What follows belongs to an exercise in optimizing a design on an open flow for a short achievable clock period and few clock cycles; a production flow would make more cautious choices.
Only simulation tests tie the RTL to the original design; equivalence was not proved.
Some runs may be left out. An edit can pass the tests and still lose a function that they never use.

[design/flow/config.mk]
export PLATFORM = sky130hd
export DESIGN_NAME = GeMIPS
export DESIGN_NICKNAME = GeMIPS
export VERILOG_FILES = /design/flow/design.v
export SDC_FILE = /design/flow/constraint.sdc
export NUM_CORES = 8
export LEC_CHECK = 0
export CAP_MARGIN = 20
export CORE_MARGIN = 2
export CORE_UTILIZATION = 40
export SLEW_MARGIN = 20
[design/flow/run.sh]
#!/bin/bash
# synth_recipe.tcl (not shown) runs the flow's synth.tcl, then flattens the netlist and writes it again
# the make line also repeats each setting of config.mk as NAME=value (left out here)
make -C /OpenROAD-flow-scripts/flow DESIGN_CONFIG=/design/flow/config.mk WORK_HOME=/design/flow/orfs CLKGATE_MAP_FILE= SYNTH_SCRIPT=/design/flow/synth_recipe.tcl finish
[design/flow/design.v]
module GeMIPS (
           input     wire               rst,           
           input     wire               clk,           
           output    wire[31:0]         rom_addr_o,    
           output    wire               ce_o,          
           input     wire[31:0]         rom_data_i,     
           input    wire[31:0]          ram2_data_i,
           output   wire[31:0]          ram2_addr_o,
           output   wire[31:0]          ram2_data_o,
           output   wire                ram2_we_o,
           output   wire[3:0]           ram2_sel_o,
           output   wire                ram2_ce_o
       );
wire id_stop,           
     mem_stop_end,
     if_stop;
STOPS STOPS_1 (
          .clk              (clk         ),
          .rst              (rst         ),
          .id_stop          (id_stop     ),
          .mem_stop_end     (mem_stop_end),
          .if_stop          (if_stop     )
      );
wire[31:0] pc_addr;          
assign rom_addr_o = pc_addr;
wire         pc_branch_flag_i;
wire[31:0]   pc_branch_address_i ;
pc_reg pc_reg_1(
           .rst     (rst),
           .clk     (clk),
           .pc      (pc_addr),
           .ce      (ce_o),
           .branch_flag_i               (pc_branch_flag_i),
           .branch_address_i            (pc_branch_address_i),
           .stops_stop              (if_stop)
       );
wire[31:0] id_pc;
wire[31:0] id_inst;
if_id if_id_1 (
          .rst      (rst),
          .clk      (clk),
          .if_pc    (pc_addr),
          .if_inst  (rom_data_i),
          .id_pc    (id_pc),
          .id_inst  (id_inst),
          .stops_stop              (if_stop)
      );
wire[4:0]   reg_waddr_i;
wire[31:0]  reg_wdata_i;
wire        reg_we_i;
wire[4:0]   reg_raddr_1_i;
wire        reg_re_1_i;
wire[31:0]  reg_wdata_1_o;
wire[4:0]   reg_raddr_2_i;
wire        reg_re_2_i;
wire[31:0]  reg_wdata_2_o;
regfile regfile_1(
            .rst        (rst),
            .clk        (clk),
            .waddr      (reg_waddr_i),
            .wdata      (reg_wdata_i),
            .we         (reg_we_i),
            .raddr_1    (reg_raddr_1_i),
            .re_1       (reg_re_1_i),
            .rdata_1    (reg_wdata_1_o),
            .raddr_2    (reg_raddr_2_i),
            .re_2       (reg_re_2_i),
            .rdata_2    (reg_wdata_2_o)
        );
wire[7:0]   id_aluop_o;
wire[3:0]   id_alusel_o;
wire[31:0]  id_reg_1_o;
wire[31:0]  id_reg_2_o;
wire[4:0]   id_waddr_o;
wire        id_we_o;
wire [31:0]  ex_wdata_o;
wire [4:0]   ex_waddr_o;
wire         ex_we_o;
wire[31:0]   id_link_addr_o;
wire         mem_we_o;
wire[4:0]    mem_waddr_o;
wire[31:0]   mem_wdata_o;
wire[31:0]   id_inst_o;
id id_1 (
       .rst                 (rst),
       .clk                 (clk),
       .pc                  (id_pc),
       .inst                (id_inst),
       .raddr_1             (reg_raddr_1_i),
       .re_1                (reg_re_1_i),
       .rdata_1             (reg_wdata_1_o),
       .raddr_2             (reg_raddr_2_i),
       .re_2                (reg_re_2_i),
       .rdata_2             (reg_wdata_2_o),
       .aluop               (id_aluop_o),
       .alusel              (id_alusel_o),
       .reg_1               (id_reg_1_o),
       .reg_2               (id_reg_2_o),
       .waddr               (id_waddr_o),
       .we                  (id_we_o),
       .ex_we_i             (ex_we_o),
       .ex_waddr_i          (ex_waddr_o),
       .ex_wdata_i          (ex_wdata_o),
       .mem_we_i            (mem_we_o),
       .mem_waddr_i         (mem_waddr_o),
       .mem_wdata_i         (mem_wdata_o),
       .branch_flag_o       (pc_branch_flag_i),
       .target_address_o    (pc_branch_address_i),
       .link_addr_o         (id_link_addr_o),
       .inst_o              (id_inst_o),
       .is_stop             (id_stop)
   );
wire[3:0]   id_ex_alusel_o;
wire[7:0]   id_ex_aluop_o;
wire[31:0]  id_ex_reg_1_o;
wire[31:0]  id_ex_reg_2_o;
wire[4:0]   id_ex_waddr_o;
wire        id_ex_we_o;
wire[31:0]  id_ex_link_addr_o;
wire[31:0]  id_ex_inst_o;
id_ex id_ex_1 (
          .rst          (rst),
          .clk          (clk),
          .id_alusel    (id_alusel_o),
          .id_aluop     (id_aluop_o),
          .id_reg_1     (id_reg_1_o),
          .id_reg_2     (id_reg_2_o),
          .id_waddr     (id_waddr_o),
          .id_we        (id_we_o),
          .ex_alusel    (id_ex_alusel_o),
          .ex_aluop     (id_ex_aluop_o),
          .ex_reg_1     (id_ex_reg_1_o),
          .ex_reg_2     (id_ex_reg_2_o),
          .ex_waddr     (id_ex_waddr_o),
          .ex_we        (id_ex_we_o),
          .id_link_addr_i   (id_link_addr_o),
          .ex_link_addr_o   (id_ex_link_addr_o),
          .id_inst          (id_inst_o),
          .ex_inst          (id_ex_inst_o)
      );
wire[7:0]    mem_op;
wire[31:0]   mem_addr_o;
wire[31:0]   mem_data_o;
ex ex_1(
       .rst         (rst),
       .clk         (clk),
       .alusel      (id_ex_alusel_o),
       .aluop       (id_ex_aluop_o),
       .reg_1       (id_ex_reg_1_o),
       .reg_2       (id_ex_reg_2_o),
       .waddr       (id_ex_waddr_o),
       .we          (id_ex_we_o),
       .wdata_o     (ex_wdata_o),
       .waddr_o     (ex_waddr_o),
       .we_o        (ex_we_o),
       .link_addr_i (id_ex_link_addr_o),
       .inst_i      (id_ex_inst_o),
       .mem_op      (mem_op),
       .mem_addr_o  (mem_addr_o),
       .mem_data_o  (mem_data_o)
   );
wire        ex_mem_we_o;
wire[4: 0]  ex_mem_waddr_o;
wire[31:0]  ex_mem_wdata_o;
wire[7:0]  mem_mem_op;
wire[31:0]  mem_mem_addr_o;
wire[31:0]  mem_mem_data_o;
ex_mem ex_mem_1(
           .rst         (rst),
           .clk         (clk),
           .ex_we       (ex_we_o),
           .ex_waddr    (ex_waddr_o),
           .ex_wdata    (ex_wdata_o),
           .mem_we      (ex_mem_we_o),
           .mem_waddr   (ex_mem_waddr_o),
           .mem_wdata   (ex_mem_wdata_o),
           .ex_mem_op       (mem_op),
           .ex_mem_addr_i   (mem_addr_o),
           .ex_mem_data_i   (mem_data_o),
           .mem_mem_op      (mem_mem_op),
           .mem_mem_addr_o  (mem_mem_addr_o),
           .mem_mem_data_o  (mem_mem_data_o)
       );
mem mem_1(
        .rst        (rst),
        .clk        (clk),
        .we_i       (ex_mem_we_o),
        .waddr_i    (ex_mem_waddr_o),
        .wdata_i    (ex_mem_wdata_o),
        .we_o       (mem_we_o),
        .waddr_o    (mem_waddr_o),
        .wdata_o    (mem_wdata_o),
        .mem_op         (mem_mem_op),
        .mem_addr_i     (mem_mem_addr_o),
        .mem_data_i     (mem_mem_data_o),
        .ram_data_i     (ram2_data_i),  
        .mem_addr_o     (ram2_addr_o),
        .mem_data_o     (ram2_data_o),
        .mem_we_o       (ram2_we_o),  
        .mem_sel_o      (ram2_sel_o),
        .mem_ce_o       (ram2_ce_o),     
        .stop_end       (mem_stop_end)
    );
wire        mem_wb_we_o;
wire[4:0]   mem_wb_waddr_o;
wire[31:0]  mem_wb_wdata_o;
mem_wb mem_wb_1 (
           .rst             (rst),
           .clk             (clk),
           .mem_we_i        (mem_we_o),
           .mem_waddr_i     (mem_waddr_o),
           .mem_wdata_i     (mem_wdata_o),
           .wb_we_o         (mem_wb_we_o),
           .wb_waddr_o      (mem_wb_waddr_o),
           .wb_wdata_o      (mem_wb_wdata_o)
       );
wb wb_1(
       .rst         (rst),
       .clk         (clk),
       .wd_i        (mem_wb_we_o),
       .waddr_i     (mem_wb_waddr_o),
       .wdata_i     (mem_wb_wdata_o),
       .wd_o        (reg_we_i),
       .waddr_o     (reg_waddr_i),
       .wdata_o     (reg_wdata_i)
   );
endmodule
module STOPS (
           input    wire    clk,             
           input    wire    rst,
           input    wire    id_stop,         
           input    wire    mem_stop_end,    
           output   reg     if_stop          
       );
reg[3:0] len;        
always @(negedge clk) begin
    if(rst) begin
        if_stop <= 1'b0;
        len <= 4'b0000;
    end
    else begin
        if(id_stop) begin
            len <= 4'b0001;
            if_stop <= 1'b1;
        end
        else begin
            case (len)
                4'b0001: begin
                    len <= 4'b0010;
                    if_stop <= 1'b1;
                end
                4'b0010: begin
                    len <= 4'b0100;
                    if_stop <= 1'b1;
                end
                4'b0100: begin
                    len <= 4'b1000;
                    if_stop <= 1'b1;
                end
                4'b1000: begin
                    len <= 4'b0000;
                    if_stop <= 1'b0;
                end
                default: begin
                    len <= 4'b0000;
                    if_stop <= 1'b0;
                end
            endcase
        end
    end
end
endmodule
module pc_reg (
           input    wire        rst,     
           input    wire        clk,     
           output   reg [31:0]  pc,      
           output   reg         ce,       
           input     wire       branch_flag_i,
           input    wire[31:0]  branch_address_i,
           input    wire        stops_stop       
       );
reg [31:0] next_pc;
always@(posedge clk) begin
    if(rst) begin
        ce <= 1'b0;
        pc <= 32'h8000_0000;
        next_pc <= 32'h8000_0004;
    end
    else begin
        if (stops_stop) begin
            ce <= ce;
            next_pc <= next_pc;
            pc <= pc;
        end
        else if(branch_flag_i) begin
            ce <= 1'b1;
            next_pc <= branch_address_i + 4'b0100;
            pc <= branch_address_i;
        end
        else begin
            ce <= 1'b1;
            next_pc <= next_pc + 4'b0100;
            pc <= next_pc;
        end
    end
end
endmodule
module if_id (
           input    wire        rst,             
           input    wire        clk,             
           input    wire[31:0]  if_pc,           
           input    wire[31:0]  if_inst,         
           output   reg [31:0]  id_pc,           
           output   reg [31:0]  id_inst,         
           input    wire        stops_stop       
       );
always @(posedge clk) begin
    if(rst) begin
        id_pc <= 32'h00000000;
        id_inst <= 32'h00000000;
    end
    else if (stops_stop) begin
        id_pc <= 32'h00000000;
        id_inst <= 32'h00000000;
    end
    else begin
        id_pc <= if_pc;
        id_inst <= if_inst;
    end
end
endmodule
module id (
           input    wire        rst,             
           input    wire        clk,             
           input    wire[31:0]  pc,              
           input    wire[31:0]  inst,            
           output   reg [4:0]   raddr_1,         
           output   reg         re_1,            
           input    wire[31:0]  rdata_1,         
           output   reg [4:0]   raddr_2,         
           output   reg         re_2,            
           input    wire[31:0]  rdata_2,         
           output   reg [7:0]   aluop,           
           output   reg [3:0]   alusel,          
           output   reg [31:0]  reg_1,           
           output   reg [31:0]  reg_2,           
           output   reg [4:0]   waddr,           
           output   reg         we,              
           input    wire        ex_we_i,         
           input    wire[4:0]   ex_waddr_i,      
           input    wire[31:0]  ex_wdata_i,      
           input    wire        mem_we_i,        
           input    wire[4:0]   mem_waddr_i,     
           input    wire[31:0]  mem_wdata_i,      
           output   reg         branch_flag_o,
           output   reg[31:0]   target_address_o,
           output   reg[31:0]   link_addr_o,
           output  wire[31:0]   inst_o,            
           output   reg         is_stop
       );
assign inst_o = inst;
wire[5:0] opcode       = inst[31:26];
wire[4:0] rs           = inst[25:21];
wire[4:0] rt           = inst[20:16];
wire[15:0] immediate   = inst[15:0];
wire[25:0] instr_index = inst[25:0];
wire[4:0] rd           = inst[15:11];
wire[4:0] sa           = inst[10:6];
wire[5:0] func         = inst[5:0];
wire[15:0] offset      = inst[15:0];
wire[31:0] immu = {16'b0000_0000_0000_0000, immediate};    
wire[31:0] imms = {{16{immediate[15]}}, immediate};         
wire[31:0] next_pc;      
assign next_pc = pc + 4'h4;
reg       uos;
reg       use_sa;
always @(*) begin
    if(rst) begin
        branch_flag_o <= 1'b0;
        target_address_o <= 32'h00000000;
        link_addr_o <= 32'h0000_0000;
    end
    else begin
        case (opcode)
            6'b000000: begin
                case (func)
                    6'b001000: begin
                        branch_flag_o <= 1'b1;
                        target_address_o <= reg_1;
                        link_addr_o <= 32'h0000_0000;
                    end
                    default : begin
                        branch_flag_o <= 1'b0;
                        target_address_o <= 32'h00000000;
                        link_addr_o <= 32'h0000_0000;
                    end
                endcase
            end
            6'b000100: begin
                if( reg_1 == reg_2) begin
                    branch_flag_o <= 1'b1;
                    target_address_o <= pc + {{14{offset[15]}},{offset[15:0], 2'b00}} + 32'h0000_0004;
                    link_addr_o <= 32'h0000_0000;
                end
                else begin
                    branch_flag_o <= 1'b0;
                    target_address_o <= 32'h00000000;
                    link_addr_o <= 32'h0000_0000;
                end
            end
            6'b000101: begin
                if( reg_1 != reg_2) begin
                    branch_flag_o <= 1'b1;
                    target_address_o <= pc + {{14{offset[15]}},{offset[15:0], 2'b00}} + 32'h0000_0004;
                    link_addr_o <= 32'h0000_0000;
                end
                else begin
                    branch_flag_o <= 1'b0;
                    target_address_o <= 32'h00000000;
                    link_addr_o <= 32'h0000_0000;
                end
            end
            6'b000111: begin
                if( $signed(reg_1) > 0) begin
                    branch_flag_o <= 1'b1;
                    target_address_o <= pc + {{14{offset[15]}},{offset[15:0], 2'b00}} + 32'h0000_0004;
                    link_addr_o <= 32'h0000_0000;
                end
                else begin
                    branch_flag_o <= 1'b0;
                    target_address_o <= 32'h00000000;
                    link_addr_o <= 32'h0000_0000;
                end
            end
            6'b000010: begin
                branch_flag_o <= 1'b1;
                target_address_o <= {next_pc[31:28], {instr_index, 2'b00}};
                link_addr_o <= 32'h0000_0000;
            end
            6'b000011: begin
                branch_flag_o <= 1'b1;
                target_address_o <= {next_pc[31:28], {instr_index, 2'b00}};
                link_addr_o <= pc + 8;
            end
            default : begin
                branch_flag_o <= 1'b0;
                target_address_o <= 32'h00000000;
                link_addr_o <= 32'h0000_0000;
            end
        endcase
    end
end
always @(*) begin
    if(rst) begin
        is_stop <= 1'b0;
    end
    else begin
        case (opcode)
            6'b101000,
            6'b101011,
            6'b100011,
            6'b100000: begin
                is_stop <= 1'b1;
            end
            default: begin
                is_stop <= 1'b0;
            end
        endcase
    end
end
always @(*) begin
    if(rst || inst == 32'h0000_0000) begin
        waddr <= 5'b00000;
        we <= 1'b0;
    end
    else begin
        case (opcode)
            6'b000000 : begin
                case (func)
                    6'b001000: begin
                        waddr <= rd;
                        we <= 1'b0;
                    end
                    default : begin
                        waddr <= rd;
                        we <= 1'b1;
                    end
                endcase
            end
            6'b100011,
            6'b100000,
            6'b001110,
            6'b001111,
            6'b001001,
            6'b001100,
            6'b001101: begin
                waddr <= rt;
                we <= 1'b1;
            end
            6'b000011: begin
                waddr <= 5'b11111;
                we <= 1'b1;
            end
            6'b011100: begin
                waddr <= rd;
                we <= 1'b1;
            end
            default : begin
                waddr <= 5'b00000;
                we <= 1'b0;
            end
        endcase
    end
end
always @(*) begin
    if(rst) begin
        alusel <= 4'b0000;
        aluop <= 8'b00000000;
    end
    else begin
        alusel <= 4'b0000;
        case (opcode)
            6'b000000 : begin
                case (func)
                    6'b100001: begin
                        aluop <= 8'b00001000;
                    end
                    6'b100100: begin
                        aluop <= 8'b00000001;
                    end
                    6'b100101: begin
                        aluop <= 8'b00000010;
                    end
                    6'b100110: begin
                        aluop <= 8'b00000101;
                    end
                    6'b000000: begin
                        aluop <= 8'b00000110;
                    end
                    6'b000010: begin
                        aluop <= 8'b00000111;
                    end
                    default: begin
                        aluop <= 8'b00000000;
                    end
                endcase
            end
            6'b001101: begin
                aluop <= 8'b00000010;
            end
            6'b001001: begin
                aluop <= 8'b00001000;
            end
            6'b001100: begin
                aluop <= 8'b00000001;
            end
            6'b001111: begin
                aluop <= 8'b00001101;
            end
            6'b001110: begin
                aluop <= 8'b00000101;
            end
            6'b000011: begin
                aluop <= 8'b00001110;
            end
            6'b011100: begin
                if(func == 6'b000010) begin
                    aluop <= 8'b00001011;
                end
                else begin
                    aluop <= 8'b00000000;
                end
            end
            default: begin
                aluop <= 8'b00000000;
            end
        endcase
    end
end
always @(*) begin
    if(rst || inst == 32'h0000_0000) begin
        raddr_1 <= 5'b00000;
        re_1 <= 1'b0;
        raddr_2 <= 5'b00000;
        re_2 <= 1'b0;
    end
    else begin
        case (opcode)
            6'b000000 : begin
                case (func)
                    6'b001000,
                    6'b100110,
                    6'b100101,
                    6'b100001,
                    6'b100100: begin
                        raddr_1 <= rs;
                        re_1 <= 1'b1;
                        raddr_2 <= rt;
                        re_2 <= 1'b1;
                    end
                    6'b000010,
                    6'b000000: begin
                        raddr_1 <= rt;
                        re_1 <= 1'b1;
                        raddr_2 <= 5'b00000;
                        re_2 <= 1'b0;
                    end
                    default : begin
                        raddr_1 <= rs;
                        re_1 <= 1'b1;
                        raddr_2 <= rt;
                        re_2 <= 1'b1;
                    end
                endcase
            end
            6'b000111,
            6'b001001,
            6'b001100,
            6'b001110,
            6'b001101: begin
                raddr_1 <= rs;
                re_1 <= 1'b1;
                raddr_2 <= rs;
                re_2 <= 1'b0;
            end
            6'b001111: begin
                raddr_1 <= rs;
                re_1 <= 1'b0;
                raddr_2 <= rs;
                re_2 <= 1'b0;
            end
            6'b101011,
            6'b101000,
            6'b000101,
            6'b000100: begin
                raddr_1 <= rs;
                re_1 <= 1'b1;
                raddr_2 <= rt;
                re_2 <= 1'b1;
            end
            6'b100011,
            6'b100000: begin
                raddr_1 <= rs;
                re_1 <= 1'b1;
                raddr_2 <= rt;
                re_2 <= 1'b0;
            end
            6'b011100: begin
                if(func == 6'b000010) begin
                    raddr_1 <= rs;
                    re_1 <= 1'b1;
                    raddr_2 <= rt;
                    re_2 <= 1'b1;
                end
                else begin
                    raddr_1 <= 5'b00000;
                    re_1 <= 1'b0;
                    raddr_2 <= 5'b00000;
                    re_2 <= 1'b0;
                end
            end
            default: begin
                raddr_1 <= 5'b00000;
                re_1 <= 1'b0;
                raddr_2 <= 5'b00000;
                re_2 <= 1'b0;
            end
        endcase
    end
end
always @(*) begin
    if(rst) begin
        uos <= 1'b0;
    end
    else begin
        case (opcode)
            6'b001111,
            6'b001100,
            6'b001110,
            6'b001101: begin
                uos <= 1'b0;         
            end
            6'b100000,
            6'b001001: begin
                uos <= 1'b1;         
            end
            default: begin
                uos <= 1'b0;
            end
        endcase
    end
end
always @(*) begin
    if(rst) begin
        use_sa <= 1'b0;
    end
    else begin
        case (opcode)
            6'b000000: begin
                case (func)
                    6'b000010,
                    6'b000000: begin
                        use_sa <= 1'b1;
                    end
                    default: begin
                        use_sa <= 1'b0;
                    end
                endcase
            end
            default: begin
                use_sa <= 1'b0;
            end
        endcase
    end
end
always @(*) begin
    if(rst) begin
        reg_1 <= 32'h00000000;
    end
    else begin
        if ((re_1 == 1'b1 && ex_we_i==1'b1 && ex_waddr_i != 5'b00000) &&
                (raddr_1 == ex_waddr_i)) begin
            reg_1 <= ex_wdata_i;
        end
        else if ((re_1 == 1'b1 && mem_we_i==1'b1 && mem_waddr_i != 5'b00000) &&
                 (raddr_1 == mem_waddr_i)) begin
            reg_1 <= mem_wdata_i;
        end
        else if (re_1 == 1'b1) begin
            reg_1 <= rdata_1;
        end
        else if (re_1 == 1'b0) begin
            if(use_sa) begin
                reg_1 <= {{27{1'b0}}, sa};
            end
            else if(uos) begin
                reg_1 <= imms;
            end
            else begin
                reg_1 <= immu;
            end
        end
        else begin
            reg_1 <= 32'h00000000;
        end
    end
end
always @(*) begin
    if(rst) begin
        reg_2 <= 32'h00000000;
    end
    else begin
        if ((re_2 == 1'b1 && ex_we_i==1'b1 && ex_waddr_i != 5'b00000) &&
                (raddr_2 == ex_waddr_i)) begin
            reg_2 <= ex_wdata_i;
        end
        else if ((re_2 == 1'b1 && mem_we_i==1'b1 && mem_waddr_i != 5'b00000) &&
                 (raddr_2 == mem_waddr_i)) begin
            reg_2 <= mem_wdata_i;
        end
        else if (re_2 == 1'b1) begin
            reg_2 <= rdata_2;
        end
        else if (re_2 == 1'b0) begin
            if(use_sa) begin
                reg_2 <= {{27{1'b0}}, sa};
            end
            else if(uos) begin
                reg_2 <= imms;               
            end
            else begin
                reg_2 <= immu;               
            end
        end
        else begin
            reg_2 <= 32'h00000000;
        end
    end
end
endmodule
module regfile (
           input    wire        rst,     
           input    wire        clk,     
           (*mark_debug = "true"*)input    wire[4:0]   waddr,   
           (*mark_debug = "true"*)input    wire[31:0]  wdata,   
           (*mark_debug = "true"*)input    wire        we,      
           input    wire[4:0]   raddr_1, 
           input    wire        re_1,    
           output   reg [31:0]  rdata_1, 
           input    wire[4:0]   raddr_2, 
           input    wire        re_2,    
           output   reg [31:0]  rdata_2  
       );
reg[31:0] regs[0:31];  
(*mark_debug = "true"*)wire[31:0] debug_regs_zero_0 = regs[0];
(*mark_debug = "true"*)wire[31:0] debug_regs_at_1 = regs[1];
(*mark_debug = "true"*)wire[31:0] debug_regs_v0_2 = regs[2];
(*mark_debug = "true"*)wire[31:0] debug_regs_v1_3 = regs[3];
(*mark_debug = "true"*)wire[31:0] debug_regs_a0_4 = regs[4];
(*mark_debug = "true"*)wire[31:0] debug_regs_a1_5 = regs[5];
(*mark_debug = "true"*)wire[31:0] debug_regs_a2_6 = regs[6];
(*mark_debug = "true"*)wire[31:0] debug_regs_a3_7 = regs[7];
(*mark_debug = "true"*)wire[31:0] debug_regs_t0_8 = regs[8];
(*mark_debug = "true"*)wire[31:0] debug_regs_t1_9 = regs[9];
(*mark_debug = "true"*)wire[31:0] debug_regs_t2_10 = regs[10];
(*mark_debug = "true"*)wire[31:0] debug_regs_t3_11 = regs[11];
(*mark_debug = "true"*)wire[31:0] debug_regs_t4_12 = regs[12];
(*mark_debug = "true"*)wire[31:0] debug_regs_t5_13 = regs[13];
(*mark_debug = "true"*)wire[31:0] debug_regs_t6_14 = regs[14];
(*mark_debug = "true"*)wire[31:0] debug_regs_t7_15 = regs[15];
(*mark_debug = "true"*)wire[31:0] debug_regs_s0_16 = regs[16];
(*mark_debug = "true"*)wire[31:0] debug_regs_s1_17 = regs[17];
(*mark_debug = "true"*)wire[31:0] debug_regs_s2_18 = regs[18];
(*mark_debug = "true"*)wire[31:0] debug_regs_s3_19 = regs[19];
(*mark_debug = "true"*)wire[31:0] debug_regs_s4_20 = regs[20];
(*mark_debug = "true"*)wire[31:0] debug_regs_s5_21 = regs[21];
(*mark_debug = "true"*)wire[31:0] debug_regs_s6_22 = regs[22];
(*mark_debug = "true"*)wire[31:0] debug_regs_s7_23 = regs[23];
(*mark_debug = "true"*)wire[31:0] debug_regs_t8_24 = regs[24];
(*mark_debug = "true"*)wire[31:0] debug_regs_t9_25 = regs[25];
(*mark_debug = "true"*)wire[31:0] debug_regs_26 = regs[26];
(*mark_debug = "true"*)wire[31:0] debug_regs_27 = regs[27];
(*mark_debug = "true"*)wire[31:0] debug_regs_gp_28 = regs[28];
(*mark_debug = "true"*)wire[31:0] debug_regs_sp_29 = regs[29];
(*mark_debug = "true"*)wire[31:0] debug_regs_fp_30 = regs[30];
(*mark_debug = "true"*)wire[31:0] debug_regs_ra_31 = regs[31];
integer i;
always@(negedge clk) begin
    if(rst) begin
        for ( i= 0;i < 32;i = i+1 ) begin
            regs[i] <= 32'h00000000;
        end
    end
    else begin
        if(we == 1'b1) begin
            if(waddr != 5'b00000) begin
                regs[waddr] <= wdata;
            end
            else begin
                for ( i= 0;i < 32;i = i+1 ) begin
                    regs[i] <= regs[i];
                end
            end
        end
        else begin
            for ( i= 0;i < 32;i = i+1 ) begin
                regs[i] <= regs[i];
            end
        end
    end
end
always @(*) begin
    if(rst) begin
        rdata_1 <= 32'h00000000;
    end
    else begin
        if(re_1) begin
            if(raddr_1 == 5'b00000) begin
                rdata_1 <= 32'h00000000;
            end
            else if (raddr_1 == waddr) begin
                rdata_1 <= wdata;
            end
            else begin
                rdata_1 <= regs[raddr_1];
            end
        end
        else begin
            rdata_1 <= 32'h00000000;
        end
    end
end
always @(*) begin
    if(rst) begin
        rdata_2 <= 32'h00000000;
    end
    else begin
        if(re_2) begin
            if(raddr_2 == 5'b00000) begin
                rdata_2 <= 32'h00000000;
            end
            else if (raddr_2 == waddr) begin
                rdata_2 <= wdata;
            end
            else begin
                rdata_2 <= regs[raddr_2];
            end
        end
        else begin
            rdata_2 <= 32'h00000000;
        end
    end
end
endmodule
module id_ex (
           input    wire        rst,         
           input    wire        clk,         
           input    wire[3:0]   id_alusel,
           input    wire[7:0]   id_aluop,
           input    wire[31:0]  id_reg_1,
           input    wire[31:0]  id_reg_2,
           input    wire[4:0]   id_waddr,
           input    wire        id_we,
           output   reg [3:0]   ex_alusel,
           output   reg [7:0]   ex_aluop,
           output   reg [31:0]  ex_reg_1,
           output   reg [31:0]  ex_reg_2,
           output   reg [4:0]   ex_waddr,
           output   reg         ex_we,
           input    wire[31:0]      id_link_addr_i,
           output   reg[31:0]       ex_link_addr_o,
           input    wire[31:0]      id_inst,
           output   reg[31:0]       ex_inst
       );
always @(posedge clk) begin
    if(rst) begin
        ex_alusel <= 4'b0000;
        ex_aluop <= 8'b00000000;
        ex_reg_1 <= 32'h00000000;
        ex_reg_2 <= 32'h00000000;
        ex_waddr <= 5'b00000;
        ex_we <= 1'b0;
        ex_link_addr_o  <= 32'h00000000;
        ex_inst <= 32'h00000000;
    end
    else begin
        ex_alusel <= id_alusel;
        ex_aluop <= id_aluop;
        ex_reg_1 <= id_reg_1;
        ex_reg_2 <= id_reg_2;
        ex_waddr <= id_waddr;
        ex_we <= id_we;
        ex_link_addr_o  <= id_link_addr_i;
        ex_inst <= id_inst;
    end
end
endmodule
module ex (
           input   wire        rst,     
           input   wire        clk,     
           input   wire[3:0]   alusel,
           input   wire[7:0]   aluop,
           input   wire[31:0]  reg_1,
           input   wire[31:0]  reg_2,
           input   wire[4:0]   waddr,
           input   wire        we,
           output  reg [31:0]  wdata_o,
           output  reg [4:0]   waddr_o,
           output  reg         we_o,
           input   wire[31:0]  link_addr_i,
           input    wire[31:0]  inst_i,          
           output   reg[7:0]    mem_op,          
           output   reg[31:0]   mem_addr_o,      
           output   reg[31:0]   mem_data_o       
       );
wire [31:0]     multiplier;                      
wire [31:0]     multiplicand;                    
wire [63:0]     mul_tmp;                         
wire [31:0]     mul_tmp_32;                      
assign multiplier = reg_1[31] ? (~reg_1 +1'b1) : reg_1;
assign multiplicand = reg_2[31] ? (~reg_2 +1'b1) : reg_2;
assign mul_tmp = multiplier * multiplicand;
assign mul_tmp_32 = mul_tmp[31:0];
always@(*) begin
    if(rst) begin
        wdata_o <= 32'h00000000;
        waddr_o <= 5'b00000;
        we_o <= 1'b0;
    end
    else begin
        waddr_o <= waddr;
        we_o <= we;
        case (aluop)
            8'b00000010: begin
                wdata_o <= reg_1 | reg_2;
            end
            8'b00000001: begin
                wdata_o <= reg_1 & reg_2;
            end
            8'b00000011: begin
                wdata_o <= ~reg_1;
            end
            8'b00001000: begin
                wdata_o <= reg_1 + reg_2;
            end
            8'b00001011: begin
                if(reg_1[31] ^ reg_2[31] == 1'b1) begin
                    wdata_o <= ~mul_tmp_32+1;
                end
                else begin
                    wdata_o <= mul_tmp_32;
                end
            end
            8'b00001101: begin
                wdata_o <= { reg_1[15:0], {16{1'b0}}};
            end
            8'b00000101: begin
                wdata_o <= reg_1 ^ reg_2;
            end
            8'b00000110: begin
                wdata_o <= reg_1 << reg_2;
            end
            8'b00000111: begin
                wdata_o <= reg_1 >> reg_2;
            end
            8'b00001110: begin
                wdata_o <= link_addr_i;
            end
            default: begin
                wdata_o <= 32'h00000000;
            end
        endcase
    end
end
wire[5:0] opcode       = inst_i[31:26];
wire[4:0] rs           = inst_i[25:21];
wire[4:0] rt           = inst_i[20:16];
wire[15:0] immediate   = inst_i[15:0];
wire[25:0] instr_index = inst_i[25:0];
wire[4:0] rd           = inst_i[15:11];
wire[4:0] sa           = inst_i[10:6];
wire[5:0] func         = inst_i[5:0];
wire[15:0] offset      = inst_i[15:0];
wire[31:0] immu = {16'b0000_0000_0000_0000, immediate};    
wire[31:0] imms = {{16{immediate[15]}}, immediate};         
always@(*) begin
    if(rst) begin
        mem_op <= 8'b00000000;
        mem_addr_o <= 32'b0000_0000;
        mem_data_o <= 32'b0000_0000;
    end
    else begin
        case (opcode)
            6'b100000: begin
                mem_op <= 8'b00000001;
                mem_addr_o <= reg_1 + {{16{immediate[15]}}, immediate};
                mem_data_o <= 32'b0000_0000;
            end
            6'b100011: begin
                mem_op <= 8'b00000010;
                mem_addr_o <= reg_1 + imms;
                mem_data_o <= 32'b0000_0000;
            end
            6'b101000: begin
                mem_op <= 8'b00000011;
                mem_addr_o <= reg_1 + imms;
                mem_data_o <= {4{reg_2[7:0]}};
            end
            6'b101011: begin
                mem_op <= 8'b00000100;
                mem_addr_o <= reg_1 + imms;
                mem_data_o <= reg_2;
            end
            default: begin
                mem_op <= 8'b00000000;
                mem_addr_o <= 32'b0000_0000;
                mem_data_o <= 32'b0000_0000;
            end
        endcase
    end
end
endmodule
module ex_mem (
           input    wire        rst,         
           input    wire        clk,         
           input    wire        ex_we,
           input    wire[4:0]   ex_waddr,
           input    wire[31:0]  ex_wdata,
           output   reg        mem_we,
           output   reg[4:0]   mem_waddr,
           output   reg[31:0]  mem_wdata,
           input    wire[7:0]    ex_mem_op,
           input    wire[31:0]   ex_mem_addr_i,
           input    wire[31:0]   ex_mem_data_i,
           output    reg[7:0]    mem_mem_op,
           output    reg[31:0]   mem_mem_addr_o,
           output    reg[31:0]   mem_mem_data_o
       );
always@(posedge clk) begin
    if (rst) begin
        mem_we <= 1'b0;
        mem_waddr <= 5'b00000;
        mem_wdata <= 32'h00000000;
        mem_mem_op <= 8'b00000000;
        mem_mem_addr_o <= 32'h00000000;
        mem_mem_data_o <= 32'h00000000;
    end
    else begin
        mem_we <= ex_we;
        mem_waddr <= ex_waddr;
        mem_wdata <= ex_wdata;
        mem_mem_op <= ex_mem_op;
        mem_mem_addr_o <= ex_mem_addr_i;
        mem_mem_data_o <= ex_mem_data_i;
    end
end
endmodule
module mem (
           input        wire        rst,         
           input        wire        clk,         
           input        wire        we_i,        
           input        wire[4:0]   waddr_i,     
           input        wire[31:0]  wdata_i,     
           output       reg         we_o,        
           output       reg[4:0]    waddr_o,     
           output       reg[31:0]   wdata_o,     
           input        wire[7:0]   mem_op,      
           input        wire[31:0]  mem_addr_i,  
           input        wire[31:0]  mem_data_i,  
           input      wire[31:0]    ram_data_i,   
           output      reg[31:0]    mem_addr_o,   
           output      reg[31:0]    mem_data_o,   
           output      reg          mem_we_o,     
           output      reg[3:0]     mem_sel_o,    
           output      reg          mem_ce_o,      
           output      reg          stop_end     
       );
always@(*) begin
    if(rst) begin
        we_o <= 1'b0;
        waddr_o <= 5'b00000;
        wdata_o <= 32'h00000000;
        mem_addr_o <= 32'b00000000;
        mem_data_o <= 32'b00000000;
        mem_we_o <= 1'b0;
        mem_ce_o <= 1'b0;
    end
    else begin
        we_o <= we_i;
        waddr_o <= waddr_i;
        case (mem_op)
            8'b00000001:  begin
                mem_addr_o <= mem_addr_i;
                mem_data_o <= 32'b00000000;
                mem_we_o <= 1'b1;
                mem_ce_o <= 1'b1;
                wdata_o <= ram_data_i;
            end
            8'b00000010:  begin
                mem_addr_o <= mem_addr_i;
                mem_data_o <= 32'b00000000;
                mem_we_o <= 1'b1;
                mem_ce_o <= 1'b1;
                wdata_o <= ram_data_i;
            end
            8'b00000011:  begin
                mem_addr_o <= mem_addr_i;
                mem_data_o <= mem_data_i;
                mem_we_o <= 1'b0;
                mem_ce_o <= 1'b1;
                wdata_o <= 32'b00000000;
            end
            8'b00000100:  begin
                mem_addr_o <= mem_addr_i;
                mem_data_o <= mem_data_i;
                mem_we_o <= 1'b0;
                mem_ce_o <= 1'b1;
                wdata_o <= 32'b00000000;
            end
            default: begin
                wdata_o <= wdata_i;
                mem_addr_o <= 32'b00000000;
                mem_data_o <= 32'b00000000;
                mem_we_o <= 1'b0;
                mem_ce_o <= 1'b0;
            end
        endcase
    end
end
always @(*)  begin
    if(rst) begin
        mem_sel_o <= 4'b0000;
    end
    else begin
        case (mem_op)
            8'b00000001,
            8'b00000011:  begin
                case (mem_addr_i[1:0])
                    2'b00: begin
                        mem_sel_o <= 4'b1110;
                    end
                    2'b01: begin
                        mem_sel_o <= 4'b1101;
                    end
                    2'b10: begin
                        mem_sel_o <= 4'b1011;
                    end
                    2'b11: begin
                        mem_sel_o <= 4'b0111;
                    end
                    default: begin
                        mem_sel_o <= 4'b1111;
                    end
                endcase
            end
            8'b00000010,
            8'b00000100:  begin
                mem_sel_o <=  4'b0000;
            end
            default: begin
                mem_sel_o <= 4'b1111;
            end
        endcase
    end
end
always@(*) begin
    if(rst) begin
        stop_end <= 1'b0;
    end
    else begin
        case (mem_op)
            8'b00000011,
            8'b00000100,
            8'b00000001,
            8'b00000010:  begin
                stop_end <= 1'b1;
            end
            default: begin
                stop_end <= 1'b0;
            end
        endcase
    end
end
endmodule
module mem_wb (
           input    wire        rst,             
           input    wire        clk,             
           input    wire        mem_we_i,
           input    wire[4:0]   mem_waddr_i,
           input    wire[31:0]  mem_wdata_i,
           output    reg        wb_we_o,
           output    reg[4:0]   wb_waddr_o,
           output    reg[31:0]  wb_wdata_o
       );
always@(posedge clk) begin
    if(rst) begin
        wb_we_o <= 1'b0;
        wb_waddr_o <= 5'b00000;
        wb_wdata_o <= 32'h00000000;
    end
    else begin
        wb_we_o    <= mem_we_i;
        wb_waddr_o <= mem_waddr_i;
        wb_wdata_o <= mem_wdata_i;
    end
end
endmodule
module wb (
           input        wire        rst,     
           input        wire        clk,     
           input        wire        wd_i,
           input        wire[4:0]   waddr_i,
           input        wire[31:0]  wdata_i,
           output       reg         wd_o,
           output       reg[4:0]    waddr_o,
           output       reg[31:0]   wdata_o
       );
always@(*) begin
    if(rst) begin
        wd_o <= 1'b0;
        waddr_o <= 5'b00000;
        wdata_o <= 32'h00000000;
    end
    else begin
        wd_o    <= wd_i;
        waddr_o <= waddr_i;
        wdata_o <= wdata_i;
    end
end
endmodule
[design/flow/constraint.sdc]
create_clock -name core_clock -period 14.5 [get_ports {clk}]
set_input_delay 2.9000 -clock core_clock [delete_from_list [all_inputs] [get_ports {clk}]]
set_output_delay 2.9000 -clock core_clock [all_outputs]
set_load 0.01 [all_outputs]
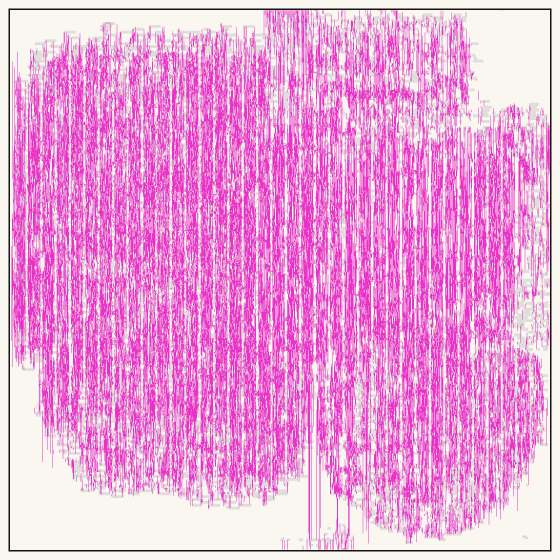
Figure 1: run 1, M2 wires.
longest straight run = 168 um
nets with wire on the layer = 10762
wire length on this layer = 231 mm
GR Layer Usage met2: 0.604
drt total wl: 545000 um
via count: 103000

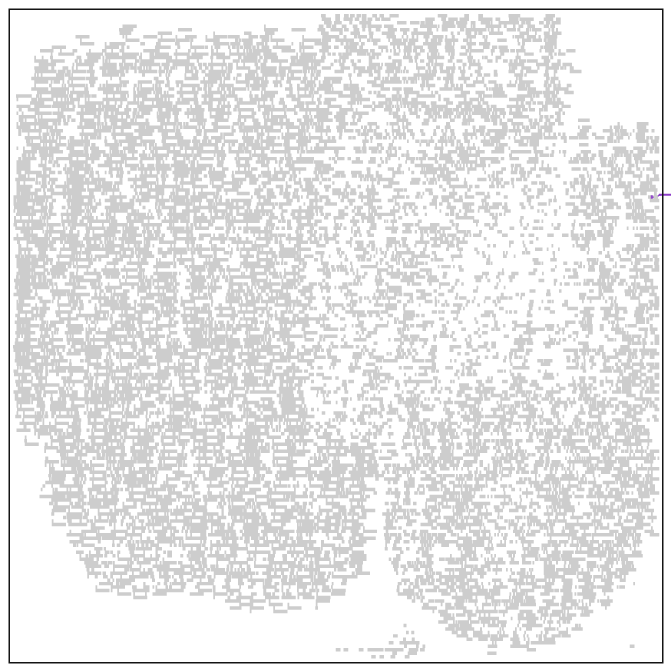
Figure 2: run 1, nets reached from selected ports.
ram2_ce_o -> purple  # bits 1, direction output, edge right, end cells 1, buffers 1, wire 4.50 um
IO Port Bufs: 168
top-level I/O count: 169

==> flow_summary.toml, run 1 <==
[global_routing]
grt_pass1_vias = 101000
grt_first_pass_wirelength_um = 752000
grt_antenna_before_repair = 57
grt.total_usage = 0.409
grt_max_degree = 122
grt_remaining_overflow = 0

[timing]
hold_viol = 0
tightest_slew_ps = 1280
setup_viol = 0
slew_violations = 0
clock_skew_ps = 99.3
maxSlewHeadroom = 0.137
whs_ps = 464
worst_slack_ps = 120

[logic_synthesis]
ys_top_cells_by_area = "edfxtp_1 30%, fa_1 8.1%, dfxtp_1 7.9%"
synth_edf_count = 1024
syn_area_per_cell_sq_um = 9.23
ys_seq_area_frac = 0.381
yosysMostFrequentCell = "nand2_1"
synthCells = 11100
ys.flop_type = "edfxtp_1"
synth_warnings = 11
async_flop_share = 0
syn_area_sq_um = 102000
synth.top_cell.area_share = 0.301
synth_commonest_cells = "1196 x nand2_1, 1086 x and2_1, 1024 x edfxtp_1, 936 x nor2_1, 663 x clkbuf_1"
ys_ff_latch = 1429
yosysUniqueCellTypes = 106
synth.largest_area_cell = "edfxtp_1"

[setup_path]
r2r_cells = 26
crit_fanout = 6
arrival_ps = 15120
crit_path_end_kind = "flop"
max_stage_delay_ps = 600
critPathLaunchType = "flop"
crit_slowest_cell = "edfxtp_1"
cp.required_ps = 15240
rr_endpoint = "pc_reg_1.next_pc[16]"
critPathKind = "reg2reg"
rrSetupSlack_ps = 120
r2r_start = "regfile_1.regs[27][10]"

[die]
initial_core_util = 0.402
die-area_sq_um = 259000
die_x_um = 509
die_h_um = 509

[clock_network]
cts_sinks = 1429
clock_path_buffers = 3
insertion_delay_ps = 890
cts-root-buf = "clkbuf_16"
ctsResizeCount = 0
cts_tree = "built"
path_clk_slew_ps = 60
h-tree-depth = 4
post-cts-setup-buffers = 0
postCtsHoldBufs = 0

[drt]
drtIter0Drc = 16700
final_antenna_net_count = 0
wl_per_cell_um = 34.6
post_drt_via_cell_ratio = 6.51
firstDrtPassIters = 9
remaining_drc_errors = 0

[layout]
syn_to_final_growth_pct = 18.1
drive_above_1_share = 0.102
finalNetCount = 12900
largest_reg_flops = 1024
mostFrequentLayoutCells = "1621 x inv_1, 1189 x nand2_1, 1086 x and2_1, 1024 x edfxtp_1, 887 x nor2_1"
layout_commonest_cell = "inv_1"
regMostFlops = "regfile_1.regs"

[hold_path]
hp-start = "pc_reg_1.ce"
worstHoldEndpoint = "pc_reg_1.ce"
hp-class = "reg2reg"
hold_depth = 1

[placed_design]
dp_worst_setup_slack_ps = 235
gp_congestion = 1.06
hpwlAfterDp_um = 367000

[outcome]
status = "no timing/DRC/antenna violations"

[flow_run]
maxCapViolCount = 0
Testbench counts for the RTL of run 1, summed over its fixed seeds: cycles 324,192.
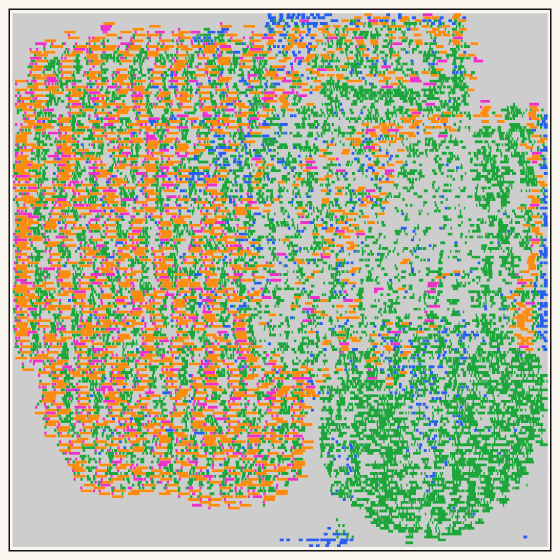
Figure 3: run 1, cells coloured by class.
Fill, decap, tap and diode cells in grey.
all other logic -> green  # cells 8758, share of their area 52%
flip-flops -> orange  # cells 1429, share of their area 33%
other buffers and delay cells -> blue  # cells 796, share of their area 6.0%
clock drivers and dummy loads -> magenta  # cells 1340, share of their area 8.3%
# rows: 185
Seq area share: 0.323
Placeable Area: 254000 sq um
Layout Utilization: 0.475

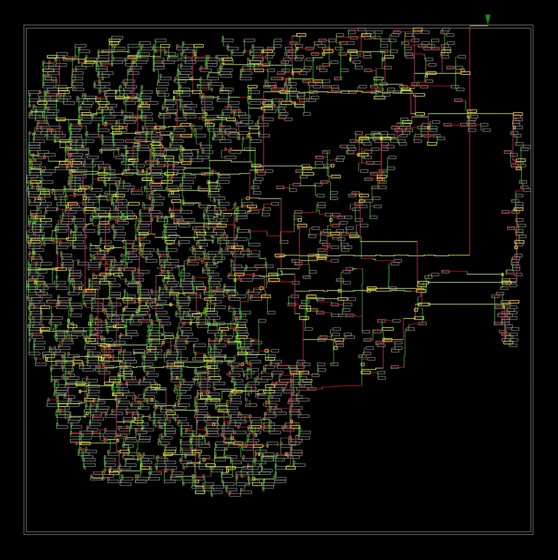
Figure 4: run 1, the clock network.
CLK BUF: 184
cts bufs inserted: 169
seq_cells: 1429

run 1: per-stage QoR:
stage                     cells  instance area [sq um]  setup TNS (ps)
after floorplan           11100                 102000          -12780
after global placement    14300                 111000               0
after detailed placement  14300                 111000               0
after CTS                 15700                 120000               0
after global routing      15700                 120000           -33.7
final                     15800                 121000               0
run 1: worst max path at each step:
stage | end | slack [ps] | cells after the start | from
after floorplan | regfile_1.regs[1][0] | -130 | 8 | rst
after global placement | pc_reg_1.next_pc[24] | 4 | 25 | regfile_1.regs[7][8]
after detailed placement | pc_reg_1.next_pc[31] | 230 | 25 | regfile_1.regs[27][10]
after CTS | pc_reg_1.next_pc[31] | 230 | 23 | regfile_1.regs[7][8]
after global routing | pc_reg_1.next_pc[16] | -20 | 48 | id_ex_1.ex_reg_1[0]
final | pc_reg_1.next_pc[16] | 120 | 26 | regfile_1.regs[27][10]
run 1: cell type report:
cell class              count  area [sq um]
diodes                     65           163
clock buffers             184          4340
clock inverters          1156          5350
fillers                 24100        133000
inverters                 576          2160
multi-input cells        8182         58500
flip-flops and latches   1429         38900
well taps                3366          4210
repair buffers            796          6920
run 1: worst max-delay path: cells and delay by family, from the launching register on:
family	cells	cell delay [ps]
compound gates	12	2970
xor+xnor	1	160
fa+ha+maj	1	220
buf+inv	2	360
flops	1	600
simple gates	10	2670
run 1: cell families (layout without fill, tap and decap cells):
logic type / count (synthesis) / count (layout) / share of synthesized area
compound gates: 2412 / 2412 / 0.163
xor+xnor: 356 / 356 / 0.0307
fa+ha+maj: 691 / 691 / 0.115
buf+inv: 1476 / 2712 / 0.0567
flops: 1429 / 1429 / 0.381
mux: 453 / 453 / 0.0498
other cells: 1 / 97 / 0.0000367
simple gates: 4238 / 4238 / 0.204
run 1: metal layers:
metal  part of all wire  vias to the layer above  global-route usage
li1                   -                    41600                   -
met1               0.34                    49700               0.469
met2               0.42                     8743               0.604
met3               0.13                     2507               0.142
met4               0.10                       32               0.357
met5            0.00044                        -                   0
--- run 2: outline of the changes from run 1 ---
design/flow/design.v: 1270 -> 2007 lines; modules unchanged: 0
  GeMIPS: edited, 227 -> 210 lines
  gm_mul: new, 1797 lines
  removed: STOPS, pc_reg, if_id, id, regfile, id_ex, ex, ex_mem, mem, mem_wb, wb
==> module GeMIPS as of run 2 <==
module GeMIPS (
           input     wire               rst,
           input     wire               clk,
           output    wire[31:0]         rom_addr_o,
           output    wire               ce_o,
           input     wire[31:0]         rom_data_i,
           input    wire[31:0]          ram2_data_i,
           output   wire[31:0]          ram2_addr_o,
           output   wire[31:0]          ram2_data_o,
           output   wire                ram2_we_o,
           output   wire[3:0]           ram2_sel_o,
           output   wire                ram2_ce_o
       );
reg [31:0] pc_f;
reg        ce_q;
reg [31:0] inst_d;
reg        v_d;
reg [31:0] a_e, b_e;
reg [15:0] imm_e;
reg [4:0]  sa_e;
reg        fam_e, faw_e, fbm_e, fbw_e;      
reg        add_e, and_e, or_e, xor_e, sll_e, srl_e;
reg        mul_e, ld_e, st_e, byte_e;
reg        beq_e, bne_e, bgtz_e, pred_e, jr_e;
reg [31:0] alt_pc_e;
reg        we_e;
reg [4:0]  rd_e;
reg [31:0] res_m;
reg        we_m, ld_m, mul_m;
reg [4:0]  rd_m;
reg        ce_m, rd_n_m;                     
reg [31:0] addr_m, data_m;
reg [3:0]  sel_m;
reg [31:0] res_w;
reg        we_w;
reg [4:0]  rd_w;
reg [31:0] regs [1:31];
assign rom_addr_o  = pc_f;
assign ce_o        = ce_q;
assign ram2_ce_o   = ce_m;
assign ram2_we_o   = rd_n_m;
assign ram2_addr_o = addr_m;
assign ram2_data_o = data_m;
assign ram2_sel_o  = sel_m;
wire [5:0]  op  = inst_d[31:26];
wire [4:0]  rs  = inst_d[25:21];
wire [4:0]  rt  = inst_d[20:16];
wire [4:0]  rd  = inst_d[15:11];
wire [4:0]  sa  = inst_d[10:6];
wire [5:0]  fn  = inst_d[5:0];
wire [15:0] imm = inst_d[15:0];
wire is_special = (op == 6'b000000);
wire is_ralu    = is_special & fn[5];                       
wire is_shift   = is_special & ~fn[5] & ~fn[3];             
wire is_jr      = is_special & ~fn[5] & fn[3];              
wire is_mul     = (op == 6'b011100);
wire is_ialu    = (op[5:3] == 3'b001);                      
wire is_lui     = is_ialu & (op[2:0] == 3'b111);
wire is_bc      = (op[5:2] == 4'b0001);                     
wire is_beq     = is_bc & (op[1:0] == 2'b00);
wire is_bne     = is_bc & (op[1:0] == 2'b01);
wire is_bgtz    = is_bc & op[1];
wire is_jmp     = (op[5:1] == 5'b00001);                    
wire is_jal     = is_jmp & op[0];
wire is_mem     = op[5];                                    
wire is_ld      = is_mem & ~op[3];
wire is_st      = is_mem & op[3];
wire is_byte    = ~op[1];
wire [2:0] f3 = is_special ? fn[2:0] : op[2:0];
wire d_add = (is_ralu | is_ialu) & ((f3 == 3'b001) | (f3 == 3'b111)) | is_jal;
wire d_and = (is_ralu | is_ialu) & (f3 == 3'b100);
wire d_or  = (is_ralu | is_ialu) & (f3 == 3'b101);
wire d_xor = (is_ralu | is_ialu) & (f3 == 3'b110);
wire d_sll = is_shift & ~fn[1];
wire d_srl = is_shift & fn[1];
wire [4:0] dst = is_jal ? 5'd31 : (is_ralu | is_shift | is_mul) ? rd : rt;
wire       d_we = v_d & (is_ralu | is_shift | is_mul | is_ialu | is_ld | is_jal) & (dst != 5'd0);
wire use_a = v_d & ~is_jmp;
wire use_b = v_d & (is_special | is_mul | is_st | is_beq | is_bne);
wire ldmul_e = we_e & (ld_e | mul_e);
wire stall_d = ldmul_e & ((use_a & (rs == rd_e)) | (use_b & (rt == rd_e)));
wire [31:0] pc_f4  = pc_f + 32'd4;
wire [31:0] br_tgt = pc_f + {{14{imm[15]}}, imm, 2'b00};
wire [31:0] j_tgt  = {pc_f[31:28], inst_d[25:0], 2'b00};
wire        pred_t = is_jmp | (is_bc & imm[15]);
wire        take_d = v_d & pred_t & ~stall_d;
wire [31:0] rf_a = (rs == 5'd0) ? 32'd0 : (we_w & (rd_w == rs)) ? res_w : regs[rs];
wire [31:0] rf_b = (rt == 5'd0) ? 32'd0 : (we_w & (rd_w == rt)) ? res_w : regs[rt];
wire fam_d = use_a & we_e & (rd_e == rs);
wire faw_d = use_a & we_m & (rd_m == rs) & ~fam_d;
wire fbm_d = use_b & we_e & (rd_e == rt);
wire fbw_d = use_b & we_m & (rd_m == rt) & ~fbm_d;
wire [31:0] immx = is_lui ? {imm, 16'd0} :
                   (op[2:0] == 3'b001) ? {{16{imm[15]}}, imm} : {16'd0, imm};
wire [31:0] b_d  = is_jal ? pc_f4 : is_ialu ? immx : rf_b;
wire [31:0] a_d  = is_jal ? 32'd0 : rf_a;
wire [31:0] fa = fam_e ? res_m : faw_e ? res_w : a_e;
wire [31:0] fb = fbm_e ? res_m : fbw_e ? res_w : b_e;
wire [31:0] sum   = fa + fb;
wire [31:0] shl   = fb << sa_e;
wire [31:0] shr   = fb >> sa_e;
wire [31:0] alu_r = ({32{add_e}} & sum) |
                    ({32{and_e}} & (fa & fb)) |
                    ({32{or_e}}  & (fa | fb)) |
                    ({32{xor_e}} & (fa ^ fb)) |
                    ({32{sll_e}} & shl) |
                    ({32{srl_e}} & shr);
wire [31:0] agu   = fa + {{16{imm_e[15]}}, imm_e};
wire [3:0]  sel_x = byte_e ? ~(4'b0001 << agu[1:0]) : 4'b0000;
wire [31:0] std_x = byte_e ? {4{fb[7:0]}} : fb;
wire eq      = (fa == fb);
wire gtz     = ~fa[31] & (|fa);
wire cond    = (beq_e & eq) | (bne_e & ~eq) | (bgtz_e & gtz);
wire is_br_e = beq_e | bne_e | bgtz_e;
wire redir   = jr_e | (is_br_e & (cond ^ pred_e));
wire [31:0] redir_pc = jr_e ? fa : alt_pc_e;
wire [31:0] prod;
gm_mul mul_1 (
           .clk (clk),
           .en  (1'b1),
           .a   (fa),
           .b   (fb),
           .p   (prod)
       );
always @(posedge clk) begin
    ce_q <= ~rst;
end
always @(posedge clk) begin
    if (rst)
        pc_f <= 32'h8000_0000;
    else if (redir)
        pc_f <= redir_pc;
    else if (!stall_d)
        pc_f <= take_d ? (is_jmp ? j_tgt : br_tgt) : pc_f4;
end
always @(posedge clk) begin
    if (rst | redir)
        v_d <= 1'b0;
    else if (!stall_d)
        v_d <= 1'b1;
    if (!stall_d)
        inst_d <= rom_data_i;
end
wire go_d = v_d & ~stall_d;
always @(posedge clk) begin
    if (rst) begin
        we_e <= 1'b0;
        mul_e <= 1'b0; ld_e <= 1'b0; st_e <= 1'b0;
        beq_e <= 1'b0; bne_e <= 1'b0; bgtz_e <= 1'b0; jr_e <= 1'b0;
    end
    else begin
        we_e   <= go_d & d_we;
        mul_e  <= go_d & is_mul;
        ld_e   <= go_d & is_ld;
        st_e   <= go_d & is_st;
        beq_e  <= go_d & is_beq;
        bne_e  <= go_d & is_bne;
        bgtz_e <= go_d & is_bgtz;
        jr_e   <= go_d & is_jr;
    end
    rd_e     <= dst;
    a_e      <= a_d;
    b_e      <= b_d;
    imm_e    <= imm;
    sa_e     <= sa;
    fam_e    <= fam_d;
    faw_e    <= faw_d;
    fbm_e    <= fbm_d;
    fbw_e    <= fbw_d;
    add_e    <= d_add;
    and_e    <= d_and;
    or_e     <= d_or;
    xor_e    <= d_xor;
    sll_e    <= d_sll;
    srl_e    <= d_srl;
    byte_e   <= is_byte;
    pred_e   <= pred_t;
    alt_pc_e <= pred_t ? pc_f4 : br_tgt;
end
always @(posedge clk) begin
    if (rst) begin
        we_m <= 1'b0;
        ce_m <= 1'b0;
    end
    else begin
        we_m <= we_e;
        ce_m <= ld_e | st_e;
    end
    ld_m   <= ld_e;
    mul_m  <= mul_e;
    rd_m   <= rd_e;
    res_m  <= alu_r;
    rd_n_m <= ld_e;
    addr_m <= agu;
    data_m <= std_x;
    sel_m  <= sel_x;
end
always @(posedge clk) begin
    if (rst)
        we_w <= 1'b0;
    else
        we_w <= we_m;
    rd_w  <= rd_m;
    res_w <= ld_m ? ram2_data_i : mul_m ? prod : res_m;
end
always @(posedge clk) begin
    if (we_w)
        regs[rd_w] <= res_w;
end
endmodule
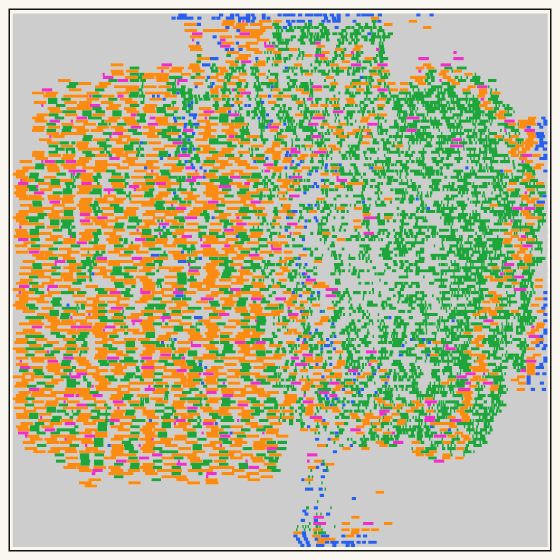
Figure 5: run 2, cells coloured by class.
Fill, decap, tap and diode cells in grey.
clock drivers and dummy loads -> magenta  # cells 307, share of their area 5.9%
all other logic -> green  # cells 4926, share of their area 48%
flip-flops -> orange  # cells 1524, share of their area 43%
other buffers and delay cells -> blue  # cells 344, share of their area 3.3%
cell area after layout: 97900 sq um
# rows: 171

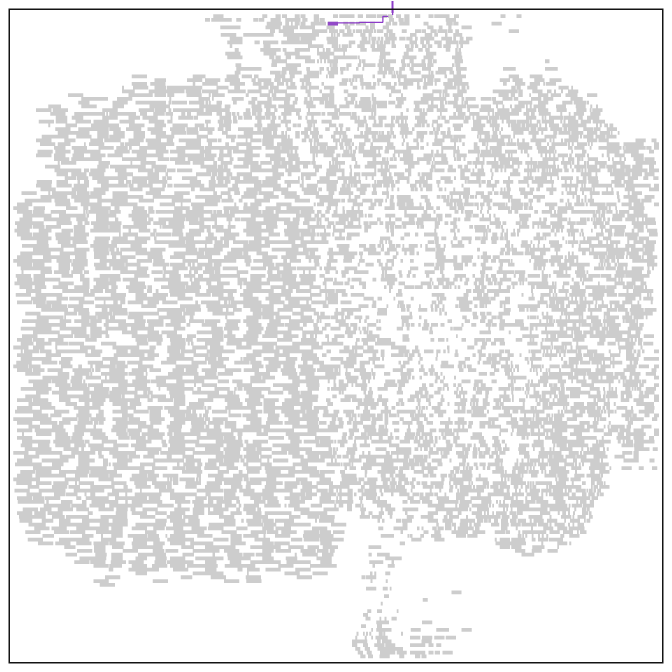
Figure 6: run 2, nets reached from selected ports.

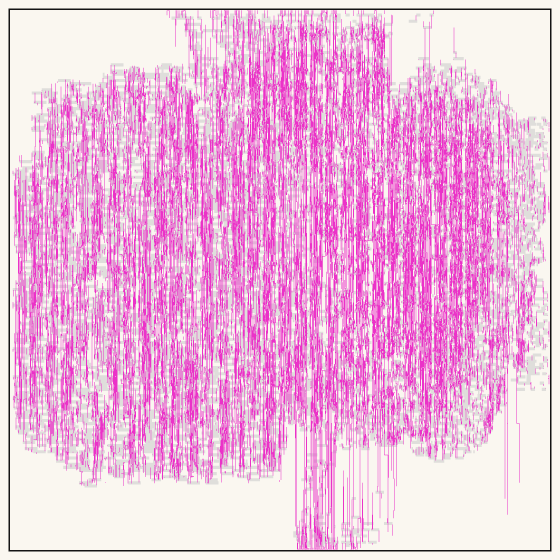
Figure 7: run 2, M2 wires.
via count: 60300
GR Layer Usage met2: 0.447

==> flow_summary.toml, run 2 <==
[outcome]
status = "no timing/DRC/antenna violations"

[clock_network]
ctsResizeCount = 0
cts-root-buf = "clkbuf_16"
h-tree-depth = 4
postCtsHoldBufs = 0
cts_tree = "built"
clock_path_buffers = 3
path_clk_slew_ps = 60
post-cts-setup-buffers = 0

[die]
num_io_pins = 169
die_x_um = 471
coreArea_sq_um = 217000
die-area_sq_um = 222000

[logic_synthesis]
synth_edf_count = 1024
ys_top_cells_by_area = "edfxtp_1 35%, mux4_2 15%, dfxtp_1 11%"
synth_warnings = 2
yosysUniqueCellTypes = 85
synth.top_cell.area_share = 0.353
ys.flop_type = "edfxtp_1"
ys_ff_latch = 1524
yosysMostFrequentCell = "edfxtp_1"
async_flop_share = 0
syn_area_sq_um = 87200
ys_seq_area_frac = 0.468

[drt]
remaining_drc_errors = 0
final_antenna_net_count = 0
wl_um = 314000
firstDrtPassIters = 9
post_drt_via_cell_ratio = 6.06

[placed_design]
place_area_sq_um = 92300
io_buffers = 168
dp_worst_setup_slack_ps = 8870
hpwlAfterDp_um = 211000

[flow_run]
maxCapViolCount = 0

[timing]
slew_violations = 0
fin_setup_tns_ps = 0
maxSlewHeadroom = 0.192
clock_skew_ps = 61.4
setup_viol = 0
worst_slack_ps = 8710

[global_routing]
grt_max_degree = 121
grt_first_pass_wirelength_um = 444000
grt_pass1_vias = 60500
grt.total_usage = 0.279
grt_antenna_before_repair = 24
grt_remaining_overflow = 0

[setup_path]
crit_path_end_kind = "flop"
max_stage_delay_ps = 610
critPathLaunchType = "flop"
arrival_ps = 6530
crit_slowest_cell = "a311oi_1"
cp.required_ps = 15230
critPathKind = "reg2reg"

[layout]
layout.cells.non_filler = 9961
mostFrequentLayoutCells = "1024 x edfxtp_1, 700 x nor2_1, 645 x inv_1, 564 x mux4_2, 470 x dfxtp_1"
regMostFlops = "regs"
syn_to_final_growth_pct = 12.3
drive_above_1_share = 0.156
largest_reg_flops = 992

[hold_path]
hp-class = "reg2reg"

[power_and_ir_drop]
Testbench counts for the RTL of run 2, summed over its fixed seeds: cycles 181,986.
-- run 2: final timing paths --
path                               from        end  slack, ps  cells after the start
worst max-delay path              fbw_e  res_m[28]       8710                     16
worst min-delay path            rd_e[2]    rd_m[2]        390                      0
worst max register to register    fbw_e  res_m[28]       8710                     16
worst min register to register  rd_e[2]    rd_m[2]        390                      0
-- run 2: logic make-up after synthesis --
family / after synthesis / synth area share
flops: 1524 / 0.468
fa+ha+maj: 594 / 0.121
compound gates: 1104 / 0.0809
xor+xnor: 219 / 0.0220
mux: 950 / 0.191
simple gates: 1405 / 0.0677
buf+inv: 1118 / 0.0500
-- run 2: layout make-up --
| cell class | count | area, sq um |
|---|---|---|
| diodes | 6 | 15.0 |
| clock buffers | 222 | 4640 |
| clock inverters | 85 | 897 |
| fillers | 19500 | 119000 |
| inverters | 654 | 2450 |
| multi-input cells | 4272 | 42400 |
| flip-flops and latches | 1524 | 40800 |
| well taps | 2854 | 3570 |
| repair buffers | 344 | 3090 |
-- run 2: per-layer routing --
| metal | vias up | track usage | routed length [um] | share of wire |
|---|---|---|---|---|
| met2 | 3472 | 0.447 | 147000 | 0.47 |
| met4 | 10 | 0.153 | 20200 | 0.064 |
| met1 | 30800 | 0.356 | 118000 | 0.38 |
| met5 | - | 0 | 66 | 0.00021 |
| met3 | 830 | 0.0542 | 28600 | 0.091 |
| li1 | 25200 | - | - | - |
-- run 2: through the flow --
| stage | hold slack [ps] | utilization |
|---|---|---|
| 2_1_floorplan | 344 | - |
| 6_report | 392 | 0.451 |
| 4_1_cts | 392 | 0.451 |
| 5_1_grt | 405 | 0.451 |
| 3_3_place_gp | 363 | 0.425 |
| 3_5_place_dp | 366 | 0.425 |
Figure 8. The clock network (run 2).
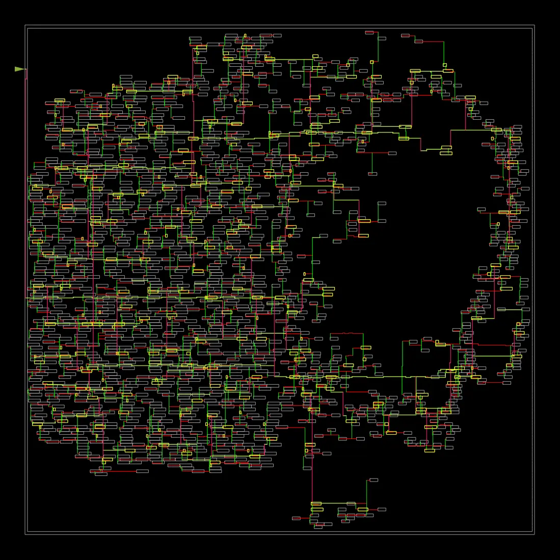

--- run 3 (diff from run 2) ---
==> design/flow/flow/run.sh (new file) <==
#!/bin/bash
# Standard ORFS layout (standard.sh, standard synthesis unchanged), with the
# timing repair steps asked to keep a large setup margin so that they size and buffer
# the critical paths even though the design meets the 14.5 ns period easily.
set -euo pipefail
MARGIN=9.5
bash standard.sh SETUP_SLACK_MARGIN=$MARGIN finish > standard_flow.log 2>&1
==> design/flow/standard.sh (new file) <==
#!/bin/bash
# synth_recipe.tcl (not shown) runs the flow's synth.tcl, then flattens the netlist and writes it again
# the make line also repeats each setting of config.mk as NAME=value (left out here)
make -C /OpenROAD-flow-scripts/flow DESIGN_CONFIG=/design/flow/config.mk WORK_HOME=/design/flow/orfs CLKGATE_MAP_FILE= SYNTH_SCRIPT=/design/flow/synth_recipe.tcl "${@:-finish}"
removed: design/flow/run.sh
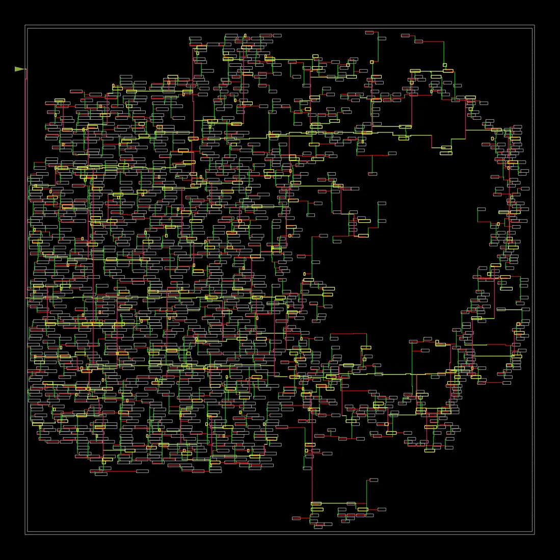
Figure 9: run 3, the clock network.
# clock sinks: 1524
seq_cells: 1524
clock network latency to the later pin of the worst-skew pair: 850 ps
CLK BUF: 222

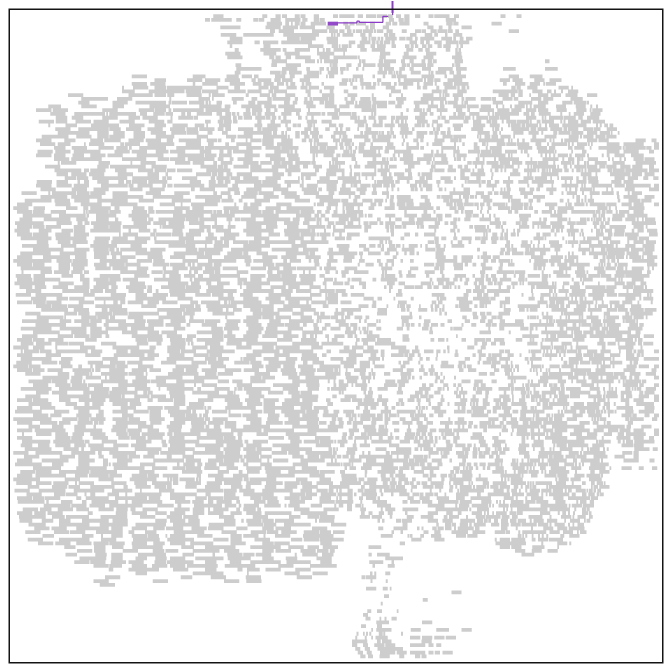
Figure 10: run 3, nets reached from selected ports.
ram2_ce_o -> purple  # bits 1, direction output, edge top, end cells 1, buffers 1, wire 46.1 um

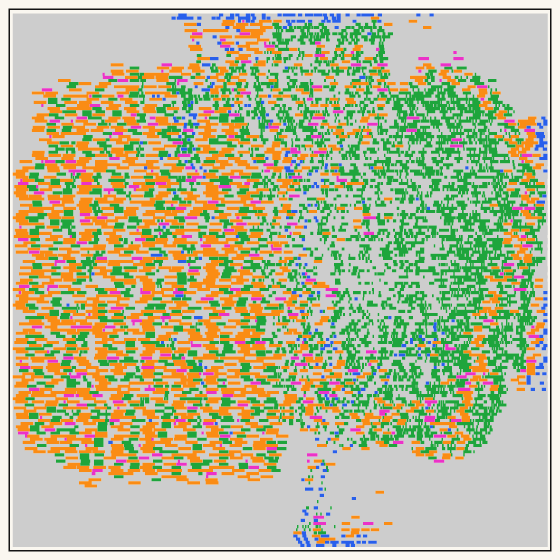
Figure 11: run 3, cells coloured by class.
Fill, decap, tap and diode cells in grey.
flip-flops -> orange  # cells 1524, share of their area 43%
other buffers and delay cells -> blue  # cells 363, share of their area 3.5%
clock drivers and dummy loads -> magenta  # cells 307, share of their area 5.8%
all other logic -> green  # cells 4926, share of their area 48%
Placeable Area: 217000 sq um
cell area after layout: 98400 sq um
Seq area share: 0.415
Layout Utilization: 0.453

==> flow_summary.toml, run 3 <==
[outcome]
status = "no timing/DRC/antenna violations"

[drt]
wl_per_cell_um = 31.5
firstDrtPassIters = 7
remaining_drc_errors = 0
dr_total_vias = 60500
final_antenna_net_count = 0
wl_um = 315000
post_drt_via_cell_ratio = 6.07
drtIter0Drc = 7824

[global_routing]
grt_first_pass_wirelength_um = 445000
grt_pass1_vias = 60500
grt_max_degree = 121
grt_antenna_before_repair = 21
grt_remaining_overflow = 0
grt.total_usage = 0.279

[logic_synthesis]
ys_top_cells_by_area = "edfxtp_1 35%, mux4_2 15%, dfxtp_1 11%"
synth_warnings = 2
synth_fa_ha_area_frac = 0.121
synth-xor-area-share = 0.0220
ys_ff_latch = 1524
synth-simple-area-share = 0.0677
ys_seq_area_frac = 0.468
syn_area_sq_um = 87200
syn_area_per_cell_sq_um = 12.6
synth_top_family_by_area = "multiplexers"
synth_compound_gate_area_share = 0.0809
synthCells = 6914
async_flop_share = 0
synth_mux_area_frac = 0.191
synth.largest_area_cell = "edfxtp_1"
synth.top_cell.area_share = 0.353
ys.flop_type = "edfxtp_1"
yosysUniqueCellTypes = 85
synth_commonest_cells = "1024 x edfxtp_1, 733 x nor2_1, 645 x inv_1, 564 x mux4_2, 500 x dfxtp_1"
yosysMostFrequentCell = "edfxtp_1"
synth_edf_count = 1024

[flow_run]
maxCapViolCount = 0

[timing]
fin_crit_sh = 0.344
rsz0062_at_grt = "false"
slew_violations = 0
fmaxAchievable_mhz = 201
fin_setup_tns_ps = 0
maxSlewHeadroom = 0.257
tightest_slew_ps = 1110
worst_slack_ps = 9520
hold_viol = 0
setup_viol = 0
clock_skew_ps = 62.5
min_period_ps = 4980

[setup_path]
rr_endpoint = "b_e[20]"
r2r_cells = 8
critPathLaunchType = "flop"
cp.required_ps = 11600
crit_buf_inv = 1
crit_fanout = 6
max_stage_delay_ps = 630
critPathKind = "reg2out"
crit_slowest_cell = "dfxtp_1"
path_cells = "clkdlybuf4s50_1"
crit_cells = 1
rrSetupSlack_ps = 9590
cp_top_family = "flip-flops"
critPathLaunch = "pc_f[7]"
arrival_ps = 2080
endpoint = "rom_addr_o[7]"
crit_path_end_kind = "primary output"

[die]
row_count = 171
die-area_sq_um = 222000
num_io_pins = 169
die_h_um = 471
initial_core_util = 0.402
die_x_um = 471

[clock_network]
cts_tree = "built"
clock_path_buffers = 3
numCtsBuffers = 170
path_clk_slew_ps = 60
cts-root-buf = "clkbuf_16"
h-tree-depth = 4

[hold_path]
hp-class = "reg2reg"

[layout]
mostFrequentLayoutCells = "1024 x edfxtp_1, 700 x nor2_1, 639 x inv_1, 564 x mux4_2, 465 x dfxtp_1"
largest_reg_flops = 992
finalNetCount = 7645
syn_to_final_growth_pct = 12.8
regMostFlops = "regs"
layout_commonest_cell = "edfxtp_1"
seq_area_sq_um = 40800
multi_input_area_sq_um = 42600
fillCellCount = 19400
drive_above_1_share = 0.165

[placed_design]
gp_congestion = 0.987
io_buffers = 168
dp_worst_setup_slack_ps = 8870
hpwlAfterDp_um = 211000
==> run 3: cell counts after synthesis <==
No cell type changed its count.
==> run 3: stage by stage <==
step | area (sq um) | instances | hold slack, ps
floorplan | 87200 | 6914 | 344
global placement | 92300 | 9648 | 363
detailed placement | 92300 | 9648 | 366
CTS | 98100 | 9957 | 392
global route | 98300 | 9975 | 405
finish | 98400 | 9979 | 392
==> run 3: final cells by class <==
| type | count | area share |
|---|---|---|
| antenna | 5 | 0.000127 |
| clock buffer | 222 | 0.0471 |
| clock inverter | 85 | 0.00912 |
| sequential | 1524 | 0.415 |
| inverter | 654 | 0.0253 |
| timing repair buffer | 363 | 0.0338 |
| multi-input combinational | 4272 | 0.433 |
| tap | 2854 | 0.0363 |
==> run 3: worst min-delay path by stage <==
| stage | startpoint | endpoint | slack [ps] | cells past startpoint |
|---|---|---|---|---|
| after floorplan | mul_e | mul_m | 340 | 0 |
| after global placement | mul_e | mul_m | 360 | 0 |
| after detailed placement | mul_e | mul_m | 370 | 0 |
| after CTS | rd_e[2] | rd_m[2] | 390 | 0 |
| after global routing | rd_e[2] | rd_m[2] | 400 | 0 |
| final | rd_e[2] | rd_m[2] | 390 | 0 |
==> run 3: metal layers <==
layer	GRT usage	part of all wire	vias to the layer above	routed length, um
li1	-	-	25300	-
met1	0.357	0.38	31000	119000
met2	0.448	0.47	3478	147000
met3	0.0539	0.090	811	28200
met4	0.153	0.064	10	20200
met5	0	0.00036	-	113
==> run 3: repair_timing <==
| item | CTS | global route |
|---|---|---|
| gates resized for setup | 52 | 37 |
| buffers inserted | 2 | 17 |
| hold buffers | 0 | 0 |
| pin swaps | 1 | 2 |
| endpoints found under the setup margin | 67 | 57 |
Figure 12. M2 wires (run 3).
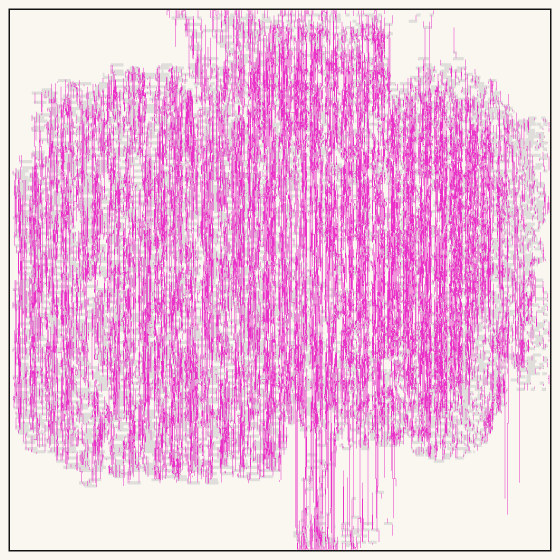

--- run 4 (diff from run 3) ---
--- a/design/flow/flow/run.sh
+++ b/design/flow/flow/run.sh
@@ -5,3 +5,3 @@
 set -euo pipefail
-MARGIN=9.5
+MARGIN=10.5
 bash standard.sh SETUP_SLACK_MARGIN=$MARGIN finish > standard_flow.log 2>&1
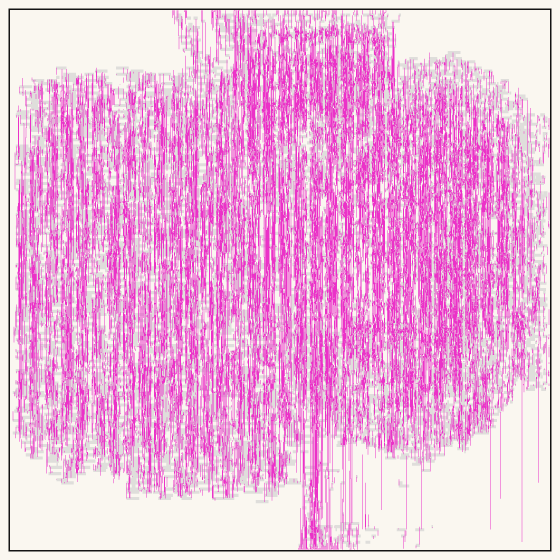
Figure 13: run 4, M2 wires.
share of all routed wire = 46%
main direction = vertical
wire length on this layer = 160 mm
nets with wire on the layer = 6893
via count: 64300
drt total wl: 350000 um
GR Layer Usage met2: 0.482

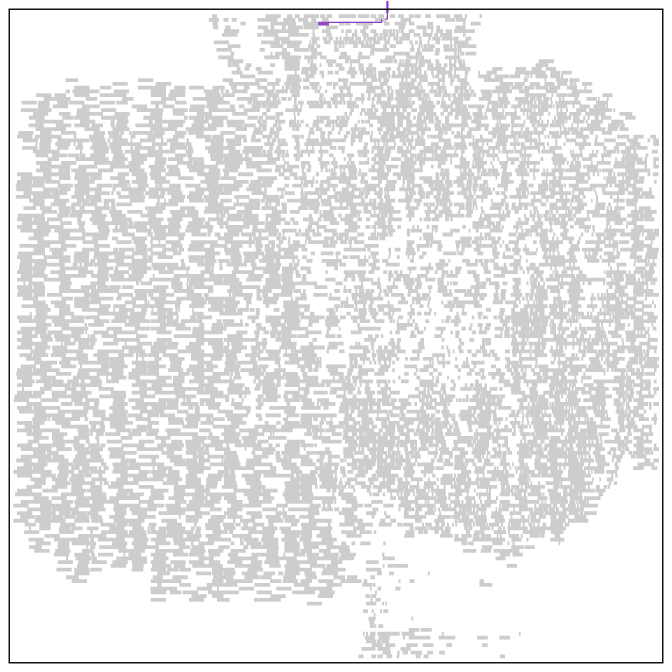
Figure 14: run 4, nets reached from selected ports.
ram2_ce_o -> purple  # bits 1, direction output, edge top, end cells 1, buffers 1, wire 48.4 um

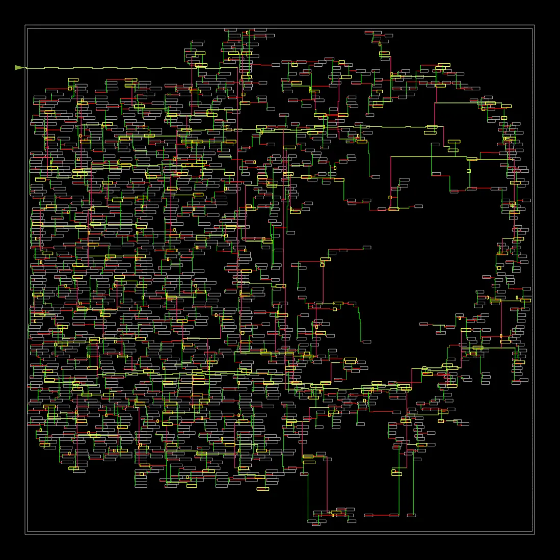
Figure 15: run 4, the clock network.
CLK BUF: 230
clock network latency to the later pin of the worst-skew pair: 860 ps
Final Skew: 64.9 ps

==> flow_summary.toml, run 4 <==
[timing]
fin_crit_sh = 0.308
fin_setup_tns_ps = 0
min_period_ps = 4470
hold_viol = 0
maxSlewHeadroom = 0.292
slew_violations = 0
fmaxAchievable_mhz = 224
setup_viol = 0
tightest_slew_ps = 1050
rsz0062_at_grt = "true"

[die]
num_io_pins = 169
initial_core_util = 0.402
die_h_um = 471
row_count = 171
coreArea_sq_um = 217000
die-area_sq_um = 222000
die_x_um = 471

[drt]
wl_met2_um = 160000
final_antenna_net_count = 0
top_layer = "met5"
post_drt_via_cell_ratio = 6.22
firstDrtPassIters = 7
remaining_drc_errors = 0
drtIter0Drc = 9174
wl_met3_um = 34900
drt-met1-wl_um = 128000
wl_per_cell_um = 33.9

[clock_network]
numCtsBuffers = 169
clock_path_buffers = 3
cts-root-buf = "clkbuf_16"
cts_tree = "built"
path_clk_slew_ps = 60
cts_sinks = 1524
h-tree-depth = 4

[layout]
drive_above_1_share = 0.279
fillCellCount = 18900
mostFrequentLayoutCells = "1024 x edfxtp_1, 673 x nor2_1, 582 x inv_1, 564 x mux4_2, 397 x dfxtp_1"
layout_commonest_cell = "edfxtp_1"
regMostFlops = "regs"
layout.cells.non_filler = 10300
largest_reg_flops = 992
syn_to_final_growth_pct = 21.1
finalNetCount = 7998

[placed_design]
place_inst = 9657
io_buffers = 168
hpwlAfterDp_um = 216000
gp_congestion = 1.00

[flow_run]
maxCapViolCount = 0

[setup_path]
cp.required_ps = 15190
crit_fanout = 5
arrival_ps = 5160
critPathLaunchType = "flop"
critPathKind = "reg2reg"
crit_path_end_kind = "flop"

[global_routing]
grt_first_pass_wirelength_um = 481000
grt_max_degree = 126
grt_antenna_before_repair = 25
grt_remaining_overflow = 0
grt_pass1_vias = 62900
grt.total_usage = 0.306

[logic_synthesis]
synth.top_cell.area_share = 0.353
synth.largest_area_cell = "edfxtp_1"
syn_area_per_cell_sq_um = 12.6
ys_ff_latch = 1524
ys_seq_area_frac = 0.468
async_flop_share = 0
synthCells = 6914
yosysMostFrequentCell = "edfxtp_1"
synth_warnings = 2
yosysUniqueCellTypes = 85
synth_edf_count = 1024
ys_top_cells_by_area = "edfxtp_1 35%, mux4_2 15%, dfxtp_1 11%"
synth_commonest_cells = "1024 x edfxtp_1, 733 x nor2_1, 645 x inv_1, 564 x mux4_2, 500 x dfxtp_1"
syn_area_sq_um = 87200
ys.flop_type = "edfxtp_1"

[hold_path]
hp-class = "reg2reg"

[outcome]
status = "no timing/DRC/antenna violations"
[run 4: cell types whose count changed in the layout (fill, tap and decap cells not counted), sizes merged, moves of 10 or more]
cell and delta:
clkdlybuf4s50 -103, inv -15, clkinvlp +10, clkbuf +19, bufbuf +19, buf +426
[run 4: timing repair]
item	in CTS	in global routing
endpoints found under the setup margin	339	262
gates resized for setup	1095	395
hold buffers	0	0
pin swaps	128	211
gates cloned	25	13
buffers inserted	221	105
[run 4: stage by stage]
stage	hold slack (ps)	util	cell area (sq um)	setup slack [ps]
after global routing	404	0.486	106000	9910
after global placement	369	0.426	92500	8730
after floorplan	344	-	87400	10500
after CTS	397	0.474	103000	9930
final	393	0.486	106000	10030
after detailed placement	368	0.426	92500	8690
[run 4: per-layer routing]
metal,up-vias,global-route usage
met5,-,0
li1,26000,-
met4,18,0.193
met1,32800,0.387
met2,4310,0.482
met3,1143,0.0624
[run 4: worst max-delay path, cell delays in order (launching register included)]
cell and delay, ps:
dfxtp_1 320, inv_1 50, fa_1 540, inv_1 50, fa_1 490, inv_1 60, fa_1 500, inv_1 50
ha_1 320, inv_1 290, o21ai_1 170, a31oi_1 270, o41ai_4 190, a21oi_4 260, o21ai_4 100, a31oi_4 240
nor3_1 70, a211o_1 360
[run 4: logic make-up (layout without fill, tap and decap cells)]
group                      Yosys count  count (layout)  synth area share
and+or+nand+nor                   1405            1406            0.0677
AOI/OAI and AO/OA                 1104            1104            0.0809
DFF                               1524            1524             0.468
xor gates and xnor gates           219             219            0.0220
adders and majority gates          594             594             0.121
other                                0              13                 0
muxes                              950             950             0.191
buffers and inverters             1118            1673            0.0500
[run 4: layout make-up]
cell class	instances	area (sq um)	share of cell area
Antenna cell	13	32.5	0.000308
Sequential cell	1524	41000	0.389
Multi-Input combinational cell	4273	44900	0.425
Tap cell	2854	3570	0.0338
Clock inverter	73	900	0.00852
Clock buffer	230	4620	0.0438
Inverter	654	2580	0.0245
Timing Repair Buffer	716	7890	0.0748
[run 4: worst paths after layout]
kind                      from  slack (ps)  cells past startpoint         to
hold reg to reg        rd_m[4]         390                      0    rd_w[4]
setup reg to reg  mul_1.r_17_2       10030                     17  res_w[30]
hold / removal         rd_m[4]         390                      0    rd_w[4]
setup / recovery  mul_1.r_17_2       10030                     17  res_w[30]
Figure 16. Cells coloured by class (run 4).
Fill, decap, tap and diode cells in grey.
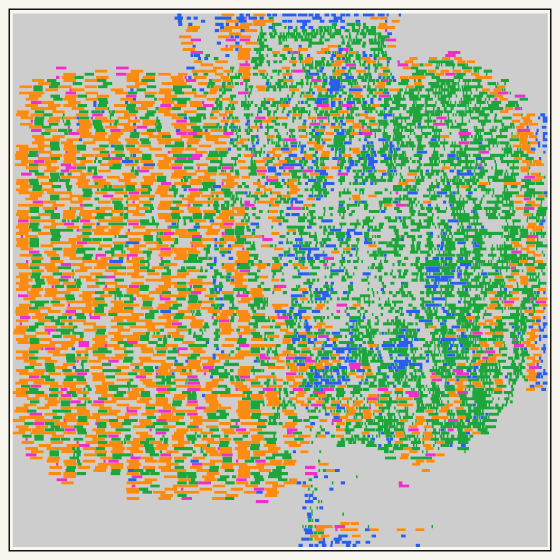

## Run 5: large edit since run 4, in outline
design/flow/design.v: 2007 -> 2136 lines; modules unchanged: 0
  GeMIPS: edited, 210 -> 214 lines
  gm_mul: edited, 1797 -> 1922 lines
==> module GeMIPS as of run 5 <==
module GeMIPS (
           input     wire               rst,
           input     wire               clk,
           output    wire[31:0]         rom_addr_o,
           output    wire               ce_o,
           input     wire[31:0]         rom_data_i,
           input    wire[31:0]          ram2_data_i,
           output   wire[31:0]          ram2_addr_o,
           output   wire[31:0]          ram2_data_o,
           output   wire                ram2_we_o,
           output   wire[3:0]           ram2_sel_o,
           output   wire                ram2_ce_o
       );
reg [31:0] pc_f;
reg        ce_q;
reg [31:0] inst_d;
reg        v_d;
reg [31:0] a_e, b_e;
reg [15:0] imm_e;
reg [4:0]  sa_e;
reg        add_e, and_e, or_e, xor_e, sll_e, srl_e;
reg        mul_e, ld_e, st_e, byte_e;
reg        beq_e, bne_e, bgtz_e, pred_e, jr_e;
reg [31:0] alt_pc_e;
reg        we_e;
reg [4:0]  rd_e;
reg [31:0] res_m;
reg        we_m, ld_m, mul_m;
reg [4:0]  rd_m;
reg        ce_m, rd_n_m;                     
reg [31:0] addr_m, data_m;
reg [3:0]  sel_m;
reg [31:0] res_w;
reg        we_w, mul_w;
reg [4:0]  rd_w;
reg [31:0] regs [1:31];
assign rom_addr_o  = pc_f;
assign ce_o        = ce_q;
assign ram2_ce_o   = ce_m;
assign ram2_we_o   = rd_n_m;
assign ram2_addr_o = addr_m;
assign ram2_data_o = data_m;
assign ram2_sel_o  = sel_m;
wire [5:0]  op  = inst_d[31:26];
wire [4:0]  rs  = inst_d[25:21];
wire [4:0]  rt  = inst_d[20:16];
wire [4:0]  rd  = inst_d[15:11];
wire [4:0]  sa  = inst_d[10:6];
wire [5:0]  fn  = inst_d[5:0];
wire [15:0] imm = inst_d[15:0];
wire is_special = (op == 6'b000000);
wire is_ralu    = is_special & fn[5];                       
wire is_shift   = is_special & ~fn[5] & ~fn[3];             
wire is_jr      = is_special & ~fn[5] & fn[3];              
wire is_mul     = (op == 6'b011100);
wire is_ialu    = (op[5:3] == 3'b001);                      
wire is_lui     = is_ialu & (op[2:0] == 3'b111);
wire is_bc      = (op[5:2] == 4'b0001);                     
wire is_beq     = is_bc & (op[1:0] == 2'b00);
wire is_bne     = is_bc & (op[1:0] == 2'b01);
wire is_bgtz    = is_bc & op[1];
wire is_jmp     = (op[5:1] == 5'b00001);                    
wire is_jal     = is_jmp & op[0];
wire is_mem     = op[5];                                    
wire is_ld      = is_mem & ~op[3];
wire is_st      = is_mem & op[3];
wire is_byte    = ~op[1];
wire [2:0] f3 = is_special ? fn[2:0] : op[2:0];
wire d_add = (is_ralu | is_ialu) & ((f3 == 3'b001) | (f3 == 3'b111)) | is_jal;
wire d_and = (is_ralu | is_ialu) & (f3 == 3'b100);
wire d_or  = (is_ralu | is_ialu) & (f3 == 3'b101);
wire d_xor = (is_ralu | is_ialu) & (f3 == 3'b110);
wire d_sll = is_shift & ~fn[1];
wire d_srl = is_shift & fn[1];
wire [4:0] dst = is_jal ? 5'd31 : (is_ralu | is_shift | is_mul) ? rd : rt;
wire       d_we = v_d & (is_ralu | is_shift | is_mul | is_ialu | is_ld | is_jal) & (dst != 5'd0);
wire use_a = v_d & ~is_jmp;
wire use_b = v_d & (is_special | is_mul | is_st | is_beq | is_bne);
wire a_eq_e = (rs == rd_e);
wire b_eq_e = (rt == rd_e);
wire a_eq_m = (rs == rd_m);
wire b_eq_m = (rt == rd_m);
wire late_e  = we_e & (ld_e | mul_e);
wire late_m  = we_m & mul_m;
wire stall_d = (late_e & ((use_a & a_eq_e) | (use_b & b_eq_e))) |
               (late_m & ((use_a & a_eq_m) | (use_b & b_eq_m)));
wire [31:0] pc_f4  = pc_f + 32'd4;
wire [31:0] br_tgt = pc_f + {{14{imm[15]}}, imm, 2'b00};
wire [31:0] j_tgt  = {pc_f[31:28], inst_d[25:0], 2'b00};
wire        pred_t = is_jmp | (is_bc & imm[15]);
wire        take_d = v_d & pred_t & ~stall_d;
wire [31:0] prod;
wire [31:0] res_x;       
wire [31:0] wres  = mul_w ? prod : res_w;
wire [31:0] mres  = ld_m ? ram2_data_i : res_m;
wire [31:0] rf_a = (rs == 5'd0) ? 32'd0 : (we_w & (rd_w == rs)) ? wres : regs[rs];
wire [31:0] rf_b = (rt == 5'd0) ? 32'd0 : (we_w & (rd_w == rt)) ? wres : regs[rt];
wire fa_e = we_e & a_eq_e;
wire fa_m = we_m & a_eq_m;
wire fb_e = we_e & b_eq_e;
wire fb_m = we_m & b_eq_m;
wire [31:0] fwd_a = fa_e ? res_x : fa_m ? mres : rf_a;
wire [31:0] fwd_b = fb_e ? res_x : fb_m ? mres : rf_b;
wire [31:0] immx = is_lui ? {imm, 16'd0} :
                   (op[2:0] == 3'b001) ? {{16{imm[15]}}, imm} : {16'd0, imm};
wire [31:0] a_d  = is_jal ? 32'd0 : fwd_a;
wire [31:0] b_d  = is_jal ? pc_f4 : is_ialu ? immx : fwd_b;
wire [31:0] sum   = a_e + b_e;
wire [31:0] shl   = b_e << sa_e;
wire [31:0] shr   = b_e >> sa_e;
assign res_x      = ({32{add_e}} & sum) |
                    ({32{and_e}} & (a_e & b_e)) |
                    ({32{or_e}}  & (a_e | b_e)) |
                    ({32{xor_e}} & (a_e ^ b_e)) |
                    ({32{sll_e}} & shl) |
                    ({32{srl_e}} & shr);
wire [31:0] agu   = a_e + {{16{imm_e[15]}}, imm_e};
wire [3:0]  sel_x = byte_e ? ~(4'b0001 << agu[1:0]) : 4'b0000;
wire [31:0] std_x = byte_e ? {4{b_e[7:0]}} : b_e;
wire eq      = (a_e == b_e);
wire gtz     = ~a_e[31] & (|a_e);
wire cond    = (beq_e & eq) | (bne_e & ~eq) | (bgtz_e & gtz);
wire is_br_e = beq_e | bne_e | bgtz_e;
wire redir   = jr_e | (is_br_e & (cond ^ pred_e));
wire [31:0] redir_pc = jr_e ? a_e : alt_pc_e;
gm_mul mul_1 (
           .clk (clk),
           .a   (a_e),
           .b   (b_e),
           .p   (prod)
       );
always @(posedge clk) begin
    ce_q <= ~rst;
end
always @(posedge clk) begin
    if (rst)
        pc_f <= 32'h8000_0000;
    else if (redir)
        pc_f <= redir_pc;
    else if (!stall_d)
        pc_f <= take_d ? (is_jmp ? j_tgt : br_tgt) : pc_f4;
end
always @(posedge clk) begin
    if (rst)
        v_d <= 1'b0;
    else if (!stall_d)
        v_d <= ~redir;
    if (!stall_d)
        inst_d <= rom_data_i;
end
wire go_d = v_d & ~stall_d;
always @(posedge clk) begin
    if (rst) begin
        we_e <= 1'b0;
        mul_e <= 1'b0; ld_e <= 1'b0; st_e <= 1'b0;
        beq_e <= 1'b0; bne_e <= 1'b0; bgtz_e <= 1'b0; jr_e <= 1'b0;
    end
    else begin
        we_e   <= go_d & d_we;
        mul_e  <= go_d & is_mul;
        ld_e   <= go_d & is_ld;
        st_e   <= go_d & is_st;
        beq_e  <= go_d & is_beq;
        bne_e  <= go_d & is_bne;
        bgtz_e <= go_d & is_bgtz;
        jr_e   <= go_d & is_jr;
    end
    rd_e     <= dst;
    a_e      <= a_d;
    b_e      <= b_d;
    imm_e    <= imm;
    sa_e     <= sa;
    add_e    <= d_add;
    and_e    <= d_and;
    or_e     <= d_or;
    xor_e    <= d_xor;
    sll_e    <= d_sll;
    srl_e    <= d_srl;
    byte_e   <= is_byte;
    pred_e   <= pred_t;
    alt_pc_e <= pred_t ? pc_f4 : br_tgt;
end
always @(posedge clk) begin
    if (rst) begin
        we_m <= 1'b0;
        ce_m <= 1'b0;
    end
    else begin
        we_m <= we_e;
        ce_m <= ld_e | st_e;
    end
    ld_m   <= ld_e;
    mul_m  <= mul_e;
    rd_m   <= rd_e;
    res_m  <= res_x;
    rd_n_m <= ld_e;
    addr_m <= agu;
    data_m <= std_x;
    sel_m  <= sel_x;
end
always @(posedge clk) begin
    if (rst)
        we_w <= 1'b0;
    else
        we_w <= we_m;
    mul_w <= mul_m;
    rd_w  <= rd_m;
    res_w <= mres;
end
always @(posedge clk) begin
    if (we_w)
        regs[rd_w] <= wres;
end
endmodule
--- a/design/flow/flow/run.sh
+++ b/design/flow/flow/run.sh
@@ -4,4 +4,4 @@
 # the critical paths even though the design meets the 14.5 ns period easily.
 set -euo pipefail
-MARGIN=10.5
+MARGIN=11
 bash standard.sh SETUP_SLACK_MARGIN=$MARGIN finish > standard_flow.log 2>&1
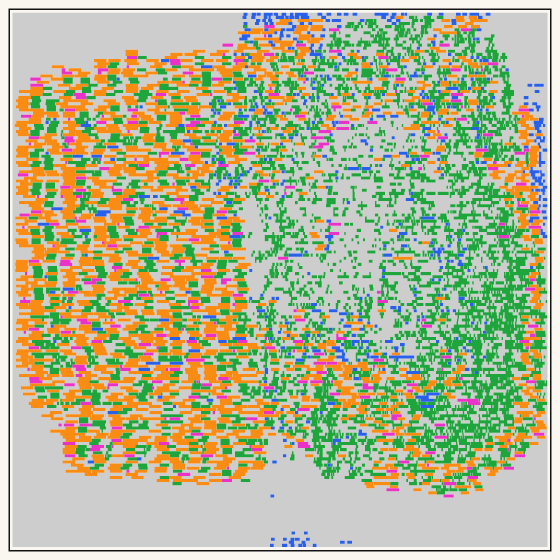
Figure 17: run 5, cells coloured by class.
Fill, decap, tap and diode cells in grey.
flip-flops -> orange  # cells 1589, share of their area 41%
all other logic -> green  # cells 5011, share of their area 47%
clock drivers and dummy loads -> magenta  # cells 319, share of their area 5.8%
other buffers and delay cells -> blue  # cells 632, share of their area 6.5%
cell area after layout: 107000 sq um
Seq area share: 0.396
Layout Utilization: 0.482
# rows: 173

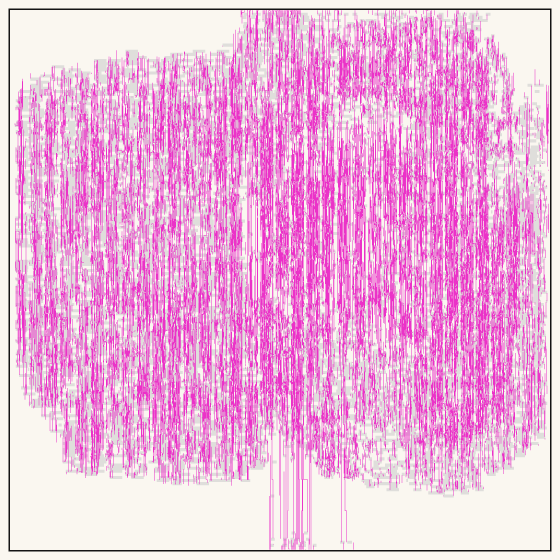
Figure 18: run 5, M2 wires.
GR Layer Usage met2: 0.476
drt total wl: 367000 um
via count: 65600

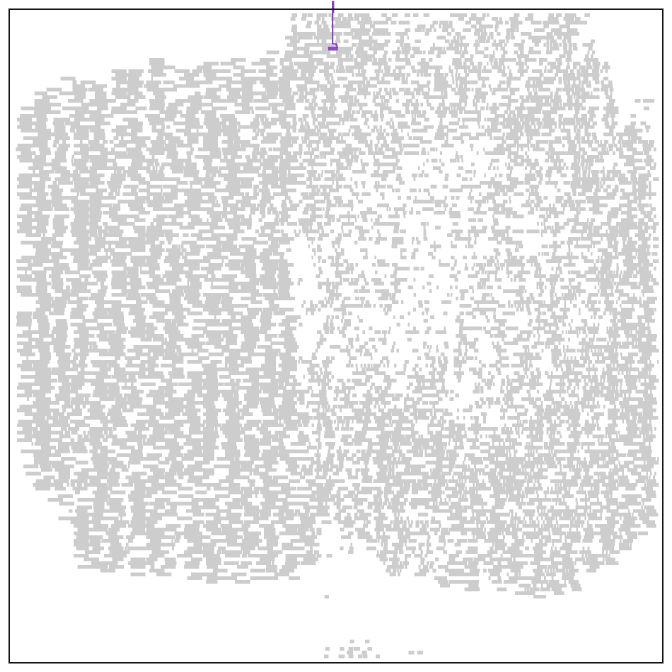
Figure 19: run 5, nets reached from selected ports.

==> flow_summary.toml, run 5 <==
[timing]
hold_viol = 0
rsz0062_at_grt = "true"
min_period_ps = 4320
tightest_slew_ps = 1230
clock_skew_ps = 72.4
setup_viol = 0
fmaxAchievable_mhz = 231
slew_violations = 0
fin_crit_sh = 0.298
fin_setup_tns_ps = 0
maxSlewHeadroom = 0.179

[setup_path]
r2r_cells = 17
rrSetupSlack_ps = 10920
arrival_ps = 1420
max_stage_delay_ps = 350
crit_slowest_cell = "dfxtp_4"
path_cells = "buf_12 > buf_6"
cp_top_family = "flip-flops"
r2r_start = "b_e[0]"
crit_buf_inv = 2
crit_fanout = 2
crit_path_end_kind = "primary output"
cp.required_ps = 11600
critPathKind = "reg2out"
rr_endpoint = "b_e[30]"
critPathLaunchType = "flop"

[logic_synthesis]
ys.flop_type = "edfxtp_1"
synthCells = 7060
synth.largest_area_cell = "edfxtp_1"
synth_warnings = 2
ys_ff_latch = 1589
synth_edf_count = 1024
synth_commonest_cells = "1024 x edfxtp_1, 747 x nor2_1, 607 x inv_1, 596 x mux4_2, 565 x dfxtp_1"
ys_top_cells_by_area = "edfxtp_1 35%, mux4_2 15%, dfxtp_1 13%"
async_flop_share = 0
synth.top_cell.area_share = 0.346
syn_area_per_cell_sq_um = 12.6
yosysMostFrequentCell = "edfxtp_1"
yosysUniqueCellTypes = 87
ys_seq_area_frac = 0.473
syn_area_sq_um = 89000

[layout]
largest_reg_flops = 992
mostFrequentLayoutCells = "1024 x edfxtp_1, 693 x nor2_1, 596 x mux4_2, 564 x inv_1, 457 x dfxtp_1"
finalNetCount = 8065
drive_above_1_share = 0.274
layout_commonest_cell = "edfxtp_1"
multi_input_area_sq_um = 45400
regMostFlops = "regs"
seq_area_sq_um = 42300
syn_to_final_growth_pct = 20.0
fillCellCount = 19400

[placed_design]
io_buffers = 168
gp_congestion = 1.03
place_area_sq_um = 94800
hpwlAfterDp_um = 235000

[global_routing]
grt_first_pass_wirelength_um = 499000
grt_remaining_overflow = 0
grt.total_usage = 0.316
grt_pass1_vias = 64300
grt_antenna_before_repair = 30
grt_max_degree = 102

[drt]
drtIter0Drc = 8468
post_drt_via_cell_ratio = 6.22
firstDrtPassIters = 8
remaining_drc_errors = 0
wl_per_cell_um = 34.8
final_antenna_net_count = 0

[die]
die_h_um = 476
initial_core_util = 0.402
num_io_pins = 169
die-area_sq_um = 226000
die_x_um = 476
coreArea_sq_um = 222000

[clock_network]
cts_tree = "built"
cts_sinks = 1589
numCtsBuffers = 171
insertion_delay_ps = 880
clock_path_buffers = 3
h-tree-depth = 4
path_clk_slew_ps = 60
cts-root-buf = "clkbuf_16"

[hold_path]
hp-start = "mul_1.r_1_0"
worstHoldEndpoint = "mul_1.q_1_0"
hold_depth = 0
hp-class = "reg2reg"

[flow_run]
maxCapViolCount = 0

[outcome]
status = "no timing/DRC/antenna violations"
Testbench counts for the RTL of run 5, summed over its fixed seeds: cycles 181,986.
-- run 5: layout make-up --
type                       count  share of cell area
sequential                  1589               0.396
timing repair inverter         6            0.000351
clock inverter               106              0.0127
multi-input combinational   4377               0.425
inverter                     628              0.0246
timing repair buffer         632              0.0627
antenna                       18            0.000422
clock buffer                 213              0.0434
tap                         2975              0.0349
-- run 5: what timing repair did --
item | 4_1_cts | 5_1_grt
gates resized for setup | 1052 | 302
setup endpoints to repair | 740 | 430
setup buffers | 133 | 82
hold buffers | 0 | 0
cloned | 24 | 18
pin swaps | 37 | 71
-- run 5: worst max path at each step --
| stage | slack (ps) | endpoint | from | cells after the start |
|---|---|---|---|---|
| after CTS | 10140 | ram2_we_o | rd_n_m | 2 |
| after detailed placement | 9150 | pc_f[15] | a_e[0] | 13 |
| after global routing | 10140 | ram2_we_o | rd_n_m | 2 |
| final | 10180 | ram2_we_o | rd_n_m | 2 |
| after floorplan | 10620 | b_e[28] | ram2_data_i[28] | 5 |
| after global placement | 9060 | b_e[21] | ram2_data_i[21] | 7 |
-- run 5: kinds of logic after synthesis --
logic type | after synthesis | synth area share
AO/OA/AOI/OAI | 1154 | 0.0836
XOR/XNOR | 215 | 0.0212
adder cells (fa/ha/maj) | 594 | 0.118
buffers and inverters | 1107 | 0.0494
flip-flops | 1589 | 0.473
multiplexers | 862 | 0.182
AND/OR/NAND/NOR | 1539 | 0.0735
-- run 5: layer usage --
metal / GRT usage / vias to the layer above / part of all wire
met2: 0.476 / 4358 / 0.44
met5: 0 / - / 0.00037
li1: - / 26500 / -
met3: 0.0734 / 1116 / 0.11
met4: 0.198 / 20 / 0.076
met1: 0.411 / 33600 / 0.38
-- run 5: through the flow --
| stage | hold slack (ps) | worst slack, ps | instances |
|---|---|---|---|
| after detailed placement | 312 | 9150 | 9950 |
| after CTS | 300 | 10140 | 10400 |
| final | 301 | 10180 | 10500 |
| after floorplan | 310 | 10620 | 7060 |
| after global placement | 313 | 9060 | 9950 |
| after global routing | 301 | 10140 | 10500 |

re-timing with driven ports:
The results above use ideal ports. As a check the final layouts listed here were re-extracted and re-timed, cells and wires unchanged.
Step 1: set_driving_cell puts a clkbuf_16 on clk and a buf_2 on each other input, an assumption about the parent block.
Step 2 moves the port delays by t, midway between the first and last clock arrival at a register: inputs arrive t later, outputs are due t later. That takes back most of the time a late clock gives input paths.
Three values: no drivers, after step 1, after step 2; two values: the first two.
run | t, ns | setup slack, ns | hold slack, ns
run 2 | 0.901 | 8.706 / 8.706 / 8.706 | 0.392 / 0.392 / 0.392
run 3 | 0.901 | 9.516 / 9.430 / 9.501 | 0.392 / 0.392 / 0.392
run 4 | 0.923 | 10.033 / 10.033 / 9.670 | 0.393 / 0.393 / 0.393
run 5 | 0.927 | 10.180 / 10.098 / 10.073 | 0.301 / 0.301 / 0.301
After both steps setup and hold are still met in every run listed. For run 4, which loses most, drivers alone change the setup slack by 0.000 ns; drivers and shift together by -0.363 ns.
